Context: an optimization exercise on an open-source flow, tuned for small area and a short achievable clock period. The choices shown serve that exercise and are no tape-out recipe.
RTL that was checked went through simulation tests only; none was proved equivalent to the original.
The series may have gaps, and a smaller design here may also do less where the tests do not look.
Only the layout flow was run in runs 2 to 12; the RTL was not checked for function there.
Power is estimated from default activity; no workload was simulated.

[run.sh]
#!/bin/bash
# synth_recipe.tcl (not shown) runs the flow's synth.tcl, then flattens the netlist and writes it again
# the make line also repeats each setting of config.mk as NAME=value (left out here)
make -C /OpenROAD-flow-scripts/flow DESIGN_CONFIG=/design/flow/config.mk WORK_HOME=/design/flow/orfs CLKGATE_MAP_FILE= SYNTH_SCRIPT=/design/flow/synth_recipe.tcl finish
[constraint.sdc]
create_clock -name core_clock -period 12.0 [get_ports {clk_i}]
set_input_delay 2.4000 -clock core_clock [delete_from_list [all_inputs] [get_ports {clk_i}]]
set_output_delay 2.4000 -clock core_clock [all_outputs]
set_load 0.01 [all_outputs]
[design.v]
/*verilator lint_off UNUSEDSIGNAL*/
/*verilator lint_off MULTITOP*/
/*verilator lint_off WIDTH*//*verilator lint_off LATCH*/
module fadd_sub(
  input logic        clk_i,
  input logic [31:0] operand_a,
  input logic [31:0] operand_b,
  output logic[31:0] result_o
);
  logic [7:0]  a_exponent, b_exponent;             
  logic [7:0]  result_exponent;
  logic [23:0] a_mantissa, b_mantissa;             
  logic [24:0] result_mantissa;
  logic        a_sign, b_sign, result_sign;        
  logic [23:0] tmp_mantissa;
  logic [7:0]  in_e, out_e;
  logic [24:0] in_m, out_m;
  logic [7:0]  diff;
always_ff@(posedge(clk_i))
begin
  a_sign <= operand_a[31];
  b_sign <= operand_b[31];
  if(operand_a[30:23]==0)
    begin
      a_exponent <= (operand_a[22:0] != 0)? 8'b00000001 : 8'b00000000;
      a_mantissa <= {1'b0,operand_a[22:0]};
    end
  else
    begin
      a_exponent <= operand_a[30:23];
      a_mantissa <= {1'b1,operand_a[22:0]};
    end
  if(operand_b[30:23]==0)
    begin
      b_exponent <= (operand_b[22:0] != 0)? 8'b00000001 : 8'b00000000;
      b_mantissa <= {1'b0,operand_b[22:0]};
    end
  else
    begin
      b_exponent <= operand_b[30:23];
      b_mantissa <= {1'b1,operand_b[22:0]};
    end
end
always_comb
begin
  diff         = 8'd0;
  tmp_mantissa = 24'd0;
  if(a_exponent == b_exponent)
    begin
      result_exponent = a_exponent;
      if(a_sign == b_sign)                                                     
        begin
          result_sign           = a_sign;
          result_mantissa       = a_mantissa + b_mantissa;
        end
      else                                                                    
        begin
          if(a_mantissa > b_mantissa)
            begin
              result_sign     = a_sign;
              result_mantissa = a_mantissa - b_mantissa;
            end
          else
            begin
              result_sign     = b_sign;
              result_mantissa = b_mantissa - a_mantissa;
            end
        end
    end
  else                                                                               
    begin
      if(a_exponent > b_exponent)
        begin
          result_sign     = a_sign;
          result_exponent = a_exponent;
          diff            = a_exponent - b_exponent;
          tmp_mantissa    = b_mantissa >> diff;
          if(a_sign == b_sign)
            result_mantissa = a_mantissa + tmp_mantissa;
          else
            result_mantissa = a_mantissa - tmp_mantissa;
        end
      else
        begin
          result_sign      = b_sign;
          result_exponent  = b_exponent;
          diff             = b_exponent - a_exponent;
          tmp_mantissa     = a_mantissa >> diff;
          if(a_sign == b_sign)
            result_mantissa  = b_mantissa + tmp_mantissa;
          else
            result_mantissa  = b_mantissa - tmp_mantissa;
        end
    end
  if(result_mantissa[24]==1)
    begin
      result_exponent = result_exponent + 8'd1;
      result_mantissa = result_mantissa >> 1;
    end
  result_o = {result_sign, result_exponent, result_mantissa[22:0]};
end
endmodule
[config.mk]
export PLATFORM = sky130hd
export DESIGN_NAME = fadd_sub
export DESIGN_NICKNAME = fadd_sub
export VERILOG_FILES = /design/flow/design.v
export SDC_FILE = /design/flow/constraint.sdc
export NUM_CORES = 4
export LEC_CHECK = 0
export CAP_MARGIN = 20
export CORE_MARGIN = 2
export CORE_UTILIZATION = 40
export SLEW_MARGIN = 20
### The clock tree on the layout, run 1

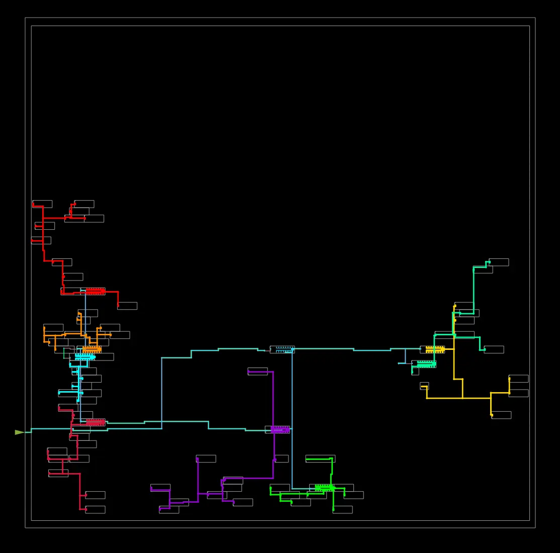
H-tree depth: 3
Clock Sinks: 66
CTS root buffer: clkbuf_16
total CTS buffers: 9

### Routed clock nets over the placement, run 1

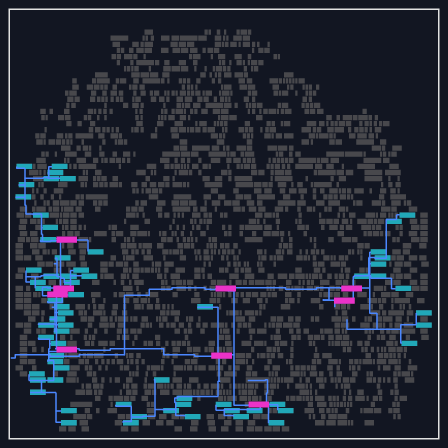
legend:
  magenta:
    item: clock-net drivers
    count: 9
  blue:
    item: clock wires
    length: 1080 um
  cyan:
    item: flip-flops
    count: 66
routed clock nets: 10

### Wiring by layer, run 1

Only two layers are drawn.
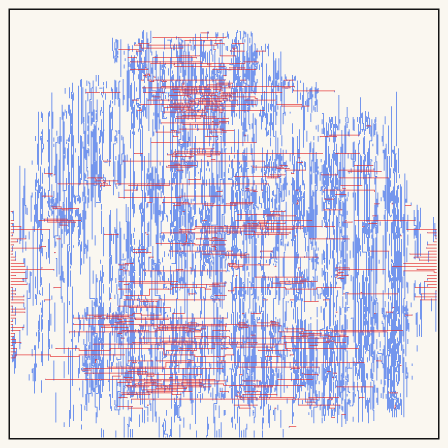
legend:
  blue:
    layer: M2
    wire_length: 23.5 mm
  red:
    layer: M3
    wire_length: 5470 um
DR vias: 15200
wire length per cell: 23.9 um
GRT Total Usage: 31.0%

==> out/metrics.yaml, run 1 <==
status:
  outcome: "finished clean"
global_routing:
  grt_antenna_before_repair: 0
  busiest_layer: "met2"
  use_met1_pct: 42.7
  grt_use_met2_pct: 45.4
  grt_max_degree: 57
  grt_pass1_vias: 14000
synthesis:
  synth-compound-area-share_pct: 29.0
  syn-num-nets: 2126
  ys_seq_area_share_pct: 9.47
  yosys.area.top_type_share_pct: 12.6
  avgSynthCellArea_um2: 7.29
  async_reset_ff_share_pct: 0
  synth_area_um2: 13900
  yosys_warnings: 1
  ys_seq_elements: 66
  synthMuxAreaShare_pct: 14.9
  synthXorXnorAreaFrac_pct: 6.48
  synth.largest_area_cell: "ha_1"
timing:
  fin_setup_tns_ns: 0
  setup_viol: 0
  timing.final.ws_setup_ns: 0.608
  whs_ns: 2.49
  hold_violations: 0
finish:
  largest_class: "multi-input gates"
  layout.cells.non_filler: 2388
  buf_share_pct: 7.54
  areaGrowthSynthToFinish_pct: 11.4
  fin_util_pct: 45.1
  sh_seq_area_pct: 8.50
  nClkBuffers: 11
  register_area_um2: 1320
  nNonClkBuffers: 124
  diodes: 0
  top_regs: "a_mantissa (24), b_mantissa (24)"
  multi_input_area_share_pct: 75.7
  multi_input_area_um2: 11800
  final_cell_area_um2: 15500
  seq_cells: 66
floorplan:
  die_x_um: 191
  die_area_um2: 36400
  row_count: 68
  pin_count: 97
power_and_ir_drop:
  clockPowerShare_pct: 12.1
  comb-power_mw: 1.73
  seq_power_share_pct: 11.8
  power_switching_mw: 1.13
  power_mw: 2.27
  switching_share_pct: 49.8
  ir_drop_mv: 0.123
drt:
  vias_per_cell: 6.38
  wl_mm: 57.1
  wl_met3_mm: 5.47
  drt_iter0_drc: 1830
  dr_wl_met2_mm: 23.5
  wl_met1_mm: 24.7
  maxUsedRoutingLayer: "met4"
  final_antenna_net_count: 0
clock_network:
  cts_tree: "built"
  cts_setup_buffers: 0
  holdBufCountCts: 0
  cts_resized: 0
critical_path:
  cp_slowest_cell: "ha_1"
  cp-start-kind: "flip-flop"
  setup.worst_path.class: "flip-flop to output port"
  worstPathBufferInverterCount: 3
  end_kind: "output port"
  crit_cells: 27
  critPathRequiredTime_ns: 9.60
place:
  place_worst_setup_slack_ns: 1.17
  dpl.hpwl_mm: 45.3
  postPlaceCellArea_um2: 15200
  place_inst: 2373
run:
  cap_viol_max_count: 0
hold_path:
  hp-class: "primary input to flip-flop"
  hp-start: "operand_b[31]"
  hold_path_end: "b_sign"
  hold_depth: 1
### Ports around the boundary, run 1

Pins as bars across the die edge, other pins in gray.
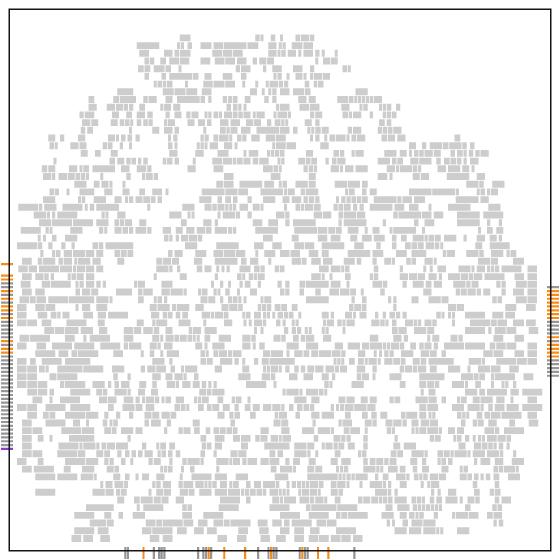

==> run 1 -> run 2 <==
==> design.v (replaced) <==
module fadd_sub(
  input  logic        clk_i,
  input  logic [31:0] operand_a,
  input  logic [31:0] operand_b,
  output logic [31:0] result_o
);
  logic        za, zb;             
  logic        a_gt_b;             
  logic [7:0]  ea1, eb1;           
  logic [8:0]  dab, dba;
  logic [7:0]  d;                  
  logic        big_sign, sub;
  logic [7:0]  big_exp;
  logic [23:0] big_man, small_man;
  logic [23:0] sh1, sh2, sh4;
  assign za = (operand_a[30:23] == 8'd0);
  assign zb = (operand_b[30:23] == 8'd0);
  assign a_gt_b = operand_a[30:0] > operand_b[30:0];
  assign ea1 = {operand_a[30:24], operand_a[23] | za};
  assign eb1 = {operand_b[30:24], operand_b[23] | zb};
  assign dab = {1'b0, ea1} - {1'b0, eb1};
  assign dba = {1'b0, eb1} - {1'b0, ea1};
  assign d   = dab[8] ? dba[7:0] : dab[7:0];
  assign sub      = operand_a[31] ^ operand_b[31];
  assign big_sign = a_gt_b ? operand_a[31] : operand_b[31];
  assign big_exp  = a_gt_b ? {operand_a[30:24], operand_a[23] | (za & (operand_a[22:0] != 0))}
                           : {operand_b[30:24], operand_b[23] | (zb & (operand_b[22:0] != 0))};
  assign big_man   = a_gt_b ? {~za, operand_a[22:0]} : {~zb, operand_b[22:0]};
  assign small_man = a_gt_b ? {~zb, operand_b[22:0]} : {~za, operand_a[22:0]};
  assign sh1 = d[0] ? {1'b0, small_man[23:1]} : small_man;
  assign sh2 = d[1] ? {2'b0, sh1[23:2]}       : sh1;
  assign sh4 = d[2] ? {4'b0, sh2[23:4]}       : sh2;
  logic        r_sign, r_sub, r_zero;
  logic [1:0]  r_d;
  logic [7:0]  r_exp;
  logic [23:0] r_big, r_small;
  always_ff @(posedge clk_i) begin
    r_sign  <= big_sign;
    r_sub   <= sub;
    r_exp   <= big_exp;
    r_big   <= big_man;
    r_small <= sh4;
    r_d     <= d[4:3];
    r_zero  <= (d[7:5] != 3'd0) | (d[4] & d[3]);
  end
  logic [23:0] sh8, sh16, y;
  logic [24:0] rm;
  logic        norm;
  assign sh8  = r_d[0] ? {8'b0,  r_small[23:8]}  : r_small;
  assign sh16 = r_d[1] ? {16'b0, sh8[23:16]}     : sh8;
  assign y    = r_zero ? 24'd0 : sh16;
  assign rm   = r_sub ? {1'b0, r_big} - {1'b0, y} : {1'b0, r_big} + {1'b0, y};
  assign norm = rm[24];
  assign result_o = {r_sign,
                     norm ? r_exp + 8'd1 : r_exp,
                     norm ? rm[23:1] : rm[22:0]};
endmodule
### Ports around the boundary, run 2

Pins as bars across the die edge, other pins in gray.
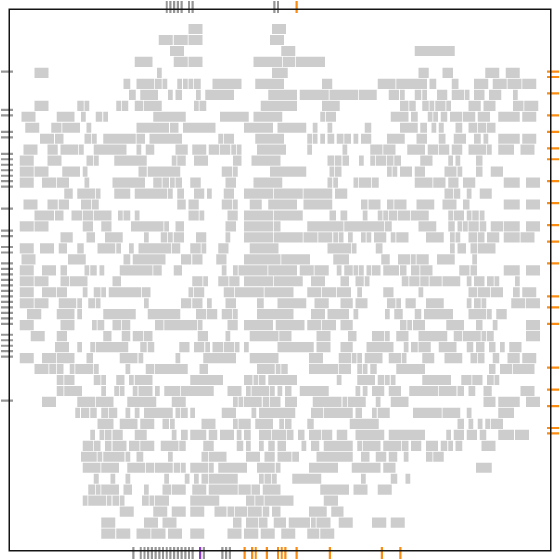
legend:
  purple:
    port: clk_i
    pins: 1
    direction: input
    edge: bottom
  orange:
    port: result_o
    pins: 32
    direction: output
    edge: 20 right, 11 bottom, 1 top
all pins by edge: 35 left, 32 bottom, 20 right, 10 top

### Routed clock nets over the placement, run 2

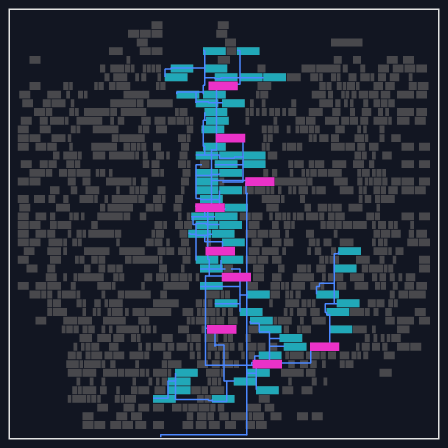
legend:
  blue:
    item: clock wires
    length: 717 um
  cyan:
    item: flip-flops
    count: 61
  magenta:
    item: clock-net drivers
    count: 9
routed clock nets: 10

### A small window of the routed layout, run 2

The bar under the picture is 5 um long. Region (90, 23) to (110, 43) um. Cells in gray, sequential cells in the stronger gray; small squares are vias.
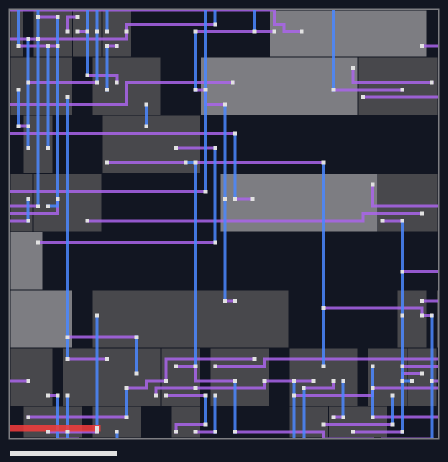
legend:
  red:
    layer: M3
  purple:
    layer: M1
  blue:
    layer: M2
most frequent: nor2_1 (6), ha_1 (4)
sequential cells in the window: 3
cells with their middle in the window: 27
netlist names of flops here include: r_big (3)

==> out/metrics.yaml, run 2 <==
place:
  postPlaceCellArea_um2: 7830  # -49%
  place.gp.congestion: 0.894
  dpl.hpwl_mm: 15.6  # -66%
  place_inst: 1109  # -53%
  place_worst_setup_slack_ns: 3.88  # +2.72 ns
synthesis:
  ys_seq_area_share_pct: 18.1  # +8.6 points
  synth_area_um2: 6750  # -52%
  synth-compound-area-share_pct: 22.5  # -6.5 points
  ys_seq_elements: 61  # -7.6%
  syn-num-nets: 962  # -55%
  avgSynthCellArea_um2: 8.14  # +12%
  async_reset_ff_share_pct: 0  # unchanged
hold_path:
  hold_depth: 2  # +1
  hp-class: "primary input to flip-flop"
  hp-start: "operand_a[31]"
  hold_path_end: "r_sub"
drt:
  drt-wirelength-per-cell_um: 16.6  # -30%
  maxUsedRoutingLayer: "met4"
  wl_met1_mm: 9.45  # -62%
  final_antenna_net_count: 0  # unchanged
  detailroute.via_count: 6230  # -59%
  wl_mm: 18.7  # -67%
  wl_met3_um: 868  # -84%
  dr_wl_met2_mm: 8.13  # -65%
  drt_iter0_drc: 514  # -72%
timing:
  timing.final.ws_setup_ns: 3.52  # +2.91 ns
  fin_setup_tns_ns: 0  # unchanged
  hold_violations: 0  # unchanged
  setup_viol: 0  # unchanged
  whs_ns: 2.67  # +0.180 ns
finish:
  nNonClkBuffers: 102  # -18%
  multi_input_area_share_pct: 62.7  # -13 points
  diodes: 0  # unchanged
  largest_class: "multi-input gates"
  seq_cells: 61  # -7.6%
  fin_util_pct: 49.1  # +4.0 points
  buf_share_pct: 12.4  # +4.9 points
  final_cell_area_um2: 8110  # -48%
  top_regs: "r_big (24), r_small (24), r_exp (8)"
  sh_seq_area_pct: 15.1  # +6.6 points
  register_area_um2: 1220  # -7.6%
  areaGrowthSynthToFinish_pct: 20.1
  n_all_inverters: 64
  multi_input_area_um2: 5090  # -57%
  nClkBuffers: 9  # -2
clock_network:
  cts_resized: 0  # unchanged
  cts_tree: "built"
  holdBufCountCts: 0  # unchanged
  cts_setup_buffers: 0  # unchanged
  ctsRootBufferMaster: "clkbuf_16"
  clock-sinks: 61  # -7.6%
  cts_buffers: 9  # unchanged
status:
  outcome: "finished clean"
critical_path:
  cp-start-kind: "flip-flop"
  critPathRequiredTime_ns: 9.60  # about the same
  slowest_delay_ns: 0.97
  setup.worst_path.class: "flip-flop to output port"
  worstPathBufferInverterCount: 2  # -1
  cp_slowest_cell: "dfxtp_1"
  crit_cells: 20  # -26%
  cp.arrival_ns: 6.08
  end_kind: "output port"
power_and_ir_drop:
  power_switching_mw: 0.762  # -33%
  p_int_mw: 1.05
  p_per_area_nw_per_um2: 224
  seq_power_share_pct: 17.1  # +5.3 points
  power_mw: 1.81  # -20%
  switching_share_pct: 42.0  # -7.8 points
  ir_drop_mv: 0.186  # +51%
  comb-power_mw: 1.28  # -26%
  clockPowerShare_pct: 12.6  # +0.5 points
global_routing:
  busiest_layer: "met2"
  grt_use_met2_pct: 31.7  # -14 points
  grt_pass1_vias: 5717  # -59%
  grt_antenna_before_repair: 0  # unchanged
  grt.total_usage_pct: 20.7  # -10 points
  use_met1_pct: 31.2  # -11 points
run:
  cap_viol_max_count: 0  # unchanged
floorplan:
  die_area_um2: 17900  # -51%
  pin_count: 97  # unchanged
  die_x_um: 134  # -30%
### The clock tree on the layout, run 2

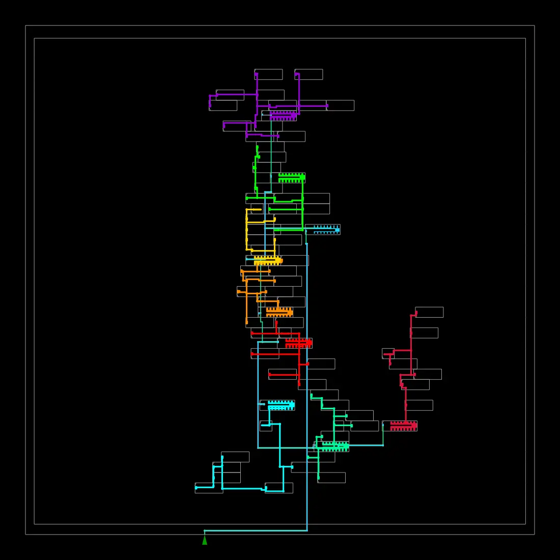

==> run 2 -> run 3 <==
==> design.v (replaced) <==
module fadd_sub(
  input  logic        clk_i,
  input  logic [31:0] operand_a,
  input  logic [31:0] operand_b,
  output logic [31:0] result_o
);
  logic        za, zb;             
  logic        a_gt_b;             
  logic [7:0]  ea1, eb1;           
  logic [8:0]  dab, dba;
  logic [7:0]  d;                  
  logic        zero;               
  logic [23:0] big_man, small_man;
  logic [23:0] sh1, sh2, sh4, sh8, sh16;
  assign za = (operand_a[30:23] == 8'd0);
  assign zb = (operand_b[30:23] == 8'd0);
  assign a_gt_b = operand_a[30:0] > operand_b[30:0];
  assign ea1 = {operand_a[30:24], operand_a[23] | za};
  assign eb1 = {operand_b[30:24], operand_b[23] | zb};
  assign dab = {1'b0, ea1} - {1'b0, eb1};
  assign dba = {1'b0, eb1} - {1'b0, ea1};
  assign d   = dab[8] ? dba[7:0] : dab[7:0];
  assign zero = (d[7:5] != 3'd0) | (d[4] & d[3]);
  assign big_man   = a_gt_b ? {~za, operand_a[22:0]} : {~zb, operand_b[22:0]};
  assign small_man = a_gt_b ? {~zb, operand_b[22:0]} : {~za, operand_a[22:0]};
  assign sh1  = d[0] ? {1'b0,  small_man[23:1]} : small_man;
  assign sh2  = d[1] ? {2'b0,  sh1[23:2]}       : sh1;
  assign sh4  = d[2] ? {4'b0,  sh2[23:4]}       : sh2;
  assign sh8  = d[3] ? {8'b0,  sh4[23:8]}       : sh4;
  assign sh16 = d[4] ? {16'b0, sh8[23:16]}      : sh8;
  logic        r_sign, r_sub;
  logic [7:0]  r_exp;
  logic [23:0] r_big, r_small;
  always_ff @(posedge clk_i) begin
    r_sign  <= a_gt_b ? operand_a[31] : operand_b[31];
    r_sub   <= operand_a[31] ^ operand_b[31];
    r_exp   <= a_gt_b ? {operand_a[30:24], operand_a[23] | (za & (operand_a[22:0] != 0))}
                      : {operand_b[30:24], operand_b[23] | (zb & (operand_b[22:0] != 0))};
    r_big   <= big_man;
    r_small <= zero ? 24'd0 : sh16;
  end
  logic [25:0] s;
  logic        norm;
  assign s    = {1'b0, r_big, r_sub} + {1'b0, r_small ^ {24{r_sub}}, r_sub};
  assign norm = s[25] & ~r_sub;
  assign result_o = {r_sign,
                     norm ? r_exp + 8'd1 : r_exp,
                     norm ? s[24:2] : s[23:1]};
endmodule
--- a/config.mk
+++ b/config.mk
@@ -8,4 +8,5 @@
 export CAP_MARGIN = 20
 export CORE_MARGIN = 2
 export CORE_UTILIZATION = 40
+export SETUP_SLACK_MARGIN = 5
 export SLEW_MARGIN = 20
### The clock tree on the layout, run 3

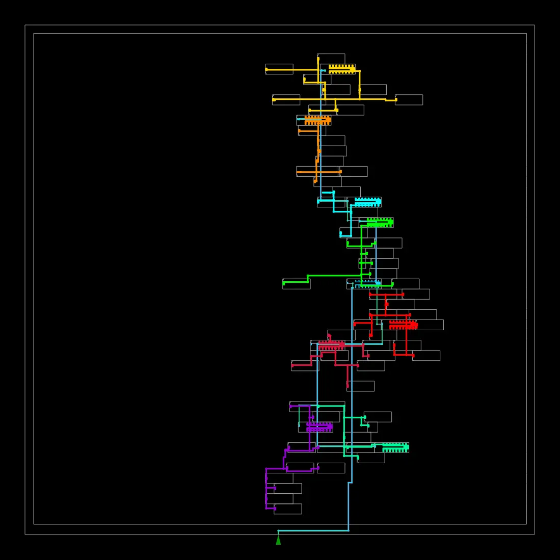
seq_cells: 58
Clock Sinks: 58

### Routed clock nets over the placement, run 3

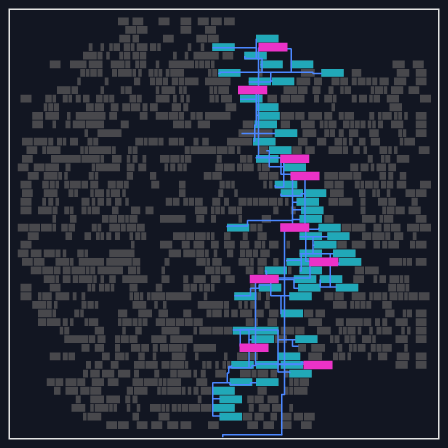
legend:
  magenta:
    item: clock-net drivers
    count: 9
  blue:
    item: clock wires
    length: 694 um
  cyan:
    item: flip-flops
    count: 58
routed clock nets: 10
clock share of power: 18.3%
clk pwr: 0.239 mW

==> out/metrics.yaml, run 3 <==
synthesis:
  synth-compound-area-share_pct: 26.4  # +4.0 points
  synth_commonest_cells: "93 x nand2_1, 81 x o21ai_0, 72 x nor2_1"
  async_reset_ff_share_pct: 0  # unchanged
  syn-num-nets: 1021  # +6.1%
  synthXorXnorAreaFrac_pct: 7.33
  synth_area_um2: 6920  # +2.5%
  avgSynthCellArea_um2: 7.77  # -4.6%
  synth_most_common_cell: "nand2_1"
  yosys.area.top_type_share_pct: 16.8
  synth_edf_count: 0
  synth_top_family_by_area: "compound AO/OA/AOI/OAI gates"
  ys_seq_elements: 58  # -4.9%
  ys_seq_area_share_pct: 16.8  # -1.3 points
  ys_top_cells_by_area: "dfxtp_1 17%, ha_1 12%, o21ai_0 5.9%"
  ys.flop_type: "dfxtp_1"
  synth_cell_types: 82
clock_network:
  path_clk_slew_ns: 0.05
  cts_tree: "built"
  cts_resized: 1  # +1
  cts_buffers: 9  # unchanged
  cts_setup_buffers: 0  # unchanged
  ctsRootBufferMaster: "clkbuf_16"
  holdBufCountCts: 0  # unchanged
hold_path:
  hold_depth: 3  # +1
  hp-class: "primary input to flip-flop"
  hold_path_end: "r_sign"
  hp-start: "operand_b[31]"
timing:
  slew_headroom_pct: 21.5
  setup_viol: 0  # unchanged
  grt_setup_unrepaired: "yes"
  worst_pin_slew_ns: 1.17
  slew_violations: 0
  clock.fmax_ghz: 0.150
  finalCritPeriodShare_pct: 55.6
  whs_ns: 2.68  # +0.00180 ns
  hold_violations: 0  # unchanged
  fin_setup_tns_ns: 0  # unchanged
  timing.final.ws_setup_ns: 5.33  # +1.81 ns
place:
  place_inst: 1174  # +5.9%
  port_buffers: 96
  place.gp.congestion: 0.915  # +2.4%
  dpl.hpwl_mm: 18.3  # +17%
  postPlaceCellArea_um2: 8020  # +2.5%
  place_worst_setup_slack_ns: 4.85  # +0.971 ns
global_routing:
  busiest_layer: "met2"
  grt_overflow_total: 0
  grt_pass1_wl_mm: 35.1
  grt_antenna_before_repair: 4  # +4
  grt.total_usage_pct: 24.5  # +3.8 points
  met3_usage_pct: 3.52
  grt_pass1_vias: 6363  # +11%
  grt_use_met2_pct: 37.3  # +5.6 points
  use_met1_pct: 35.5  # +4.3 points
finish:
  fillers: 1730
  register_area_um2: 1160  # -4.9%
  areaGrowthSynthToFinish_pct: 20.5
  multi_input_area_share_pct: 64.6  # +1.8 points
  diodes: 0  # unchanged
  nClkBuffers: 10  # +1
  multi_input_cells: 734
  layout_common_cells: "96 x clkdlybuf4s50_1, 93 x nand2_1, 81 x o21ai_0, 72 x nor2_1, 64 x ha_1"
  fin_util_pct: 48.7  # -0.34 points
  multi_input_area_um2: 5380  # +5.9%
  top_regs: "r_big (24), r_small (24), r_exp (8)"
  clock_area_share_pct: 3.42
  nNonClkBuffers: 103  # +0.98%
  final_cell_area_um2: 8340  # +2.9%
  finalNetCount: 1092
  buf_share_pct: 12.2  # -0.21 points
  sh_seq_area_pct: 13.9  # -1.1 points
  n_all_inverters: 55  # -14%
  largest_class: "multi-input gates"
  final_common_cell: "clkdlybuf4s50_1"
  layout.cells.non_filler: 1190
power_and_ir_drop:
  seq_cell_power_mw: 0.234
  comb-power_mw: 0.836  # -35%
  p_int_mw: 0.771  # -27%
  seq_power_share_pct: 17.9  # +0.8 points
  power_switching_mw: 0.539  # -29%
  p_per_area_nw_per_um2: 157  # -30%
  switching_share_pct: 41.1  # -0.88 points
  ir_drop_mv: 0.109  # -42%
  pwr-share-comb_pct: 63.8
  power_mw: 1.31  # -28%
status:
  outcome: "finished clean"
critical_path:
  cp.arrival_ns: 4.27  # -1.81 ns
  crit_chain: "buf_6, xor2_1, ha_1, a211oi_1, o21ai_0, a221oi_2, nor4_1, o21ai_0, a311o_1, mux2_2, clkdlybuf4s50_1"
  end_kind: "output port"
  setup.worst_path.class: "flip-flop to output port"
  cp_slowest_cell: "a311o_1"
  path_common_cell: "o21ai_0"
  worstPathBufferInverterCount: 2  # unchanged
  endpoint: "result_o[9]"
  path_max_fanout: 34
  crit_start: "r_sub"
  slowest_delay_ns: 0.63  # -0.34 ns
  crit_cells: 11  # -45%
  crit_family: "compound AO/OA/AOI/OAI gates"
  critPathRequiredTime_ns: 9.60  # about the same
  cp-start-kind: "flip-flop"
floorplan:
  die_h_um: 136
  start_util_pct: 40.4
  coreArea_um2: 17100
  die_x_um: 136  # +1.2%
  num_tap_cells: 225
  row_count: 48
  die_area_um2: 18400  # +2.4%
  pin_count: 97  # unchanged
drt:
  vias_per_cell: 5.93
  final_antenna_net_count: 0  # unchanged
  drt-wirelength-per-cell_um: 19.0  # +14%
  drc: 0
  wl_met1_mm: 10.5  # +11%
  dr_wl_met2_mm: 9.80  # +21%
  detailroute.via_count: 7054  # +13%
  wl_met3_mm: 1.71  # +97%
  maxUsedRoutingLayer: "met5"
  dr.pass1.iters: 6
  drt_iter0_drc: 571  # +11%
  wl_mm: 22.7  # +21%
run:
  cap_viol_max_count: 0  # unchanged
### A small window of the routed layout, run 3

The bar under the picture is 5 um long. Region (92, 24) to (112, 44) um. Cells in gray, sequential cells in the stronger gray; small squares are vias.
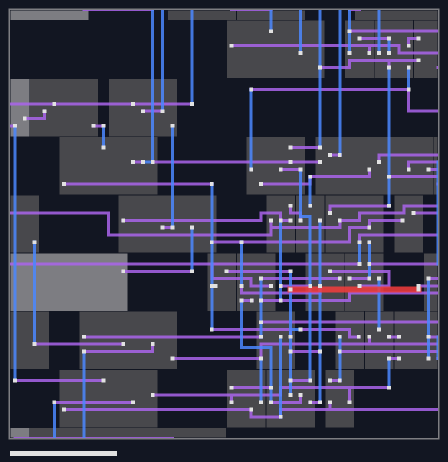
legend:
  red:
    layer: M3
  blue:
    layer: M2
  purple:
    layer: M1
sequential cells in the window: 1
most frequent: ha_1 (5), nor2_1 (4)
cells with their middle in the window: 29
netlist names of flops here include: r_big (1)

### Wiring by layer, run 3

Only two layers are drawn.
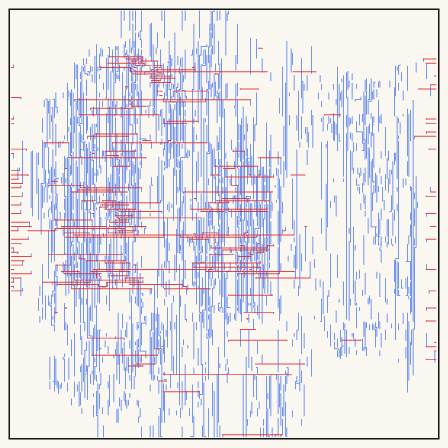

==> run 3 -> run 4 <==
==> flow/run.sh (new file) <==
#!/bin/bash
# Own layout flow: the standard ORFS flow (standard.sh), with two changes:
#  - ports are buffered with sky130_fd_sc_hd__buf_1 (which repair may upsize)
#    instead of the clkdlybuf4s50_1 that buffer_ports picks by default;
#  - repair_timing aims for a setup slack margin of MARGIN ns.
# Every tool's output goes to the ORFS logs under orfs/logs and to standard.log.
set -euo pipefail
MARGIN=$(cat flow/margin 2>/dev/null || echo 5)
export BUFFER_PORTS_ARGS="-buffer_cell sky130_fd_sc_hd__buf_1"
bash standard.sh SETUP_SLACK_MARGIN=$MARGIN finish > standard.log 2>&1
==> flow/margin (new file) <==
5
==> standard.sh (new file) <==
#!/bin/bash
# synth_recipe.tcl (not shown) runs the flow's synth.tcl, then flattens the netlist and writes it again
# the make line also repeats each setting of config.mk as NAME=value (left out here)
make -C /OpenROAD-flow-scripts/flow DESIGN_CONFIG=/design/flow/config.mk WORK_HOME=/design/flow/orfs CLKGATE_MAP_FILE= SYNTH_SCRIPT=/design/flow/synth_recipe.tcl "${@:-finish}"
--- a/config.mk
+++ b/config.mk
@@ -8,5 +8,4 @@
 export CAP_MARGIN = 20
 export CORE_MARGIN = 2
 export CORE_UTILIZATION = 40
-export SETUP_SLACK_MARGIN = 5
 export SLEW_MARGIN = 20
removed: run.sh
### Wiring by layer, run 4

Only two layers are drawn.
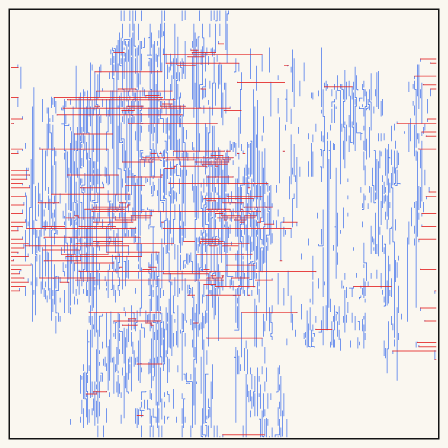
legend:
  red:
    layer: M3
    wire_length: 1760 um
  blue:
    layer: M2
    wire_length: 9630 um

### Routed clock nets over the placement, run 4

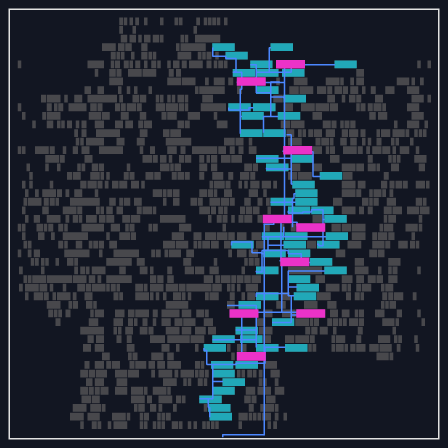
legend:
  magenta:
    item: clock-net drivers
    count: 9
  blue:
    item: clock wires
    length: 693 um
  cyan:
    item: flip-flops
    count: 58
flops lie: a vertical strip down the middle
routed clock nets: 10
clock share of power: 19.9%
clk pwr: 0.241 mW

### Ports around the boundary, run 4

Pins as bars across the die edge, other pins in gray.
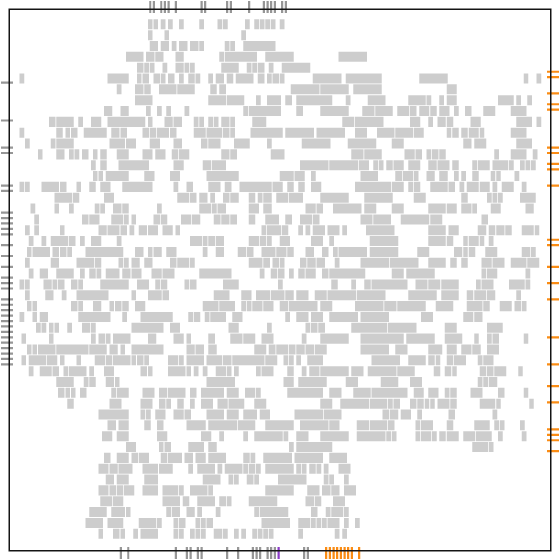
legend:
  orange:
    port: result_o
    pins: 32
    direction: output
    edge: 23 right, 9 bottom
  purple:
    port: clk_i
    pins: 1
    direction: input
    edge: bottom
all pins by edge: 30 left, 27 bottom, 23 right, 17 top
die width: 136 um
Chip Height: 136 um
I/O Buffers: 96

==> out/metrics.yaml, run 4 <==
synthesis:
  synth_commonest_cells: "93 x nand2_1, 81 x o21ai_0, 72 x nor2_1"
  ys_seq_area_share_pct: 16.8  # unchanged
  synth_cells: 890
  async_reset_ff_share_pct: 0  # unchanged
  syn-num-nets: 1021  # unchanged
  synth_cell_types: 82  # unchanged
  yosys_warnings: 1
  synth-compound-area-share_pct: 26.4  # unchanged
  synth_most_common_cell: "nand2_1"
  synthXorXnorAreaFrac_pct: 7.33  # unchanged
  synth_area_um2: 6920  # unchanged
  yosys.area.top_type_share_pct: 16.8  # unchanged
  avgSynthCellArea_um2: 7.77  # unchanged
  synthAdderAreaFrac_pct: 12.2
  synth_edf_count: 0  # unchanged
  ys_seq_elements: 58  # unchanged
  ys_top_cells_by_area: "dfxtp_1 17%, ha_1 12%, o21ai_0 5.9%"
  synth_top_family_by_area: "compound AO/OA/AOI/OAI gates"
critical_path:
  slowest_delay_ns: 0.59  # -0.04 ns
  crit_family: "compound AO/OA/AOI/OAI gates"
  crit_cells: 13  # +2
  endpoint: "result_o[28]"
  path_max_fanout: 33  # -2.9%
  crit_chain: "buf_4, xor2_1, ha_1, a211oi_1, o21ai_0, a221oi_1, nor4_1, o21ai_0, a311o_2, nor2_1, nand3_1, xnor2_1, buf_1"
  cp_slowest_cell: "a221oi_1"
  cp-start-kind: "flip-flop"
  path_common_cell: "o21ai_0"
  worstPathBufferInverterCount: 2  # unchanged
  crit_start: "r_sub"
  end_kind: "output port"
  setup.worst_path.class: "flip-flop to output port"
  cp.arrival_ns: 4.16  # -0.11 ns
  critPathRequiredTime_ns: 9.60  # about the same
timing:
  fin_setup_tns_ns: 0  # unchanged
  clock.fmax_ghz: 0.152  # +1.7%
  hold_violations: 0  # unchanged
  grt_setup_unrepaired: "no"
  whs_ns: 2.32  # -0.354 ns
  slew_headroom_pct: 30.0  # +8.5 points
  finalCritPeriodShare_pct: 54.7  # -0.94 points
  timing.final.ws_setup_ns: 5.44  # +0.113 ns
  worst_pin_slew_ns: 1.04  # -0.127 ns
  slew_violations: 0  # unchanged
  setup_viol: 0  # unchanged
finish:
  register_area_um2: 1160  # unchanged
  final_cell_area_um2: 7710  # -7.5%
  nClkBuffers: 11  # +1
  multi_input_cells: 733  # -0.14%
  fin_util_pct: 45.1  # -3.7 points
  final_common_cell: "buf_1"
  largest_class: "multi-input gates"
  multi_input_area_um2: 5360  # -0.40%
  diodes: 0  # unchanged
  top_regs: "r_big (24), r_small (24), r_exp (8)"
  seq_cells: 58  # unchanged
  clock_area_share_pct: 3.73  # +0.31 points
  sh_seq_area_pct: 15.1  # +1.1 points
  finalNetCount: 1091  # -0.092%
  multi_input_area_share_pct: 69.5  # +5.0 points
  layout.cells.non_filler: 1190  # unchanged
  layout_common_cells: "96 x buf_1, 93 x nand2_1, 81 x o21ai_0, 72 x nor2_1, 64 x ha_1"
  fillers: 1772  # +2.4%
  areaGrowthSynthToFinish_pct: 11.5
  buf_share_pct: 5.35  # -6.8 points
floorplan:
  pin_count: 97  # unchanged
  die_area_um2: 18400  # unchanged
  coreArea_um2: 17100  # unchanged
  row_count: 48  # unchanged
  num_tap_cells: 225  # unchanged
  start_util_pct: 40.4  # unchanged
power_and_ir_drop:
  p_per_area_nw_per_um2: 157  # -0.27%
  switching_share_pct: 44.4  # +3.3 points
  p_int_mw: 0.672  # -13%
  seq_power_share_pct: 19.4  # +1.5 points
  comb-power_mw: 0.734  # -12%
  pwr-share-comb_pct: 60.7  # -3.1 points
  ir_drop_mv: 0.101  # -7.2%
  power_mw: 1.21  # -7.8%
  seq_cell_power_mw: 0.234  # about the same
  power_switching_mw: 0.536  # -0.45%
drt:
  dr_wl_met2_mm: 9.63  # -1.7%
  maxUsedRoutingLayer: "met5"
  wl_mm: 22.0  # -2.8%
  wl_met3_mm: 1.76  # +2.8%
  final_antenna_net_count: 0  # unchanged
  vias_per_cell: 5.97  # +0.71%
  wl_met1_mm: 10.1  # -4.4%
  dr.pass1.iters: 5  # -1
  drt_iter0_drc: 505  # -12%
  drc: 0  # unchanged
  detailroute.via_count: 7104  # +0.71%
  drt-wirelength-per-cell_um: 18.5  # -2.8%
place:
  place_inst: 1174  # unchanged
  place_worst_setup_slack_ns: 5.25  # +0.393 ns
  dpl.hpwl_mm: 17.8  # -2.8%
  place.gp.congestion: 0.935  # +2.2%
hold_path:
  hold_depth: 2  # -1
  hp-class: "primary input to flip-flop"
  hp-start: "operand_b[31]"
  hold_path_end: "r_sub"
global_routing:
  busiest_layer: "met2"
  met3_usage_pct: 2.99  # -0.52 points
  grt_pass1_wl_mm: 34.7  # -0.93%
  grt.total_usage_pct: 23.9  # -0.58 points
  use_met1_pct: 34.1  # -1.4 points
  grt_pass1_vias: 6435  # +1.1%
  grt_overflow_total: 0  # unchanged
clock_network:
  cts_buffers: 9  # unchanged
  cts_resized: 1  # unchanged
  cts_setup_buffers: 0  # unchanged
  holdBufCountCts: 0  # unchanged
  cts_tree: "built"
  path_clk_slew_ns: 0.05  # about the same
  clock-sinks: 58  # unchanged
  ctsRootBufferMaster: "clkbuf_16"
status:
  outcome: "finished clean"
run:
  cap_viol_max_count: 0  # unchanged
### The clock tree on the layout, run 4

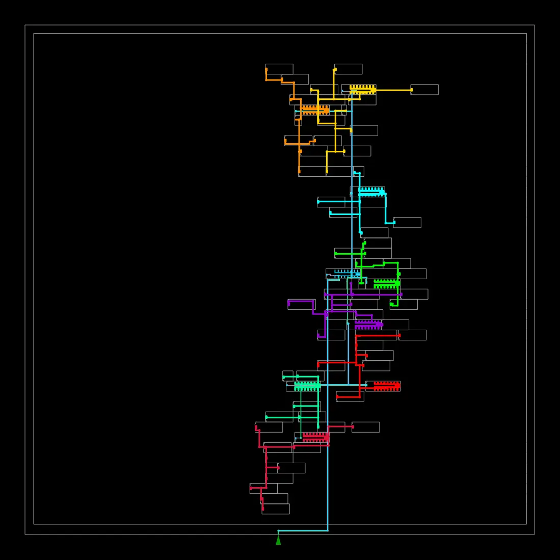

==> run 4 -> run 5 <==
==> flow/margin (replaced) <==
7
### The clock tree on the layout, run 5

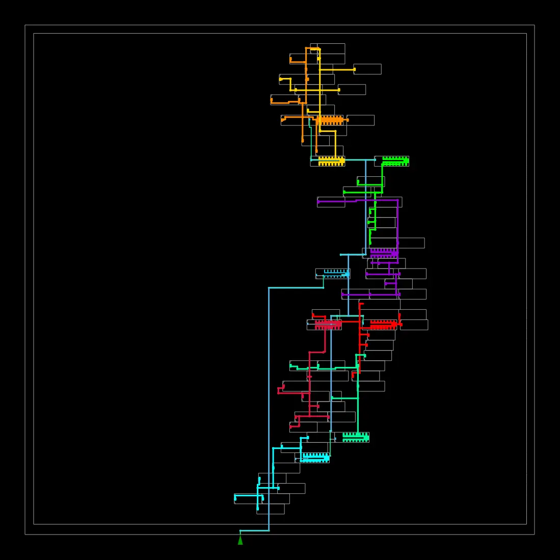

### Ports around the boundary, run 5

Pins as bars across the die edge, other pins in gray.
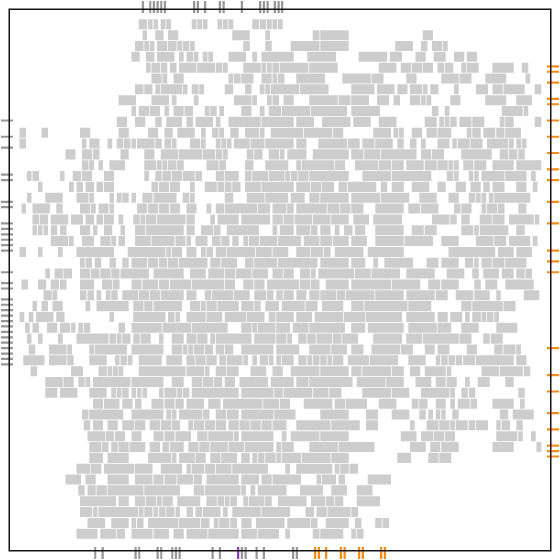
legend:
  purple:
    port: clk_i
    pins: 1
    direction: input
    edge: bottom
  orange:
    port: result_o
    pins: 32
    direction: output
    edge: 23 right, 9 bottom
all pins by edge: 29 left, 27 bottom, 23 right, 18 top

### Routed clock nets over the placement, run 5

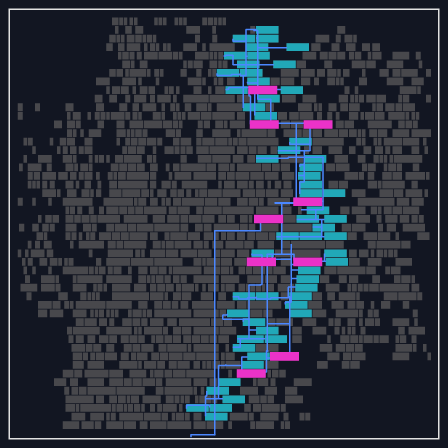
legend:
  blue:
    item: clock wires
    length: 728 um
  cyan:
    item: flip-flops
    count: 58
  magenta:
    item: clock-net drivers
    count: 9
flops lie: a vertical strip down the middle

==> out/metrics.yaml, run 5 <==
timing:
  timing.final.ws_setup_ns: 6.30  # +0.863 ns
  clock.fmax_ghz: 0.176  # +15%
  slew_headroom_pct: 58.4  # +28 points
  worst_pin_slew_ns: 0.619  # -0.423 ns
  fin_setup_tns_ns: 0  # unchanged
  finalCritPeriodShare_pct: 47.5  # -7.2 points
  whs_ns: 2.31  # -0.00862 ns
  grt_setup_unrepaired: "yes"
  slew_violations: 0  # unchanged
  setup_viol: 0  # unchanged
synthesis:
  avgSynthCellArea_um2: 7.77  # unchanged
  ys_seq_elements: 58  # unchanged
  synth_edf_count: 0  # unchanged
  yosys.area.top_type_share_pct: 16.8  # unchanged
  yosys.area_share.simple_pct: 20.4
  synth_area_um2: 6920  # unchanged
  synth_cells: 890  # unchanged
  syn-num-nets: 1021  # unchanged
  synthXorXnorAreaFrac_pct: 7.33  # unchanged
  synth-compound-area-share_pct: 26.4  # unchanged
  synthAdderAreaFrac_pct: 12.2  # unchanged
  ys_top_cells_by_area: "dfxtp_1 17%, ha_1 12%, o21ai_0 5.9%"
  async_reset_ff_share_pct: 0  # unchanged
  ys_seq_area_share_pct: 16.8  # unchanged
  synth_top_family_by_area: "compound AO/OA/AOI/OAI gates"
  yosys_warnings: 1  # unchanged
  synth_cell_types: 82  # unchanged
  synth_commonest_cells: "93 x nand2_1, 81 x o21ai_0, 72 x nor2_1"
  synth_most_common_cell: "nand2_1"
clock_network:
  holdBufCountCts: 0  # unchanged
  clock-sinks: 58  # unchanged
  cts_resized: 206  # +205
  cts_buffers: 9  # unchanged
  cts_tree: "built"
  cts_setup_buffers: 119  # +119
  path_clk_slew_ns: 0.05  # about the same
global_routing:
  grt.total_usage_pct: 28.5  # +4.6 points
  use_met1_pct: 37.9  # +3.8 points
  grt_pass1_vias: 7451  # +16%
  grt_overflow_total: 0  # unchanged
  busiest_layer: "met2"
  met3_usage_pct: 4.00  # +1.0 points
  grt_pass1_wl_mm: 41.0  # +18%
power_and_ir_drop:
  comb-power_mw: 1.16  # +58%
  switching_share_pct: 42.8  # -1.6 points
  pwr-share-comb_pct: 69.5  # +8.8 points
  power_switching_mw: 0.712  # +33%
  seq_power_share_pct: 14.3  # -5.1 points
  p_per_area_nw_per_um2: 154  # -1.8%
  clockPowerShare_pct: 16.2  # -3.7 points
  power_mw: 1.66  # +38%
  ir_drop_mv: 0.100  # -0.58%
  p_int_mw: 0.951  # +42%
  seq_cell_power_mw: 0.237  # about the same
  powerClk_mw: 0.270  # +12%
critical_path:
  path_max_fanout: 6  # -82%
  crit_start: "r_sub"
  endpoint: "result_o[30]"
  end_kind: "output port"
  cp-start-kind: "flip-flop"
  cp.arrival_ns: 3.30  # -0.86 ns
  slowest_delay_ns: 0.40  # -0.19 ns
  setup.worst_path.class: "flip-flop to output port"
  crit_family: "simple AND/OR/NAND/NOR gates"
  crit_chain: "clkbuf_16, xor2_1, ha_1, nand3_2, nor2_4, a221oi_2, buf_4, nor4_4, o21ai_4, a311o_2, buf_12, nor2_4, nand3_2, xnor2_2, buf_2"
  cp_slowest_cell: "a311o_2"
  worstPathBufferInverterCount: 4  # +2
  crit_cells: 15  # +2
  critPathRequiredTime_ns: 9.60  # about the same
finish:
  final_cell_area_um2: 10800  # +40%
  nClkBuffers: 11  # unchanged
  multi_input_area_um2: 6680  # +24%
  buf_share_pct: 19.7  # +14 points
  final_common_cell: "buf_4"
  diodes: 0  # unchanged
  layout_common_cells: "123 x buf_4, 71 x nand2_1, 62 x nor2_1, 58 x o21ai_0, 57 x dfxtp_1"
  multi_input_cells: 739  # +0.82%
  clock_area_share_pct: 2.96  # -0.77 points
  finalNetCount: 1255  # +15%
  layout.cells.non_filler: 1354  # +14%
  multi_input_area_share_pct: 61.7  # -7.8 points
  fillers: 1349  # -24%
  areaGrowthSynthToFinish_pct: 56.3
  seq_cells: 58  # unchanged
  largest_class: "multi-input gates"
  sh_seq_area_pct: 10.8  # -4.3 points
hold_path:
  hold_depth: 2  # unchanged
  hold_path_end: "r_sub"
  hp-class: "primary input to flip-flop"
  hp-start: "operand_a[31]"
drt:
  dr_wl_met2_mm: 13.0  # +35%
  vias_per_cell: 6.10  # +2.1%
  wl_met3_mm: 2.46  # +39%
  final_antenna_net_count: 0  # unchanged
  drt-wirelength-per-cell_um: 20.8  # +12%
  detailroute.via_count: 8253  # +16%
  dr.pass1.iters: 6  # +1
  drt_iter0_drc: 852  # +69%
  maxUsedRoutingLayer: "met4"
place:
  place_inst: 1174  # unchanged
  port_buffers: 96  # unchanged
  dpl.hpwl_mm: 18.0  # +1.1%
  place.gp.congestion: 0.926  # -0.97%
  place_worst_setup_slack_ns: 5.17  # -0.0709 ns
floorplan:
  num_tap_cells: 225  # unchanged
  pin_count: 97  # unchanged
  die_x_um: 136  # unchanged
  coreArea_um2: 17100  # unchanged
  die_h_um: 136  # unchanged
  row_count: 48  # unchanged
  die_area_um2: 18400  # unchanged
run:
  cap_viol_max_count: 0  # unchanged
status:
  outcome: "finished clean"
### A small window of the routed layout, run 5

The bar under the picture is 5 um long. Region (92, 24) to (112, 44) um. Cells in gray, sequential cells in the stronger gray; small squares are vias.
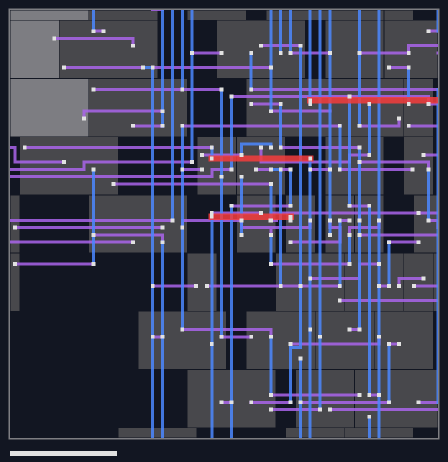

==> run 5 -> run 6 <==
==> design.v (replaced) <==
module fadd_sub(input logic clk_i, input logic [31:0] operand_a, input logic [31:0] operand_b, output logic [31:0] result_o);
  logic [31:0] A, B;
  assign A = operand_a;
  assign B = operand_b;
  logic        za, zb;
  logic        a_gt_b;
  logic [7:0]  ea1, eb1;
  logic [8:0]  dab, dba;
  logic [7:0]  d;
  logic        big_sign, sub, zero;
  logic [7:0]  big_exp;
  logic [23:0] big_man, small_man;
  logic [23:0] sh1, sh2, sh4, sh8, sh16, y;
  logic [24:0] rm;
  logic        norm;
  logic [31:0] f;
  assign za = (A[30:23] == 8'd0);
  assign zb = (B[30:23] == 8'd0);
  assign a_gt_b = A[30:0] > B[30:0];
  assign ea1 = {A[30:24], A[23] | za};
  assign eb1 = {B[30:24], B[23] | zb};
  assign dab = {1'b0, ea1} - {1'b0, eb1};
  assign dba = {1'b0, eb1} - {1'b0, ea1};
  assign d   = dab[8] ? dba[7:0] : dab[7:0];
  assign zero = (d[7:5] != 3'd0) | (d[4] & d[3]);
  assign sub      = A[31] ^ B[31];
  assign big_sign = a_gt_b ? A[31] : B[31];
  assign big_exp  = a_gt_b ? {A[30:24], A[23] | (za & (A[22:0] != 0))}
                           : {B[30:24], B[23] | (zb & (B[22:0] != 0))};
  assign big_man   = a_gt_b ? {~za, A[22:0]} : {~zb, B[22:0]};
  assign small_man = a_gt_b ? {~zb, B[22:0]} : {~za, A[22:0]};
  assign sh1  = d[0] ? {1'b0, small_man[23:1]} : small_man;
  assign sh2  = d[1] ? {2'b0, sh1[23:2]}       : sh1;
  assign sh4  = d[2] ? {4'b0, sh2[23:4]}       : sh2;
  assign sh8  = d[3] ? {8'b0, sh4[23:8]}       : sh4;
  assign sh16 = d[4] ? {16'b0, sh8[23:16]}     : sh8;
  assign y    = zero ? 24'd0 : sh16;
  assign rm   = sub ? {1'b0, big_man} - {1'b0, y} : {1'b0, big_man} + {1'b0, y};
  assign norm = rm[24];
  assign f = {big_sign, norm ? big_exp + 8'd1 : big_exp, norm ? rm[23:1] : rm[22:0]};
  always_ff @(posedge clk_i) result_o <= f;
endmodule
==> run.sh (new file) <==
#!/bin/bash
# synth_recipe.tcl (not shown) runs the flow's synth.tcl, then flattens the netlist and writes it again
# the make line also repeats each setting of config.mk as NAME=value (left out here)
make -C /OpenROAD-flow-scripts/flow DESIGN_CONFIG=/design/flow/config.mk WORK_HOME=/design/flow/orfs CLKGATE_MAP_FILE= SYNTH_SCRIPT=/design/flow/synth_recipe.tcl finish
removed: flow/run.sh
removed: flow/margin
removed: standard.sh
### A small window of the routed layout, run 6

The bar under the picture is 5 um long. Region (95, 25) to (115, 45) um. Cells in gray, sequential cells in the stronger gray; small squares are vias.
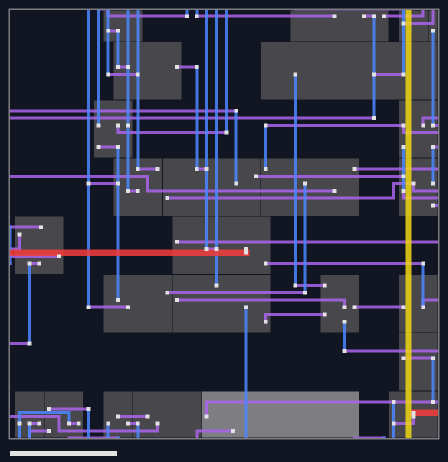
legend:
  red:
    layer: M3
  yellow:
    layer: M4
  purple:
    layer: M1
  blue:
    layer: M2
cells with their middle in the window: 22
most frequent: ha_1 (5), a21oi_1 (4), nor2_1 (3)
sequential cells in the window: 1
netlist names of flops here include: result_o (1)

### Wiring by layer, run 6

Only two layers are drawn.
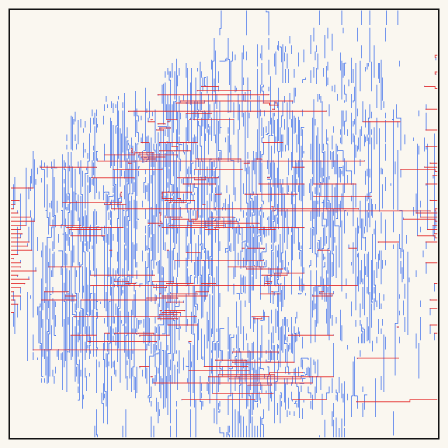
legend:
  blue:
    layer: M2
    wire_length: 11500 um
  red:
    layer: M3
    wire_length: 2030 um

==> out/metrics.yaml, run 6 <==
status:
  outcome: "finished clean"
finish:
  largest_class: "multi-input gates"
  final_cell_area_um2: 8770  # -19%
  layout_common_cells: "123 x nand2_1, 96 x clkdlybuf4s50_1, 76 x nor2_1, 73 x a21oi_1, 65 x ha_1"
  nClkBuffers: 7  # -4
  layout-drive-gt1-share_pct: 8.78
  finalNetCount: 1227  # -2.2%
  largest_register: "result_o"
  clock_area_share_pct: 1.74  # -1.2 points
  nNonClkBuffers: 127
  largest_register_ffs: 32
  fin_util_pct: 48.5
  seq_cells: 32  # -45%
  register_area_um2: 641
  fillers: 1840  # +36%
  multi_input_cells: 867  # +17%
  top_regs: "result_o (32)"
  diodes: 0  # unchanged
  buf_share_pct: 13.6  # -6.1 points
  n_all_inverters: 61
  multi_input_area_um2: 6270  # -6.1%
  areaGrowthSynthToFinish_pct: 18.0
  layout.cells.non_filler: 1323  # -2.3%
  sh_seq_area_pct: 7.30  # -3.5 points
  final_common_cell: "nand2_1"
  multi_input_area_share_pct: 71.5  # +9.7 points
synthesis:
  yosys.area.top_type_share_pct: 10.9  # -5.8 points
  ys_seq_area_share_pct: 8.62  # -8.2 points
  synth_commonest_cells: "123 x nand2_1, 76 x nor2_1, 73 x a21oi_1"
  synth.largest_area_cell: "ha_1"
  synthAdderAreaFrac_pct: 11.7  # -0.41 points
  avgSynthCellArea_um2: 7.32  # -5.9%
  synthMuxAreaShare_pct: 15.0
  synth_cell_types: 85  # +3.7%
  synth_area_um2: 7430  # +7.5%
  synth_edf_count: 0  # unchanged
  yosys_warnings: 1  # unchanged
  synth_top_family_by_area: "compound AO/OA/AOI/OAI gates"
  ys.flop_type: "dfxtp_1"
  ys_seq_elements: 32  # -45%
  async_reset_ff_share_pct: 0  # unchanged
  synthXorXnorAreaFrac_pct: 6.60  # -0.73 points
  yosys.area_share.simple_pct: 24.5  # +4.1 points
  syn-num-nets: 1149  # +13%
  synth_most_common_cell: "nand2_1"
  ys_top_cells_by_area: "ha_1 11%, dfxtp_1 8.6%, mux2i_1 6.3%"
  synth-compound-area-share_pct: 26.5  # +0.035 points
  synth_cells: 1016  # +14%
global_routing:
  grt_pass1_vias: 7477  # +0.35%
  grt_use_met2_pct: 41.4
  use_met1_pct: 36.8  # -1.1 points
  grt.total_usage_pct: 26.2  # -2.3 points
  busiest_layer: "met2"
  grt_antenna_before_repair: 0
  grt_overflow_total: 0  # unchanged
  grt_pass1_wl_mm: 41.2  # +0.66%
  met3_usage_pct: 3.73  # -0.28 points
  grt_max_degree: 39
drt:
  final_antenna_net_count: 0  # unchanged
  wl_mm: 26.4
  drc: 0
  maxUsedRoutingLayer: "met4"
  vias_per_cell: 6.01  # -1.5%
  drt-wirelength-per-cell_um: 19.9  # -4.1%
  drt_iter0_drc: 686  # -19%
  wl_met3_mm: 2.03  # -17%
  dr_wl_met2_mm: 11.5  # -12%
  detailroute.via_count: 7945  # -3.7%
  dr.pass1.iters: 7  # +1
  wl_met1_mm: 12.0
place:
  postPlaceCellArea_um2: 8620
  port_buffers: 96  # unchanged
  dpl.hpwl_mm: 21.4  # +19%
  place_inst: 1316  # +12%
  place_worst_setup_slack_ns: 0.329  # -4.85 ns
  place.gp.congestion: 0.984  # +6.3%
power_and_ir_drop:
  p_per_area_nw_per_um2: 192  # +25%
  ir_drop_mv: 0.0714  # -29%
  powerClk_mw: 0.128  # -53%
  pwr-share-comb_pct: 81.6  # +12 points
  clockPowerShare_pct: 7.6  # -8.6 points
  comb-power_mw: 1.38  # +19%
  seq_cell_power_mw: 0.182  # -23%
  power_leader: "combinational logic"
  p_leak_nw: 3.62
  seq_power_share_pct: 10.8  # -3.5 points
  switching_share_pct: 47.9  # +5.1 points
  power_mw: 1.69  # +1.3%
  p_int_mw: 0.877  # -7.8%
  power_switching_mw: 0.808  # +13%
hold_path:
  hp-class: "primary input to flip-flop"
  hp-start: "operand_b[31]"
  hold_depth: 3  # +1
  hold_path_end: "result_o[31]"
clock_network:
  holdBufCountCts: 0  # unchanged
  clock-sinks: 32  # -45%
  ctsRootBufferMaster: "clkbuf_16"
  cts_resized: 0  # -100%
  htreeDepth: 2
  cts_buffers: 5  # -4
  cts.path.max_buffers: 2
  path_clk_slew_ns: 0.05  # about the same
  cts_tree: "built"
  cts_setup_buffers: 0  # -100%
critical_path:
  path_max_fanout: 35  # +29
  crit_cells: 32  # +17
  crit_start: "operand_b[27]"
  end_kind: "flip-flop"
  setup.worst_path.class: "primary input to flip-flop"
  slowest_delay_ns: 0.82  # +0.42 ns
  cp-start-kind: "primary input"
  cp.arrival_ns: 11.39  # +8.09 ns
  crit_family: "compound AO/OA/AOI/OAI gates"
  endpoint: "result_o[3]"
  worstPathBufferInverterCount: 2  # -2
  path_common_cell: "nand2_1"
  critPathRequiredTime_ns: 12.16  # +2.56 ns
  cp_slowest_cell: "xnor2_4"
floorplan:
  die_area_um2: 19700  # +7.2%
  coreArea_um2: 18100  # +5.7%
  pin_count: 97  # unchanged
  num_tap_cells: 229  # +1.8%
  die_x_um: 140  # +3.5%
  start_util_pct: 41.1
  die_h_um: 140  # +3.5%
  row_count: 49  # +2.1%
timing:
  setup_viol: 0  # unchanged
  grt_setup_unrepaired: "no"
  slew_violations: 0  # unchanged
  hold_violations: 0
  whs_ns: 2.77  # +0.455 ns
  clock.fmax_ghz: 0.0891  # -49%
  period_minus_slack_ns: 11.22
  worst_pin_slew_ns: 1.02  # +0.403 ns
  fin_setup_tns_ns: 0  # unchanged
  timing.final.ws_setup_ns: 0.780  # -5.52 ns
  slew_headroom_pct: 31.9  # -27 points
  finalCritPeriodShare_pct: 93.5  # +46 points
run:
  cap_viol_max_count: 0  # unchanged
### Ports around the boundary, run 6

Pins as bars across the die edge, other pins in gray.
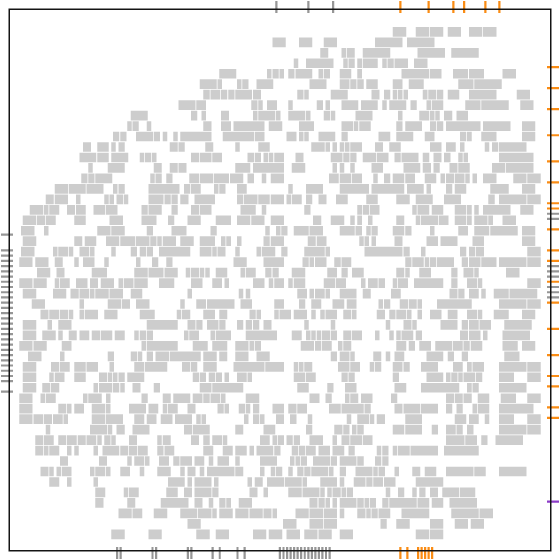
legend:
  purple:
    port: clk_i
    pins: 1
    direction: input
    edge: right
  orange:
    port: result_o
    pins: 32
    direction: output
    edge: 19 right, 7 bottom, 6 top

### The clock tree on the layout, run 6

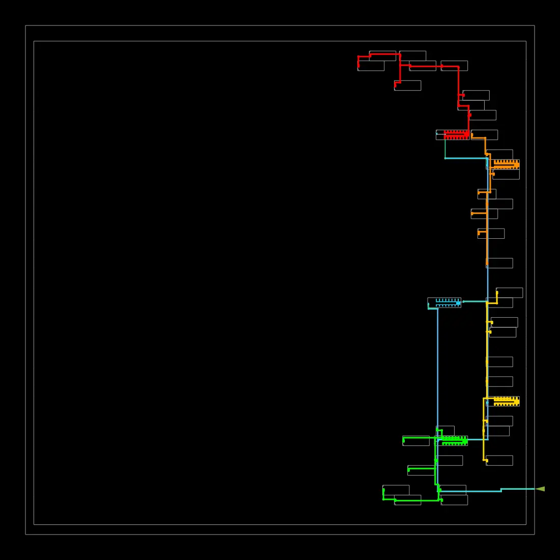

==> run 7: a larger rewrite; changed files in full <==
removed: run.sh
==> design.v <==
module fadd_sub(
  input  logic        clk_i,
  input  logic [31:0] operand_a,
  input  logic [31:0] operand_b,
  output logic [31:0] result_o
);
  wire        sa = operand_a[31], sb = operand_b[31];
  wire [7:0]  fa = operand_a[30:23], fb = operand_b[30:23];
  wire        za = (fa == 8'd0), zb = (fb == 8'd0);    
  wire [7:0]  ea1 = {fa[7:1], fa[0] | za};             
  wire [7:0]  eb1 = {fb[7:1], fb[0] | zb};
  wire [23:0] ma = {~za, operand_a[22:0]};
  wire [23:0] mb = {~zb, operand_b[22:0]};
  wire [7:0]  ea = {fa[7:1], fa[0] | (za & (operand_a[22:0] != 23'd0))};
  wire [7:0]  eb = {fb[7:1], fb[0] | (zb & (operand_b[22:0] != 23'd0))};
  wire [7:0]  xp = fa ^ ~fb;
  wire [7:0]  xg = fa & ~fb;
  wire eg0 = xg[1] | (xp[1] & xg[0]);
  wire ep0 = xp[1] & xp[0];
  wire eg1 = xg[3] | (xp[3] & xg[2]);
  wire ep1 = xp[3] & xp[2];
  wire eg2 = xg[5] | (xp[5] & xg[4]);
  wire ep2 = xp[5] & xp[4];
  wire eg3 = xg[7] | (xp[7] & xg[6]);
  wire ep3 = xp[7] & xp[6];
  wire eg4 = xg[2] | (xp[2] & eg0);
  wire ep4 = xp[2] & ep0;
  wire eg5 = eg1 | (ep1 & eg0);
  wire ep5 = ep1 & ep0;
  wire eg6 = xg[6] | (xp[6] & eg2);
  wire ep6 = xp[6] & ep2;
  wire eg7 = eg3 | (ep3 & eg2);
  wire ep7 = ep3 & ep2;
  wire eg8 = xg[4] | (xp[4] & eg5);
  wire ep8 = xp[4] & ep5;
  wire eg9 = eg2 | (ep2 & eg5);
  wire ep9 = ep2 & ep5;
  wire eg10 = eg6 | (ep6 & eg5);
  wire ep10 = ep6 & ep5;
  wire eg11 = eg7 | (ep7 & eg5);
  wire ep11 = ep7 & ep5;
  wire [7:0]  xG = {eg11, eg10, eg9, eg8, eg5, eg4, eg0, xg[0]};
  wire [7:0]  xP;
  assign xP[0] = xp[0];
  assign xP[1] = xP[0] & xp[1];
  assign xP[2] = xP[1] & xp[2];
  assign xP[3] = xP[2] & xp[3];
  assign xP[4] = xP[3] & xp[4];
  assign xP[5] = xP[4] & xp[5];
  assign xP[6] = xP[5] & xp[6];
  assign xP[7] = xP[6] & xp[7];
  wire        a_exp_gt = xG[7];               
  wire        exp_eq = xP[7];                 
  wire [7:0]  d;                              
  wire        corr = za ^ zb;
  assign d[0] = a_exp_gt ? (xp[0] ^ ~corr) : ~(xp[0] ^ corr);
  assign d[1] = a_exp_gt ? (xp[1] ^ (xG[0] | (xP[0] & ~corr))) : ~(xp[1] ^ (xG[0] | (xP[0] & corr)));
  assign d[2] = a_exp_gt ? (xp[2] ^ (xG[1] | (xP[1] & ~corr))) : ~(xp[2] ^ (xG[1] | (xP[1] & corr)));
  assign d[3] = a_exp_gt ? (xp[3] ^ (xG[2] | (xP[2] & ~corr))) : ~(xp[3] ^ (xG[2] | (xP[2] & corr)));
  assign d[4] = a_exp_gt ? (xp[4] ^ (xG[3] | (xP[3] & ~corr))) : ~(xp[4] ^ (xG[3] | (xP[3] & corr)));
  assign d[5] = a_exp_gt ? (xp[5] ^ (xG[4] | (xP[4] & ~corr))) : ~(xp[5] ^ (xG[4] | (xP[4] & corr)));
  assign d[6] = a_exp_gt ? (xp[6] ^ (xG[5] | (xP[5] & ~corr))) : ~(xp[6] ^ (xG[5] | (xP[5] & corr)));
  assign d[7] = a_exp_gt ? (xp[7] ^ (xG[6] | (xP[6] & ~corr))) : ~(xp[7] ^ (xG[6] | (xP[6] & corr)));
  wire [23:0] ma_s = ma, mb_s = mb;
  wire        a_gt_b = a_exp_gt | (exp_eq & (operand_a[22:0] > operand_b[22:0]));
  wire        zero = (d[7:5] != 3'd0);                      
  wire        sub = sa ^ sb;
  wire [23:0] big   = a_gt_b ? ma : mb;
  wire [23:0] small = a_gt_b ? mb_s : ma_s;
  wire [23:0] sh1 = d[0] ? {1'b0, small[23:1]} : small;
  wire [23:0] sh2 = d[1] ? {2'b0, sh1[23:2]} : sh1;
  wire [23:0] sh4 = d[2] ? {4'b0, sh2[23:4]} : sh2;
  wire [23:0] sh8 = d[3] ? {8'b0, sh4[23:8]} : sh4;
  wire [23:0] sh16 = d[4] ? {16'b0, sh8[23:16]} : sh8;
  wire [23:0] y = (zero ? 24'd0 : sh16) ^ {24{sub}};
  logic        r_sign, r_sub;
  logic [7:0]  r_exp;
  logic [23:0] r_x, r_y;
  always_ff @(posedge clk_i) begin
    r_sign <= a_gt_b ? sa : sb;
    r_sub  <= sub;
    r_exp  <= a_gt_b ? ea : eb;
    r_x    <= big;
    r_y    <= y;
  end
  wire [24:0] p = {r_x ^ r_y, 1'b0};
  wire [24:0] g = {r_x & r_y, r_sub};
  wire [24:0] s;    
  wire cg12 = g[1] | (p[1] & g[0]);
  wire cp12 = p[1] & p[0];
  wire cg13 = g[3] | (p[3] & g[2]);
  wire cp13 = p[3] & p[2];
  wire cg14 = g[5] | (p[5] & g[4]);
  wire cp14 = p[5] & p[4];
  wire cg15 = g[7] | (p[7] & g[6]);
  wire cp15 = p[7] & p[6];
  wire cg16 = g[9] | (p[9] & g[8]);
  wire cp16 = p[9] & p[8];
  wire cg17 = g[11] | (p[11] & g[10]);
  wire cp17 = p[11] & p[10];
  wire cg18 = g[13] | (p[13] & g[12]);
  wire cp18 = p[13] & p[12];
  wire cg19 = g[15] | (p[15] & g[14]);
  wire cp19 = p[15] & p[14];
  wire cg20 = g[17] | (p[17] & g[16]);
  wire cp20 = p[17] & p[16];
  wire cg21 = g[19] | (p[19] & g[18]);
  wire cp21 = p[19] & p[18];
  wire cg22 = g[21] | (p[21] & g[20]);
  wire cp22 = p[21] & p[20];
  wire cg23 = g[23] | (p[23] & g[22]);
  wire cp23 = p[23] & p[22];
  wire cg24 = g[2] | (p[2] & cg12);
  wire cp24 = p[2] & cp12;
  wire cg25 = cg13 | (cp13 & cg12);
  wire cp25 = cp13 & cp12;
  wire cg26 = g[6] | (p[6] & cg14);
  wire cp26 = p[6] & cp14;
  wire cg27 = cg15 | (cp15 & cg14);
  wire cp27 = cp15 & cp14;
  wire cg28 = g[10] | (p[10] & cg16);
  wire cp28 = p[10] & cp16;
  wire cg29 = cg17 | (cp17 & cg16);
  wire cp29 = cp17 & cp16;
  wire cg30 = g[14] | (p[14] & cg18);
  wire cp30 = p[14] & cp18;
  wire cg31 = cg19 | (cp19 & cg18);
  wire cp31 = cp19 & cp18;
  wire cg32 = g[18] | (p[18] & cg20);
  wire cp32 = p[18] & cp20;
  wire cg33 = cg21 | (cp21 & cg20);
  wire cp33 = cp21 & cp20;
  wire cg34 = g[22] | (p[22] & cg22);
  wire cp34 = p[22] & cp22;
  wire cg35 = cg23 | (cp23 & cg22);
  wire cp35 = cp23 & cp22;
  wire cg36 = g[4] | (p[4] & cg25);
  wire cp36 = p[4] & cp25;
  wire cg37 = cg14 | (cp14 & cg25);
  wire cp37 = cp14 & cp25;
  wire cg38 = cg26 | (cp26 & cg25);
  wire cp38 = cp26 & cp25;
  wire cg39 = cg27 | (cp27 & cg25);
  wire cp39 = cp27 & cp25;
  wire cg40 = g[12] | (p[12] & cg29);
  wire cp40 = p[12] & cp29;
  wire cg41 = cg18 | (cp18 & cg29);
  wire cp41 = cp18 & cp29;
  wire cg42 = cg30 | (cp30 & cg29);
  wire cp42 = cp30 & cp29;
  wire cg43 = cg31 | (cp31 & cg29);
  wire cp43 = cp31 & cp29;
  wire cg44 = g[20] | (p[20] & cg33);
  wire cp44 = p[20] & cp33;
  wire cg45 = cg22 | (cp22 & cg33);
  wire cp45 = cp22 & cp33;
  wire cg46 = cg34 | (cp34 & cg33);
  wire cp46 = cp34 & cp33;
  wire cg47 = cg35 | (cp35 & cg33);
  wire cp47 = cp35 & cp33;
  wire cg48 = g[8] | (p[8] & cg39);
  wire cp48 = p[8] & cp39;
  wire cg49 = cg16 | (cp16 & cg39);
  wire cp49 = cp16 & cp39;
  wire cg50 = cg28 | (cp28 & cg39);
  wire cp50 = cp28 & cp39;
  wire cg51 = cg29 | (cp29 & cg39);
  wire cp51 = cp29 & cp39;
  wire cg52 = cg40 | (cp40 & cg39);
  wire cp52 = cp40 & cp39;
  wire cg53 = cg41 | (cp41 & cg39);
  wire cp53 = cp41 & cp39;
  wire cg54 = cg42 | (cp42 & cg39);
  wire cp54 = cp42 & cp39;
  wire cg55 = cg43 | (cp43 & cg39);
  wire cp55 = cp43 & cp39;
  wire cg56 = g[24] | (p[24] & cg47);
  wire cp56 = p[24] & cp47;
  wire cg57 = g[16] | (p[16] & cg55);
  wire cp57 = p[16] & cp55;
  wire cg58 = cg20 | (cp20 & cg55);
  wire cp58 = cp20 & cp55;
  wire cg59 = cg32 | (cp32 & cg55);
  wire cp59 = cp32 & cp55;
  wire cg60 = cg33 | (cp33 & cg55);
  wire cp60 = cp33 & cp55;
  wire cg61 = cg44 | (cp44 & cg55);
  wire cp61 = cp44 & cp55;
  wire cg62 = cg45 | (cp45 & cg55);
  wire cp62 = cp45 & cp55;
  wire cg63 = cg46 | (cp46 & cg55);
  wire cp63 = cp46 & cp55;
  wire cg64 = cg47 | (cp47 & cg55);
  wire cp64 = cp47 & cp55;
  wire cg65 = cg56 | (cp56 & cg55);
  wire cp65 = cp56 & cp55;
  assign s[0] = p[1] ^ g[0];
  assign s[1] = p[2] ^ cg12;
  assign s[2] = p[3] ^ cg24;
  assign s[3] = p[4] ^ cg25;
  assign s[4] = p[5] ^ cg36;
  assign s[5] = p[6] ^ cg37;
  assign s[6] = p[7] ^ cg38;
  assign s[7] = p[8] ^ cg39;
  assign s[8] = p[9] ^ cg48;
  assign s[9] = p[10] ^ cg49;
  assign s[10] = p[11] ^ cg50;
  assign s[11] = p[12] ^ cg51;
  assign s[12] = p[13] ^ cg52;
  assign s[13] = p[14] ^ cg53;
  assign s[14] = p[15] ^ cg54;
  assign s[15] = p[16] ^ cg55;
  assign s[16] = p[17] ^ cg57;
  assign s[17] = p[18] ^ cg58;
  assign s[18] = p[19] ^ cg59;
  assign s[19] = p[20] ^ cg60;
  assign s[20] = p[21] ^ cg61;
  assign s[21] = p[22] ^ cg62;
  assign s[22] = p[23] ^ cg63;
  assign s[23] = p[24] ^ cg64;
  assign s[24] = cg65;
  wire        norm = s[24] & ~r_sub;    
  assign result_o = {r_sign,
                     norm ? r_exp + 8'd1 : r_exp,
                     norm ? s[23:1] : s[22:0]};
endmodule
==> flow/run.sh <==
#!/bin/bash
# Own layout flow: the standard ORFS flow (standard.sh), with two changes:
#  - ports are buffered with sky130_fd_sc_hd__buf_1 (which repair may upsize)
#    instead of the clkdlybuf4s50_1 that buffer_ports picks by default;
#  - repair_timing aims for a setup slack margin of MARGIN ns.
# Every tool's output goes to the ORFS logs under orfs/logs and to standard.log.
set -euo pipefail
MARGIN=$(cat flow/margin 2>/dev/null || echo 5)
export BUFFER_PORTS_ARGS="-buffer_cell sky130_fd_sc_hd__buf_1"
bash standard.sh SETUP_SLACK_MARGIN=$MARGIN finish > standard.log 2>&1
==> flow/margin <==
5
==> standard.sh <==
#!/bin/bash
# synth_recipe.tcl (not shown) runs the flow's synth.tcl, then flattens the netlist and writes it again
# the make line also repeats each setting of config.mk as NAME=value (left out here)
make -C /OpenROAD-flow-scripts/flow DESIGN_CONFIG=/design/flow/config.mk WORK_HOME=/design/flow/orfs CLKGATE_MAP_FILE= SYNTH_SCRIPT=/design/flow/synth_recipe.tcl "${@:-finish}"
### The clock tree on the layout, run 7

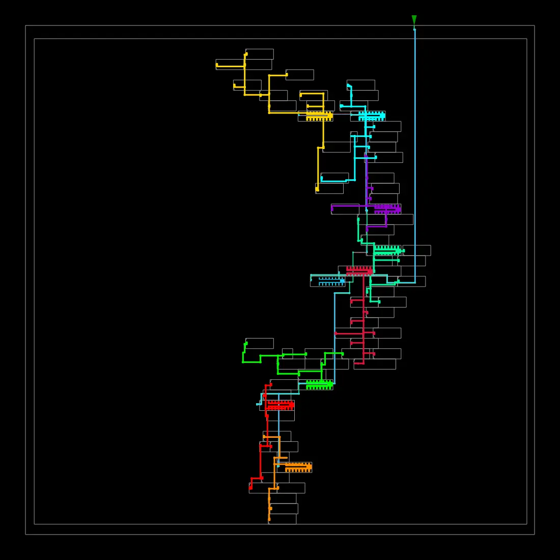

### Routed clock nets over the placement, run 7

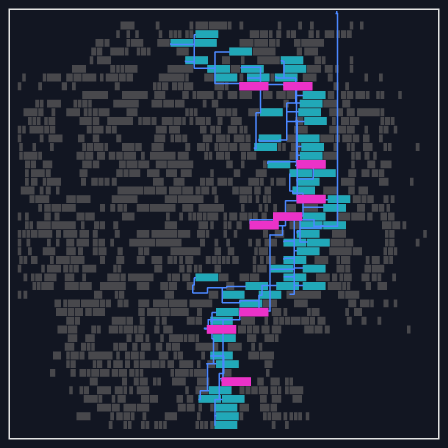
legend:
  magenta:
    item: clock-net drivers
    count: 9
  cyan:
    item: flip-flops
    count: 58
  blue:
    item: clock wires
    length: 675 um
routed clock nets: 10

==> out/metrics.yaml, run 7 <==
place:
  place_inst: 1116  # -15%
  place_worst_setup_slack_ns: 4.61  # +4.28 ns
  postPlaceCellArea_um2: 7270  # -16%
  place.gp.congestion: 0.943  # -4.2%
  dpl.hpwl_mm: 16.7  # -22%
power_and_ir_drop:
  p_per_area_nw_per_um2: 150  # -22%
  seq_power_share_pct: 20.8  # +10 points
  power_leader: "combinational logic"
  pwr-share-comb_pct: 57.2  # -24 points
  switching_share_pct: 43.0  # -4.9 points
  power_switching_mw: 0.491  # -39%
  p_int_mw: 0.650  # -26%
  ir_drop_mv: 0.0608  # -15%
  power_mw: 1.14  # -32%
  seq_cell_power_mw: 0.238  # +31%
critical_path:
  path_common_cell: "o21ai_0"
  crit_cells: 14  # -56%
  critPathRequiredTime_ns: 9.60  # -2.56 ns
  cp.arrival_ns: 4.21  # -7.18 ns
  crit_family: "compound AO/OA/AOI/OAI gates"
  cp_slowest_cell: "a311oi_1"
  cp-start-kind: "flip-flop"
  setup.worst_path.class: "flip-flop to output port"
  worstPathBufferInverterCount: 3  # +1
  endpoint: "result_o[11]"
  crit_start: "r_sub"
  end_kind: "output port"
  path_max_fanout: 26  # -26%
timing:
  grt_setup_unrepaired: "yes"
  slew_violations: 0  # unchanged
  slew_headroom_pct: 52.4  # +21 points
  whs_ns: 2.40  # -0.366 ns
  clock.fmax_ghz: 0.151  # +70%
  worst_pin_slew_ns: 0.713  # -0.309 ns
  hold_violations: 0  # unchanged
  fin_setup_tns_ns: 0  # unchanged
  finalCritPeriodShare_pct: 55.1  # -38 points
run:
  cap_viol_max_count: 0  # unchanged
finish:
  fin_util_pct: 45.8  # -2.7 points
  areaGrowthSynthToFinish_pct: 12.2
  multi_input_cells: 681  # -21%
  final_cell_area_um2: 7590  # -13%
  nClkBuffers: 10  # +3
  multi_input_area_um2: 5220  # -17%
  register_area_um2: 1160  # +81%
  layout-drive-gt1-share_pct: 11.7  # +2.9 points
  clock_area_share_pct: 4.02  # +2.3 points
  layout_common_cells: "96 x buf_1, 75 x nor2_1, 65 x nand2_1, 58 x dfxtp_1, 55 x ha_1"
  buf_share_pct: 5.79  # -7.8 points
  layout.cells.non_filler: 1133  # -14%
  nNonClkBuffers: 106  # -17%
  sh_seq_area_pct: 15.3  # +8.0 points
  final_common_cell: "buf_1"
  finalNetCount: 1035  # -16%
  largest_class: "multi-input gates"
  seq_cells: 58  # +81%
  multi_input_area_share_pct: 68.7  # -2.8 points
global_routing:
  met3_usage_pct: 3.10  # -0.63 points
  grt_overflow_total: 0  # unchanged
  grt_pass1_vias: 6131  # -18%
  grt_pass1_wl_mm: 32.8  # -20%
  grt_antenna_before_repair: 0  # unchanged
  use_met1_pct: 32.7  # -4.1 points
  busiest_layer: "met2"
  grt_max_degree: 43  # +10%
  grt_use_met2_pct: 34.8  # -6.5 points
synthesis:
  syn-num-nets: 960  # -16%
  synthAdderAreaFrac_pct: 12.2  # +0.50 points
  synthXorXnorAreaFrac_pct: 5.66  # -0.94 points
  synth-compound-area-share_pct: 22.5  # -3.9 points
  synth_commonest_cells: "75 x nor2_1, 65 x nand2_1, 58 x dfxtp_1"
  avgSynthCellArea_um2: 8.12  # +11%
  synth_most_common_cell: "nor2_1"
  synth_top_family_by_area: "compound AO/OA/AOI/OAI gates"
  yosys.area_share.simple_pct: 20.1  # -4.4 points
  ys_top_cells_by_area: "dfxtp_1 17%, ha_1 10%, mux4_2 6.0%"
  yosys.area.top_type_share_pct: 17.2  # +6.2 points
  synth_cell_types: 89  # +4.7%
  synth.largest_area_cell: "dfxtp_1"
  synth_edf_count: 0  # unchanged
  yosys_warnings: 1  # unchanged
  async_reset_ff_share_pct: 0  # unchanged
  ys_seq_area_share_pct: 17.2  # +8.5 points
  synth_cells: 833  # -18%
  synth_area_um2: 6760  # -9.0%
drt:
  detailroute.via_count: 6733  # -15%
  dr_wl_met2_mm: 8.87  # -23%
  wl_met3_mm: 1.44  # -29%
  final_antenna_net_count: 0  # unchanged
  wl_mm: 20.5  # -22%
  wl_met1_mm: 9.63  # -19%
  dr.pass1.iters: 5  # -2
  maxUsedRoutingLayer: "met4"
  drc: 0  # unchanged
status:
  outcome: "finished clean"
clock_network:
  cts_resized: 2  # +2
  cts_buffers: 9  # +4
  cts.path.max_buffers: 2  # unchanged
  path_clk_slew_ns: 0.06  # about the same
  cts_tree: "built"
  ctsRootBufferMaster: "clkbuf_16"
  htreeDepth: 3  # +1
hold_path:
  hp-start: "operand_b[31]"
  hold_path_end: "r_sign"
  hp-class: "primary input to flip-flop"
floorplan:
  row_count: 47  # -4.1%
  die_h_um: 134  # -4.5%
  pin_count: 97  # unchanged
  start_util_pct: 40.8  # -0.31 points
  die_x_um: 134  # -4.5%
### Wiring by layer, run 7

Only two layers are drawn.
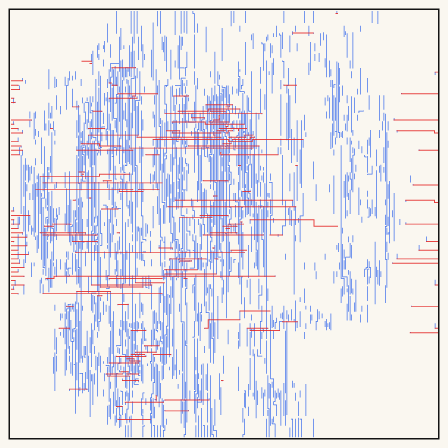
legend:
  blue:
    layer: M2
    wire_length: 8870 um
  red:
    layer: M3
    wire_length: 1440 um
wire length per cell: 18.1 um
GRT Total Usage: 22.8%

### A small window of the routed layout, run 7

The bar under the picture is 5 um long. Region (91, 24) to (111, 44) um. Cells in gray, sequential cells in the stronger gray; small squares are vias.
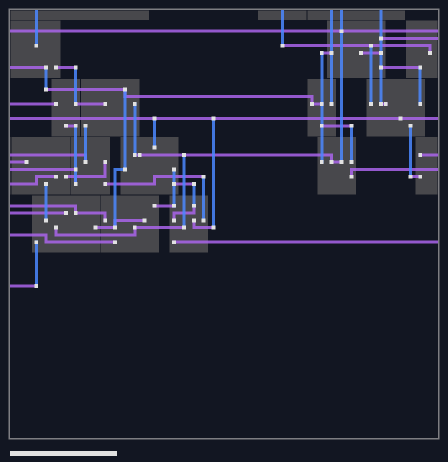

==> run 7 -> run 8 <==
--- a/config.mk
+++ b/config.mk
@@ -5,6 +5,7 @@
 export SDC_FILE = /design/flow/constraint.sdc
 export NUM_CORES = 4
 export LEC_CHECK = 0
+export ABC_AREA = 1
 export CAP_MARGIN = 20
 export CORE_MARGIN = 2
 export CORE_UTILIZATION = 40
### A small window of the routed layout, run 8

The bar under the picture is 5 um long. Region (88, 23) to (108, 43) um. Cells in gray, sequential cells in the stronger gray; small squares are vias.
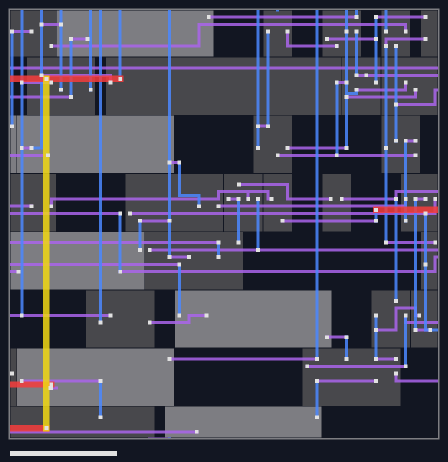
legend:
  purple:
    layer: M1
  red:
    layer: M3
  blue:
    layer: M2
  yellow:
    layer: M4
most frequent: dfxtp_1 (6), a21oi_1 (5)
netlist names of flops here include: r_x (4), r_y (2)
sequential cells in the window: 6
cells with their middle in the window: 27

### Wiring by layer, run 8

Only two layers are drawn.
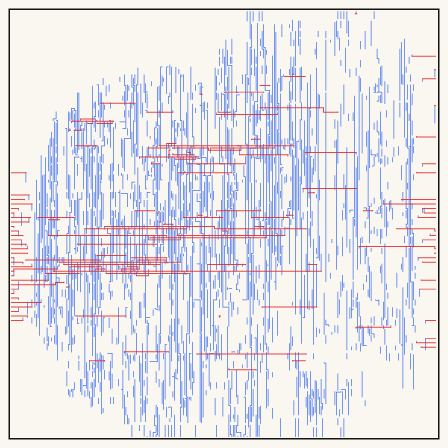
legend:
  blue:
    layer: M2
    wire_length: 9230 um
  red:
    layer: M3
    wire_length: 1290 um

### Routed clock nets over the placement, run 8

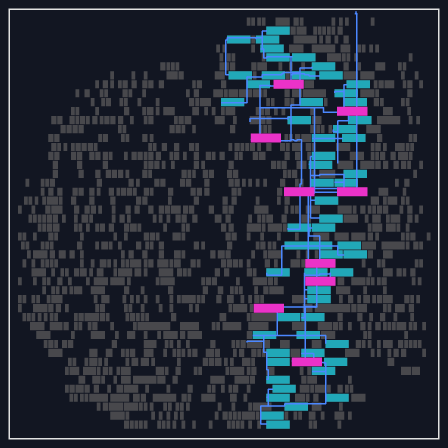
legend:
  cyan:
    item: flip-flops
    count: 58
  blue:
    item: clock wires
    length: 708 um
  magenta:
    item: clock-net drivers
    count: 9
routed clock nets: 10

==> out/metrics.yaml, run 8 <==
critical_path:
  crit_start: "operand_b[24]"
  endpoint: "r_y[5]"
  end_kind: "flip-flop"
  cp.arrival_ns: 6.61  # +2.40 ns
  cp_slowest_cell: "nand2_1"
  cp-start-kind: "primary input"
timing:
  worst_pin_slew_ns: 1.11  # +0.397 ns
  whs_ns: 2.38  # -0.0206 ns
  slew_headroom_pct: 25.8  # -27 points
  grt_setup_unrepaired: "no"
  fin_setup_tns_ns: 0  # unchanged
  clock.fmax_ghz: 0.156  # +3.2%
finish:
  final_cell_area_um2: 7130  # -6.0%
  seq_cells: 58  # unchanged
  multi_input_cells: 810  # +19%
  sh_seq_area_pct: 16.3  # +0.98 points
  final_common_cell: "nand2_1"
  nClkBuffers: 14  # +4
  layout_common_cells: "301 x nand2_1, 192 x nand3_1, 96 x buf_1, 95 x inv_1, 58 x dfxtp_1"
  layout-drive-gt1-share_pct: 6.16  # -5.6 points
  largest_class: "multi-input gates"
global_routing:
  grt_max_degree: 61  # +42%
  grt_antenna_before_repair: 0  # unchanged
  grt_pass1_wl_mm: 32.4  # -1.2%
  busiest_layer: "met2"
  grt_pass1_vias: 6085  # -0.75%
  grt_use_met2_pct: 39.9  # +5.1 points
  grt.total_usage_pct: 25.0  # +2.2 points
place:
  postPlaceCellArea_um2: 6790  # -6.5%
  place.gp.congestion: 1.01  # +7.2%
  place_worst_setup_slack_ns: 5.19  # +0.583 ns
synthesis:
  synth_most_common_cell: "nand2_1"
  synth_edf_count: 0  # unchanged
  yosys_warnings: 1  # unchanged
  synth_top_family_by_area: "simple AND/OR/NAND/NOR gates"
  async_reset_ff_share_pct: 0  # unchanged
  synthAdderAreaFrac_pct: 13.0  # +0.80 points
  ys_seq_area_share_pct: 18.3  # +1.1 points
  yosys.area_share.simple_pct: 41.5  # +21 points
  synth_area_um2: 6350  # -6.1%
  synth-compound-area-share_pct: 10.2  # -12 points
drt:
  wl_met3_mm: 1.29  # -10%
  detailroute.via_count: 6740  # +0.10%
  dr_wl_met2_mm: 9.23  # +4.0%
  wl_met1_mm: 10.0  # +4.0%
  final_antenna_net_count: 0  # unchanged
  drt-wirelength-per-cell_um: 16.1  # -11%
  maxUsedRoutingLayer: "met4"
clock_network:
  cts_resized: 0  # -2
  cts_buffers: 9  # unchanged
  cts.path.max_buffers: 2  # unchanged
  path_clk_slew_ns: 0.05  # about the same
  cts_tree: "built"
  htreeDepth: 3  # unchanged
  ctsRootBufferMaster: "clkbuf_16"
power_and_ir_drop:
  power_switching_mw: 0.511  # +4.2%
  pwr-share-comb_pct: 54.8  # -2.4 points
  p_int_mw: 0.612  # -5.9%
  power_leader: "combinational logic"
floorplan:
  row_count: 46  # -2.1%
  pin_count: 97  # unchanged
status:
  outcome: "finished clean"
run:
  cap_viol_max_count: 0  # unchanged
### The clock tree on the layout, run 8

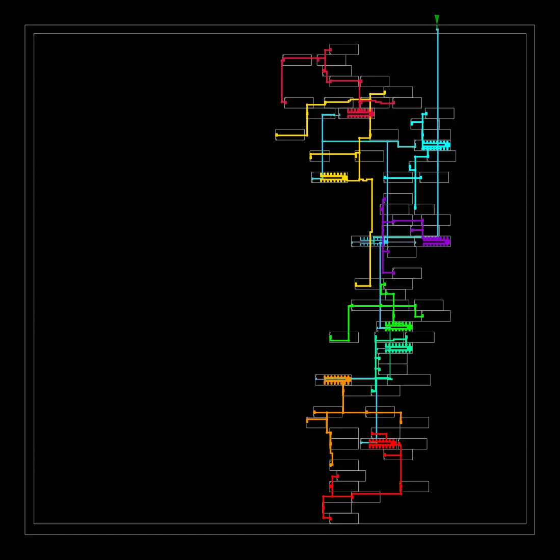

==> run 8 -> run 9 <==
--- a/design.v
+++ b/design.v
@@ -71,20 +71,24 @@
   wire [23:0] sh2 = d[1] ? {2'b0, sh1[23:2]} : sh1;
   wire [23:0] sh4 = d[2] ? {4'b0, sh2[23:4]} : sh2;
   wire [23:0] sh8 = d[3] ? {8'b0, sh4[23:8]} : sh4;
-  wire [23:0] sh16 = d[4] ? {16'b0, sh8[23:16]} : sh8;
-  wire [23:0] y = (zero ? 24'd0 : sh16) ^ {24{sub}};
   logic        r_sign, r_sub;
   logic [7:0]  r_exp;
   logic [23:0] r_x, r_y;
+  logic [4:4] r_d;
+  logic        r_zero;
   always_ff @(posedge clk_i) begin
     r_sign <= a_gt_b ? sa : sb;
     r_sub  <= sub;
     r_exp  <= a_gt_b ? ea : eb;
     r_x    <= big;
-    r_y    <= y;
+    r_y    <= sh8;
+    r_d    <= d[4:4];
+    r_zero <= zero;
   end
-  wire [24:0] p = {r_x ^ r_y, 1'b0};
-  wire [24:0] g = {r_x & r_y, r_sub};
+  wire [23:0] r_sh16 = r_d[4] ? {16'b0, r_y[23:16]} : r_y;
+  wire [23:0] y = (r_zero ? 24'd0 : r_sh16) ^ {24{r_sub}};
+  wire [24:0] p = {r_x ^ y, 1'b0};
+  wire [24:0] g = {r_x & y, r_sub};
   wire [24:0] s;    
   wire cg12 = g[1] | (p[1] & g[0]);
   wire cp12 = p[1] & p[0];
--- a/config.mk
+++ b/config.mk
@@ -5,7 +5,6 @@
 export SDC_FILE = /design/flow/constraint.sdc
 export NUM_CORES = 4
 export LEC_CHECK = 0
-export ABC_AREA = 1
 export CAP_MARGIN = 20
 export CORE_MARGIN = 2
 export CORE_UTILIZATION = 40
### The clock tree on the layout, run 9

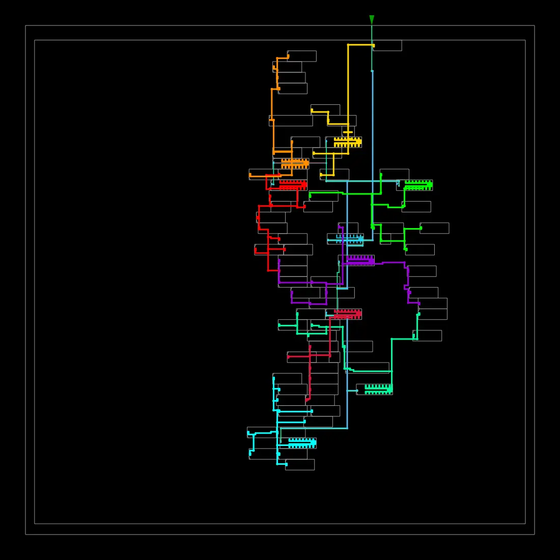
seq_cells: 60
Clock Sinks: 60

### Wiring by layer, run 9

Only two layers are drawn.
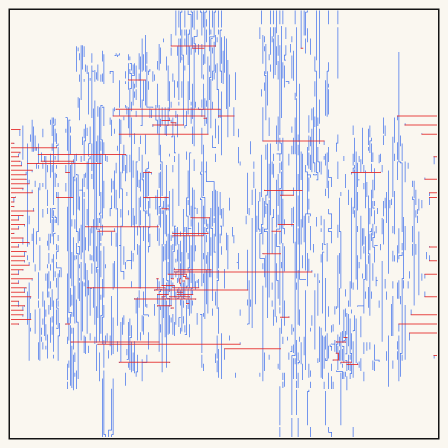
legend:
  red:
    layer: M3
    wire_length: 821 um
  blue:
    layer: M2
    wire_length: 7780 um

### Ports around the boundary, run 9

Pins as bars across the die edge, other pins in gray.
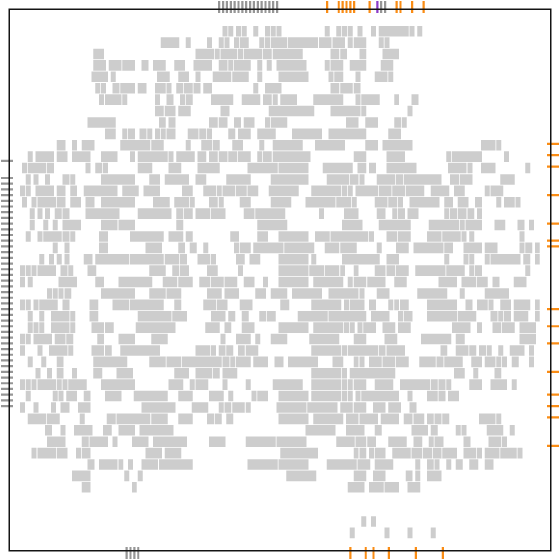
legend:
  purple:
    port: clk_i
    pins: 1
    direction: input
    edge: top
  orange:
    port: result_o
    pins: 32
    direction: output
    edge: 15 right, 11 top, 6 bottom
all pins by edge: 42 left, 30 top, 15 right, 10 bottom

==> out/metrics.yaml, run 9 <==
timing:
  finalCritPeriodShare_pct: 56.3
  slew_violations: 0
  grt_setup_unrepaired: "no"
  slew_headroom_pct: 37.8  # +12 points
  whs_ns: 2.32  # -0.0600 ns
  clock.fmax_ghz: 0.148  # -5.2%
  worst_pin_slew_ns: 0.931  # -0.179 ns
  fin_setup_tns_ns: 0  # unchanged
finish:
  largest_class: "multi-input gates"
  multi_input_area_share_pct: 66.8
  layout-drive-gt1-share_pct: 13.9  # +7.8 points
  top_regs: "r_x (24), r_y (24), r_exp (8)"
  final_common_cell: "buf_1"
  final_cell_area_um2: 7110  # -0.32%
  sh_seq_area_pct: 16.9  # +0.63 points
  multi_input_cells: 573  # -29%
  layout_common_cells: "96 x buf_1, 63 x nand2_1, 59 x dfxtp_1, 55 x ha_1"
  nClkBuffers: 11  # -3
drt:
  dr_wl_met2_mm: 7.78  # -16%
  detailroute.via_count: 5605  # -17%
  drc: 0
  wl_met3_um: 821  # -36%
  vias_per_cell: 5.68
  final_antenna_net_count: 0  # unchanged
  wl_met1_mm: 8.57  # -14%
  maxUsedRoutingLayer: "met4"
  drt-wirelength-per-cell_um: 17.7  # +10%
place:
  place_inst: 968
  place.gp.congestion: 0.893  # -12%
  place_worst_setup_slack_ns: 4.96  # -0.229 ns
  postPlaceCellArea_um2: 6730  # -0.99%
floorplan:
  row_count: 45  # -2.2%
  pin_count: 97  # unchanged
  die_area_um2: 16600
  die_h_um: 129
global_routing:
  grt_overflow_total: 0
  grt_max_degree: 61  # unchanged
  grt_antenna_before_repair: 0  # unchanged
  grt_pass1_wl_mm: 27.7  # -14%
  grt.total_usage_pct: 21.1  # -3.9 points
  grt_pass1_vias: 5139  # -16%
  busiest_layer: "met2"
  grt_use_met2_pct: 32.3  # -7.6 points
clock_network:
  cts_buffers: 9  # unchanged
  path_clk_slew_ns: 0.05  # about the same
  ctsRootBufferMaster: "clkbuf_16"
  cts_resized: 3  # +3
  cts_tree: "built"
  cts.path.max_buffers: 2  # unchanged
  htreeDepth: 3  # unchanged
synthesis:
  synth-compound-area-share_pct: 15.7  # +5.5 points
  yosys.area.top_type_share_pct: 19.3
  ys_seq_area_share_pct: 19.3  # +0.99 points
  yosys_warnings: 1  # unchanged
  synth_edf_count: 0  # unchanged
  synth_top_family_by_area: "multiplexers"
  synth_area_um2: 6230  # -1.9%
  async_reset_ff_share_pct: 0  # unchanged
  synth_most_common_cell: "nand2_1"
  synth_cell_types: 67
  syn-num-nets: 834
  synthAdderAreaFrac_pct: 13.0  # -0.072 points
  ys.flop_type: "dfxtp_1"
  yosys.area_share.simple_pct: 16.1  # -25 points
critical_path:
  critPathRequiredTime_ns: 9.60
  endpoint: "result_o[13]"
  cp.arrival_ns: 4.35  # -2.26 ns
  crit_chain: "nor2_4, nand2_1, xnor2_1, ha_1, a21o_1, a21oi_1, o21bai_1, a2111o_1, a21oi_1, a211oi_4, nor2_2, mux2_2, buf_1"
  path_common_cell: "a21oi_1"
  cp_slowest_cell: "nor2_2"
  end_kind: "output port"
  cp-start-kind: "flip-flop"
  crit_start: "r_d"
power_and_ir_drop:
  pwr-share-comb_pct: 53.2  # -1.6 points
  powerClk_mw: 0.283
  p_int_mw: 0.723  # +18%
  p_per_area_nw_per_um2: 170
  p_leak_nw: 2.99
  power_switching_mw: 0.486  # -4.9%
  seq_cell_power_mw: 0.282
  power_leader: "combinational logic"
hold_path:
  hold_path_end: "r_sub"
  hold_depth: 2
  hp-class: "primary input to flip-flop"
run:
  cap_viol_max_count: 0  # unchanged
status:
  outcome: "finished clean"
### A small window of the routed layout, run 9

The bar under the picture is 5 um long. Region (87, 22) to (107, 42) um. Cells in gray, sequential cells in the stronger gray; small squares are vias.
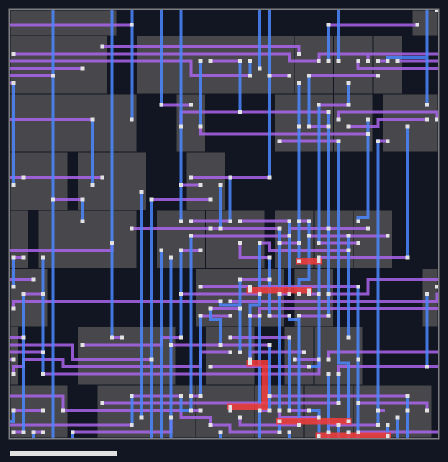

==> run 9 -> run 10 <==
--- a/config.mk
+++ b/config.mk
@@ -5,6 +5,7 @@
 export SDC_FILE = /design/flow/constraint.sdc
 export NUM_CORES = 4
 export LEC_CHECK = 0
+export ABC_AREA = 1
 export CAP_MARGIN = 20
 export CORE_MARGIN = 2
 export CORE_UTILIZATION = 40
### A small window of the routed layout, run 10

The bar under the picture is 5 um long. Region (87, 22) to (107, 42) um. Cells in gray, sequential cells in the stronger gray; small squares are vias.
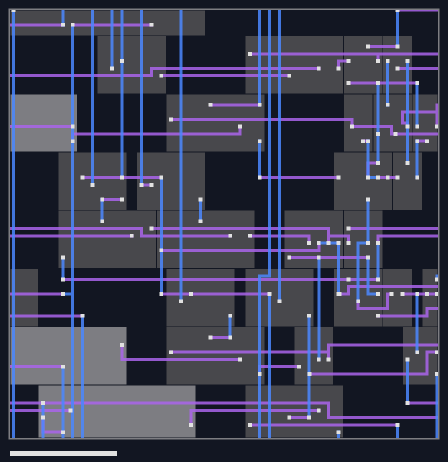
legend:
  blue:
    layer: M2
  purple:
    layer: M1
most frequent: ha_1 (6), xor2_1 (5), nand2_1 (4)
netlist names of flops here include: r_x (2)
sequential cells in the window: 2
cells with their middle in the window: 27

### Ports around the boundary, run 10

Pins as bars across the die edge, other pins in gray.
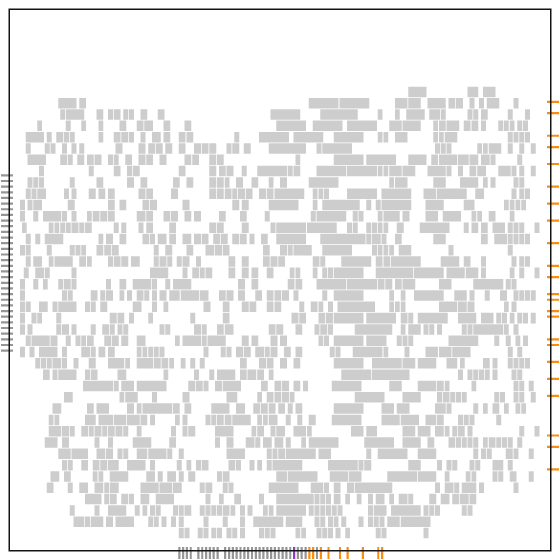
legend:
  purple:
    port: clk_i
    pins: 1
    direction: input
    edge: bottom
  orange:
    port: result_o
    pins: 32
    direction: output
    edge: 23 right, 9 bottom
all pins by edge: 42 bottom, 32 left, 23 right

==> out/metrics.yaml, run 10 <==
status:
  outcome: "finished clean"
timing:
  fin_setup_tns_ns: 0  # unchanged
  slew_headroom_pct: 27.6  # -10 points
  grt_setup_unrepaired: "no"
  finalCritPeriodShare_pct: 52.3  # -4.0 points
  slew_violations: 0  # unchanged
  clock.fmax_ghz: 0.159  # +7.6%
  setup_viol: 0
  hold_violations: 0
  worst_pin_slew_ns: 1.09  # +0.155 ns
  whs_ns: 2.38  # +0.0644 ns
  timing.final.ws_setup_ns: 5.72
  period_minus_slack_ns: 6.28
floorplan:
  pin_count: 97  # unchanged
  die_x_um: 130
  row_count: 46  # +2.2%
  coreArea_um2: 15700
  die_area_um2: 16900  # +1.6%
  num_tap_cells: 216
  start_util_pct: 40.5
  die_h_um: 130  # +0.80%
drt:
  wl_met3_um: 851  # +3.7%
  maxUsedRoutingLayer: "met4"
  detailroute.via_count: 6609  # +18%
  final_antenna_net_count: 0  # unchanged
  dr.pass1.iters: 5
  wl_met1_mm: 9.01  # +5.1%
  vias_per_cell: 5.06  # -11%
  dr_wl_met2_mm: 7.84  # +0.87%
  drt-wirelength-per-cell_um: 13.8  # -22%
  drc: 0  # unchanged
finish:
  areaGrowthSynthToFinish_pct: 11.1
  diodes: 0
  multi_input_cells: 816  # +42%
  layout.cells.non_filler: 1307
  finalNetCount: 1212
  fillers: 1778
  multi_input_area_share_pct: 64.2  # -2.7 points
  largest_class: "multi-input gates"
  layout-drive-gt1-share_pct: 5.41  # -8.5 points
  final_cell_area_um2: 7040  # -0.97%
  layout_common_cells: "289 x nand2_1, 202 x nand3_1, 96 x inv_1, 96 x buf_1, 60 x dfxtp_1"
  multi_input_area_um2: 4520
  final_common_cell: "nand2_1"
  top_regs: "r_x (24), r_y (24), r_exp (8)"
  seq_cells: 60  # unchanged
  buf_share_pct: 5.12
  register_area_um2: 1200
  fin_util_pct: 45.0
  nClkBuffers: 10  # -1
  nNonClkBuffers: 96
  n_all_inverters: 103
  sh_seq_area_pct: 17.1  # +0.15 points
synthesis:
  yosys.area.top_type_share_pct: 19.0  # -0.32 points
  synth_commonest_cells: "289 x nand2_1, 202 x nand3_1, 96 x inv_1"
  synth_area_um2: 6340  # +1.7%
  ys_seq_area_share_pct: 19.0  # -0.32 points
  syn-num-nets: 1147  # +38%
  synthXorXnorAreaFrac_pct: 6.77
  synth-compound-area-share_pct: 8.47  # -7.3 points
  avgSynthCellArea_um2: 6.21
  ys.flop_type: "dfxtp_1"
  synth_top_family_by_area: "simple AND/OR/NAND/NOR gates"
  synth_edf_count: 0  # unchanged
  yosys.area_share.simple_pct: 43.0  # +27 points
  synthMuxAreaShare_pct: 0.178
  synth.largest_area_cell: "dfxtp_1"
  ys_top_cells_by_area: "dfxtp_1 19%, nand2_1 17%, nand3_1 16%"
  synthAdderAreaFrac_pct: 12.8  # -0.21 points
  synth_most_common_cell: "nand2_1"
  synth_cells: 1021
  yosys_warnings: 1  # unchanged
  ys_seq_elements: 60
  synth_cell_types: 42  # -37%
  async_reset_ff_share_pct: 0  # unchanged
clock_network:
  cts_resized: 0  # -3
  htreeDepth: 3  # unchanged
  cts_tree: "built"
  cts_setup_buffers: 0
  cts_buffers: 9  # unchanged
  clock-sinks: 60  # unchanged
  cts.path.max_buffers: 2  # unchanged
  path_clk_slew_ns: 0.05  # about the same
  ctsRootBufferMaster: "clkbuf_16"
critical_path:
  endpoint: "result_o[12]"
  end_kind: "output port"
  critPathRequiredTime_ns: 9.60  # about the same
  path_max_fanout: 34
  crit_cells: 18
  slowest_delay_ns: 0.48
  cp_slowest_cell: "inv_2"
  crit_family: "simple AND/OR/NAND/NOR gates"
  setup.worst_path.class: "flip-flop to output port"
  worstPathBufferInverterCount: 3
  crit_start: "r_d"
  cp-start-kind: "flip-flop"
  path_common_cell: "nand2_1"
  cp.arrival_ns: 3.88  # -0.47 ns
  crit_chain: "nor2_4, nand2_1, xor2_1, ha_1, a21o_1, a21oi_1, o21bai_1, inv_1, o21ai_0, nand2_1, nand2_1, a21oi_1, nand2_2, nand2_2, inv_2, nand2_1, nand2_1, buf_1"
power_and_ir_drop:
  pwr-share-comb_pct: 53.8  # +0.6 points
  switching_share_pct: 45.3
  power_switching_mw: 0.519  # +6.7%
  power_leader: "combinational logic"
  clockPowerShare_pct: 21.8
  power_mw: 1.15
  seq_power_share_pct: 24.4
  comb-power_mw: 0.617
  p_int_mw: 0.627  # -13%
  p_leak_nw: 3.47  # +16%
  seq_cell_power_mw: 0.279  # about the same
  powerClk_mw: 0.250  # -12%
  p_per_area_nw_per_um2: 163  # -4.3%
  ir_drop_mv: 0.0590
place:
  place.gp.congestion: 0.882  # -1.2%
  port_buffers: 96
  dpl.hpwl_mm: 14.8
  place_worst_setup_slack_ns: 5.58  # +0.618 ns
  postPlaceCellArea_um2: 6730  # about the same
  place_inst: 1291  # +33%
global_routing:
  grt_pass1_wl_mm: 29.3  # +5.8%
  grt_max_degree: 92  # +51%
  grt_use_met2_pct: 34.9  # +2.6 points
  met3_usage_pct: 1.60
  grt_pass1_vias: 5975  # +16%
  grt.total_usage_pct: 21.9  # +0.80 points
  use_met1_pct: 31.7
  busiest_layer: "met2"
  grt_overflow_total: 0  # unchanged
  grt_antenna_before_repair: 0  # unchanged
hold_path:
  hold_path_end: "r_sub"
  hp-start: "operand_a[31]"
  hold_depth: 2  # unchanged
  hp-class: "primary input to flip-flop"
run:
  cap_viol_max_count: 0  # unchanged
### The clock tree on the layout, run 10

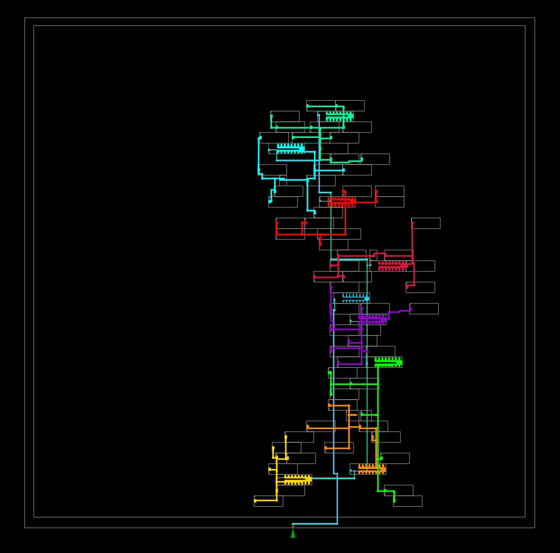

### Wiring by layer, run 10

Only two layers are drawn.
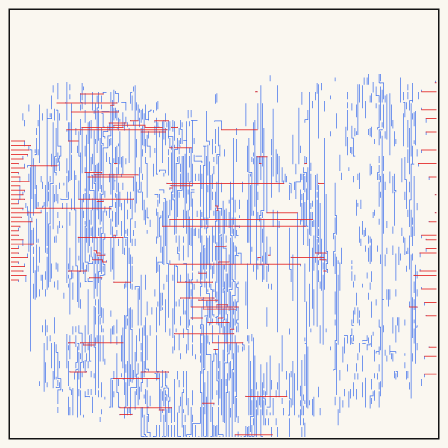

==> run 10 -> run 11 <==
==> flow/margin (replaced) <==
5.8
### Wiring by layer, run 11

Only two layers are drawn.
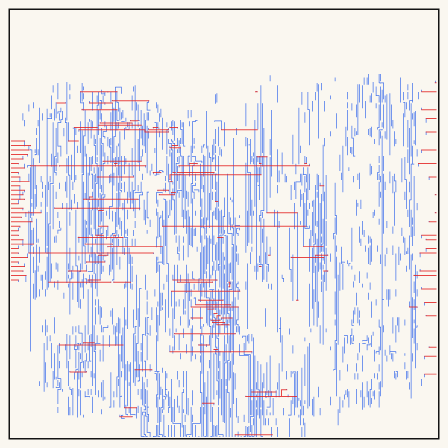
legend:
  red:
    layer: M3
    wire_length: 955 um
  blue:
    layer: M2
    wire_length: 7810 um
DR vias: 6704
wire length per cell: 13.8 um

### The clock tree on the layout, run 11

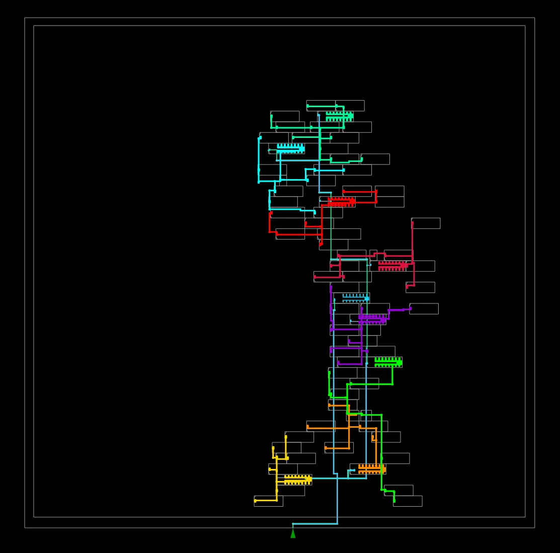

### A small window of the routed layout, run 11

The bar under the picture is 5 um long. Region (87, 22) to (107, 42) um. Cells in gray, sequential cells in the stronger gray; small squares are vias.
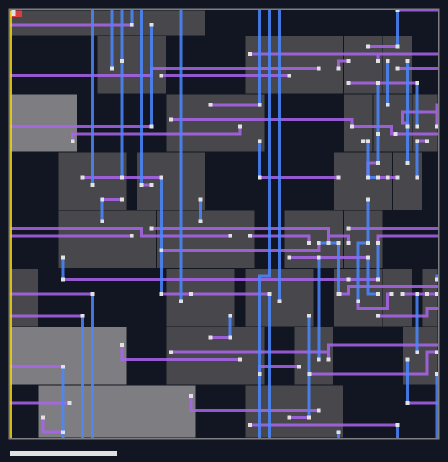
legend:
  blue:
    layer: M2
  yellow:
    layer: M4
  red:
    layer: M3
  purple:
    layer: M1
cells with their middle in the window: 27
netlist names of flops here include: r_x (2)
sequential cells in the window: 2
most frequent: ha_1 (6), xor2_1 (5), nand2_1 (4)

==> out/metrics.yaml, run 11 <==
status:
  outcome: "finished clean"
place:
  place_inst: 1291  # unchanged
  place_worst_setup_slack_ns: 5.58  # unchanged
  place.gp.congestion: 0.882  # unchanged
  dpl.hpwl_mm: 14.8  # unchanged
  port_buffers: 96  # unchanged
power_and_ir_drop:
  switching_share_pct: 45.3  # about the same
  seq_cell_power_mw: 0.280  # about the same
  ir_drop_mv: 0.0598  # +1.4%
  p_int_mw: 0.632  # +0.71%
  pwr-share-comb_pct: 53.9  # about the same
  power_mw: 1.15  # +0.76%
  clockPowerShare_pct: 21.8  # about the same
  power_switching_mw: 0.523  # +0.82%
  p_per_area_nw_per_um2: 163  # about the same
  powerClk_mw: 0.252  # about the same
  seq_power_share_pct: 24.3  # about the same
timing:
  setup_viol: 0  # unchanged
  clock.fmax_ghz: 0.173  # +8.5%
  grt_setup_unrepaired: "yes"
  whs_ns: 2.39  # +0.00472 ns
  worst_pin_slew_ns: 0.795  # -0.290 ns
  fin_setup_tns_ns: 0  # unchanged
synthesis:
  synthAdderAreaFrac_pct: 12.8  # unchanged
  synth_cell_types: 42  # unchanged
  yosys_warnings: 1  # unchanged
  yosys.area_share.simple_pct: 43.0  # unchanged
  synthMuxAreaShare_pct: 0.178  # unchanged
  synth_edf_count: 0  # unchanged
  synth_top_family_by_area: "simple AND/OR/NAND/NOR gates"
  async_reset_ff_share_pct: 0  # unchanged
  ys_top_cells_by_area: "dfxtp_1 19%, nand2_1 17%, nand3_1 16%"
  synth_cells: 1021  # unchanged
  syn-num-nets: 1147  # unchanged
  synth_most_common_cell: "nand2_1"
  ys_seq_area_share_pct: 19.0  # unchanged
  avgSynthCellArea_um2: 6.21  # unchanged
critical_path:
  cp.arrival_ns: 3.39  # -0.49 ns
  endpoint: "result_o[12]"
  crit_cells: 18  # unchanged
  worstPathBufferInverterCount: 3  # unchanged
  path_common_cell: "nand2_1"
  crit_start: "r_zero"
  cp_slowest_cell: "dfxtp_1"
drt:
  dr.pass1.iters: 5  # unchanged
  vias_per_cell: 5.12  # +1.2%
  dr_wl_met2_mm: 7.81  # -0.43%
  wl_met3_um: 955  # +12%
  wl_met1_mm: 8.98  # -0.34%
  maxUsedRoutingLayer: "met4"
finish:
  layout.cells.non_filler: 1310  # +0.23%
  fin_util_pct: 45.3  # +0.34 points
  diodes: 0  # unchanged
  n_all_inverters: 103  # unchanged
  multi_input_cells: 816  # unchanged
  final_common_cell: "nand2_1"
  areaGrowthSynthToFinish_pct: 12.0
  buf_share_pct: 5.57  # +0.45 points
  nClkBuffers: 10  # unchanged
  nNonClkBuffers: 99  # +3.1%
  multi_input_area_share_pct: 63.8  # -0.38 points
  layout_common_cells: "289 x nand2_1, 202 x nand3_1, 96 x inv_1, 96 x buf_1, 59 x dfxtp_1"
  sh_seq_area_pct: 17.0  # -0.076 points
clock_network:
  cts.path.max_buffers: 2  # unchanged
  cts_setup_buffers: 0  # unchanged
  path_clk_slew_ns: 0.05  # about the same
  htreeDepth: 3  # unchanged
  cts_resized: 4  # +4
global_routing:
  grt_pass1_vias: 5975  # unchanged
  grt_antenna_before_repair: 0  # unchanged
  grt_pass1_wl_mm: 29.3  # unchanged
  grt_use_met2_pct: 34.9  # unchanged
  grt_overflow_total: 0  # unchanged
  grt.total_usage_pct: 21.9  # unchanged
  met3_usage_pct: 1.60  # unchanged
run:
  cap_viol_max_count: 0  # unchanged
hold_path:
  hold_depth: 2  # unchanged
  hp-class: "primary input to flip-flop"
  hold_path_end: "r_sub"
floorplan:
  die_area_um2: 16900  # unchanged
  num_tap_cells: 216  # unchanged
  die_h_um: 130  # unchanged
  pin_count: 97  # unchanged
  row_count: 46  # unchanged
### Routed clock nets over the placement, run 11

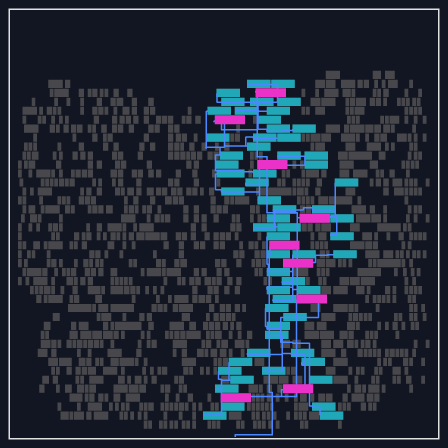

==> run 11 -> run 12 <==
==> flow/margin (replaced) <==
6.3
### Routed clock nets over the placement, run 12

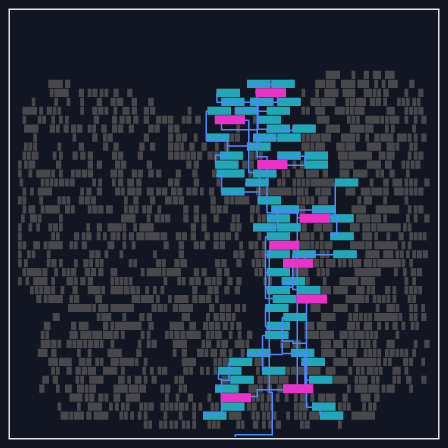
legend:
  magenta:
    item: clock-net drivers
    count: 9
  cyan:
    item: flip-flops
    count: 60
  blue:
    item: clock wires
    length: 680 um
routed clock nets: 10

### Wiring by layer, run 12

Only two layers are drawn.
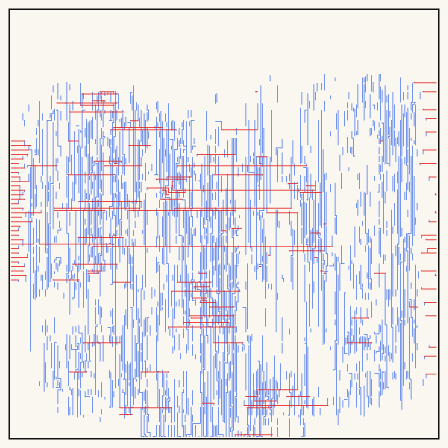
legend:
  blue:
    layer: M2
    wire_length: 8800 um
  red:
    layer: M3
    wire_length: 1070 um
GRT Total Usage: 22.3%
DR vias: 6835
Post-Route WL: 19.3 mm

### Ports around the boundary, run 12

Pins as bars across the die edge, other pins in gray.
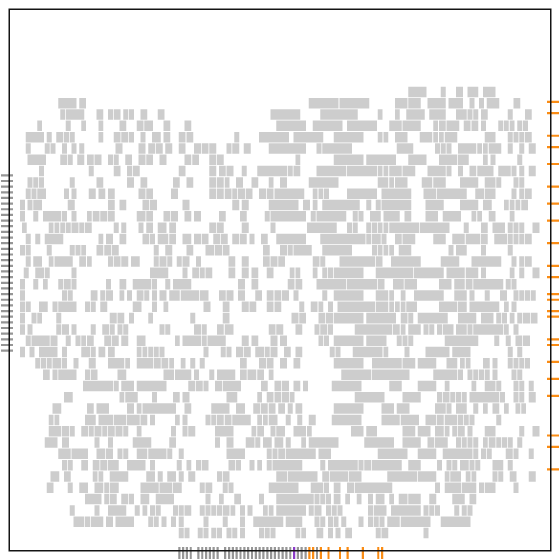
legend:
  purple:
    port: clk_i
    pins: 1
    direction: input
    edge: bottom
  orange:
    port: result_o
    pins: 32
    direction: output
    edge: 23 right, 9 bottom
Chip Height: 130 um
die width: 130 um

==> out/metrics.yaml, run 12 <==
status:
  outcome: "finished clean"
drt:
  drt-wirelength-per-cell_um: 14.5  # +5.2%
  dr.pass1.iters: 5  # unchanged
  vias_per_cell: 5.13  # +0.19%
  wl_met3_mm: 1.07  # +12%
  final_antenna_net_count: 0
  wl_met1_mm: 9.15  # +1.9%
  maxUsedRoutingLayer: "met4"
  dr_wl_met2_mm: 8.80  # +13%
synthesis:
  synth_edf_count: 0  # unchanged
  ys.flop_type: "dfxtp_1"
  synth_commonest_cells: "289 x nand2_1, 202 x nand3_1, 96 x inv_1"
  ys_top_cells_by_area: "dfxtp_1 19%, nand2_1 17%, nand3_1 16%"
  synth_top_family_by_area: "simple AND/OR/NAND/NOR gates"
  synth.largest_area_cell: "dfxtp_1"
  synthXorXnorAreaFrac_pct: 6.77
  synthMuxAreaShare_pct: 0.178  # unchanged
  ys_seq_area_share_pct: 19.0  # unchanged
  synth_cell_types: 42  # unchanged
  synth-compound-area-share_pct: 8.47
  synth_most_common_cell: "nand2_1"
  avgSynthCellArea_um2: 6.21  # unchanged
  ys_seq_elements: 60
  async_reset_ff_share_pct: 0  # unchanged
  synth_cells: 1021  # unchanged
  yosys_warnings: 1  # unchanged
  syn-num-nets: 1147  # unchanged
  yosys.area_share.simple_pct: 43.0  # unchanged
  synthAdderAreaFrac_pct: 12.8  # unchanged
power_and_ir_drop:
  clockPowerShare_pct: 20.3  # -1.5 points
  power_mw: 1.24  # +7.3%
  pwr-share-comb_pct: 57.1  # +3.2 points
  p_int_mw: 0.682  # +8.0%
  p_per_area_nw_per_um2: 166  # +2.0%
  power_leader: "combinational logic"
  seq_cell_power_mw: 0.281  # about the same
  p_leak_nw: 3.68
  seq_power_share_pct: 22.7  # -1.6 points
  power_switching_mw: 0.557  # +6.5%
  ir_drop_mv: 0.0660  # +10%
  switching_share_pct: 45.0  # -0.33 points
  powerClk_mw: 0.251  # about the same
hold_path:
  hold_depth: 2  # unchanged
  hp-class: "primary input to flip-flop"
  hold_path_end: "r_sub"
finish:
  buf_share_pct: 7.82  # +2.3 points
  diodes: 0  # unchanged
  finalNetCount: 1238
  multi_input_area_share_pct: 62.6  # -1.2 points
  layout-drive-gt1-share_pct: 11.5
  nNonClkBuffers: 118  # +19%
  final_common_cell: "nand2_1"
  nClkBuffers: 10  # unchanged
  n_all_inverters: 104  # +0.97%
  layout_common_cells: "289 x nand2_1, 202 x nand3_1, 94 x inv_1, 73 x buf_1, 58 x dfxtp_1"
  top_regs: "r_x (24), r_y (24), r_exp (8)"
  fin_util_pct: 47.7  # +2.4 points
  sh_seq_area_pct: 16.2  # -0.80 points
  areaGrowthSynthToFinish_pct: 17.9
  layout.cells.non_filler: 1333  # +1.8%
  multi_input_cells: 819  # +0.37%
  clock_area_share_pct: 4.05
  fillers: 1728
global_routing:
  grt_pass1_vias: 6042  # +1.1%
  grt_pass1_wl_mm: 29.8  # +1.6%
  grt_antenna_before_repair: 0  # unchanged
  grt_overflow_total: 0  # unchanged
  use_met1_pct: 32.2
  busiest_layer: "met2"
  met3_usage_pct: 1.31  # -0.29 points
  grt_use_met2_pct: 35.9  # +0.99 points
timing:
  timing.final.ws_setup_ns: 6.43
  fin_setup_tns_ns: 0  # unchanged
  grt_setup_unrepaired: "yes"
  worst_pin_slew_ns: 0.578  # -0.218 ns
  slew_violations: 0
  setup_viol: 0  # unchanged
  whs_ns: 2.39  # -0.00391 ns
  clock.fmax_ghz: 0.180  # +3.9%
critical_path:
  crit_cells: 19  # +1
  slowest_delay_ns: 0.37
  worstPathBufferInverterCount: 4  # +1
  endpoint: "result_o[24]"
  crit_start: "r_zero"
  path_common_cell: "nand2_1"
  cp-start-kind: "flip-flop"
  cp.arrival_ns: 3.17  # -0.22 ns
  crit_family: "compound AO/OA/AOI/OAI gates"
  cp_slowest_cell: "dfxtp_4"
  setup.worst_path.class: "flip-flop to output port"
  path_max_fanout: 9
place:
  dpl.hpwl_mm: 14.8  # unchanged
  place.gp.congestion: 0.882  # unchanged
  place_worst_setup_slack_ns: 5.58  # unchanged
  port_buffers: 96  # unchanged
  place_inst: 1291  # unchanged
  postPlaceCellArea_um2: 6730
floorplan:
  start_util_pct: 40.5
  row_count: 46  # unchanged
  num_tap_cells: 216  # unchanged
  die_area_um2: 16900  # unchanged
  pin_count: 97  # unchanged
  coreArea_um2: 15700
clock_network:
  cts_setup_buffers: 5  # +5
  path_clk_slew_ns: 0.05  # about the same
  htreeDepth: 3  # unchanged
  cts.path.max_buffers: 2  # unchanged
  cts_buffers: 9
  cts_resized: 15  # +11
  cts_tree: "built"
run:
  cap_viol_max_count: 0  # unchanged

==> layout pictures side by side <==
Routed clock nets over the placement.
Plate I
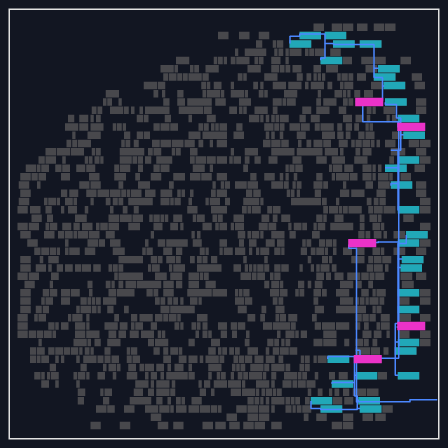
Plate II
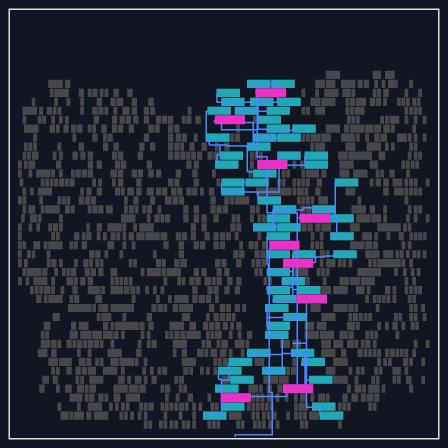
Plate III
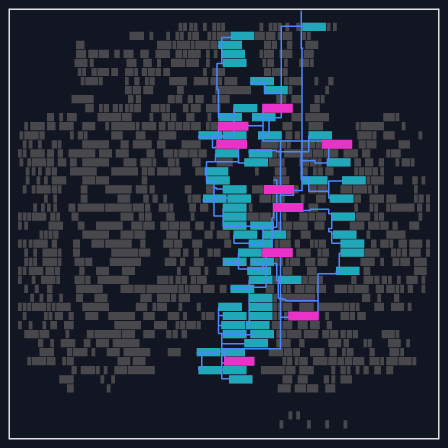
| from | picture |
|---|---|
| run 6 | Plate I |
| run 10 | Plate II |
| run 9 | Plate III |

Key to Plate II:
legend:
  cyan:
    item: flip-flops
    count: 60
  magenta:
    item: clock-net drivers
    count: 9
  blue:
    item: clock wires
    length: 671 um
routed clock nets: 10


==> screenshots <==
A small window of the routed layout.
(a)
The bar under the picture is 5 um long. Region (92, 24) to (112, 44) um. Cells in gray, sequential cells in the stronger gray; small squares are vias.
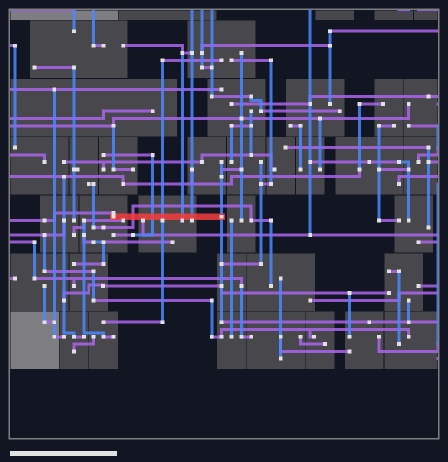
(b)
The bar under the picture is 5 um long. Region (87, 22) to (107, 42) um. Cells in gray, sequential cells in the stronger gray; small squares are vias.
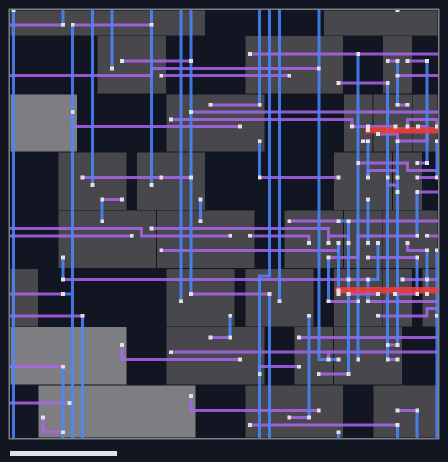
(c)
The bar under the picture is 5 um long. Region (133, 38) to (153, 58) um. Cells in gray, sequential cells in the stronger gray; small squares are vias.
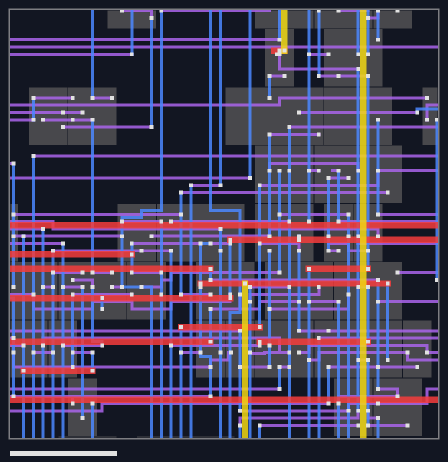
(c): run 1
(a): run 4
(b): run 12

Key to (a):
legend:
  blue:
    layer: M2
  red:
    layer: M3
  purple:
    layer: M1
sequential cells in the window: 0
most frequent: nor2_1 (5), a21oi_1 (5)
cells with their middle in the window: 33

[what the ideal ports hide]
The results above use ideal ports. As a check the final layouts listed here were re-extracted and re-timed, cells and wires unchanged. Step 1: set_driving_cell puts a clkbuf_16 on clk_i and a buf_2 on each other input, an assumption about the parent block. Step 2, shift: input delay + t, output delay - t, t = (earliest + latest rising clock arrival at the registers) / 2. This alone moves slack from input paths to output paths. a / b / c = ideal ports / drivers / drivers and shift; a / b = the first two.
run | t, ns | setup WS [ns] | worst slew at a driven data input, ns | cell pins on the clock port's net
run 1 | 0.397 | 0.608 / 0.562 / 0.959 | 0.05 | 1
run 2 | 0.359 | 3.520 / 3.480 / 3.839 | 0.05 | 1
run 3 | 0.352 | 5.327 / 5.291 / 5.016 | 0.04 | 1
run 4 | 0.349 | 5.441 / 5.404 / 5.408 | 0.04 | 1
run 5 | 0.359 | 6.303 / 6.263 / 6.137 | 0.06 | 1
run 6 | 0.311 | 0.780 / 0.794 / 0.483 | 0.05 | 1
run 7 | 0.356 | 5.393 / 5.353 / 5.065 | 0.07 | 1
run 8 | 0.354 | 5.598 / 5.608 / 5.253 | 0.06 | 1
run 9 | 0.354 | 5.248 / 5.214 / 5.526 | 0.04 | 1
run 10 | 0.347 | 5.724 / 5.691 / 5.723 | 0.05 | 1
run 11 | 0.350 | 6.214 / 6.181 / 6.205 | 0.05 | 1
run 12 | 0.349 | 6.429 / 6.396 / 6.455 | 0.05 | 1
After both steps every run listed still meets setup and hold. For run 8, which loses most, drivers alone change the setup slack by +0.010 ns; drivers and shift together by -0.345 ns.
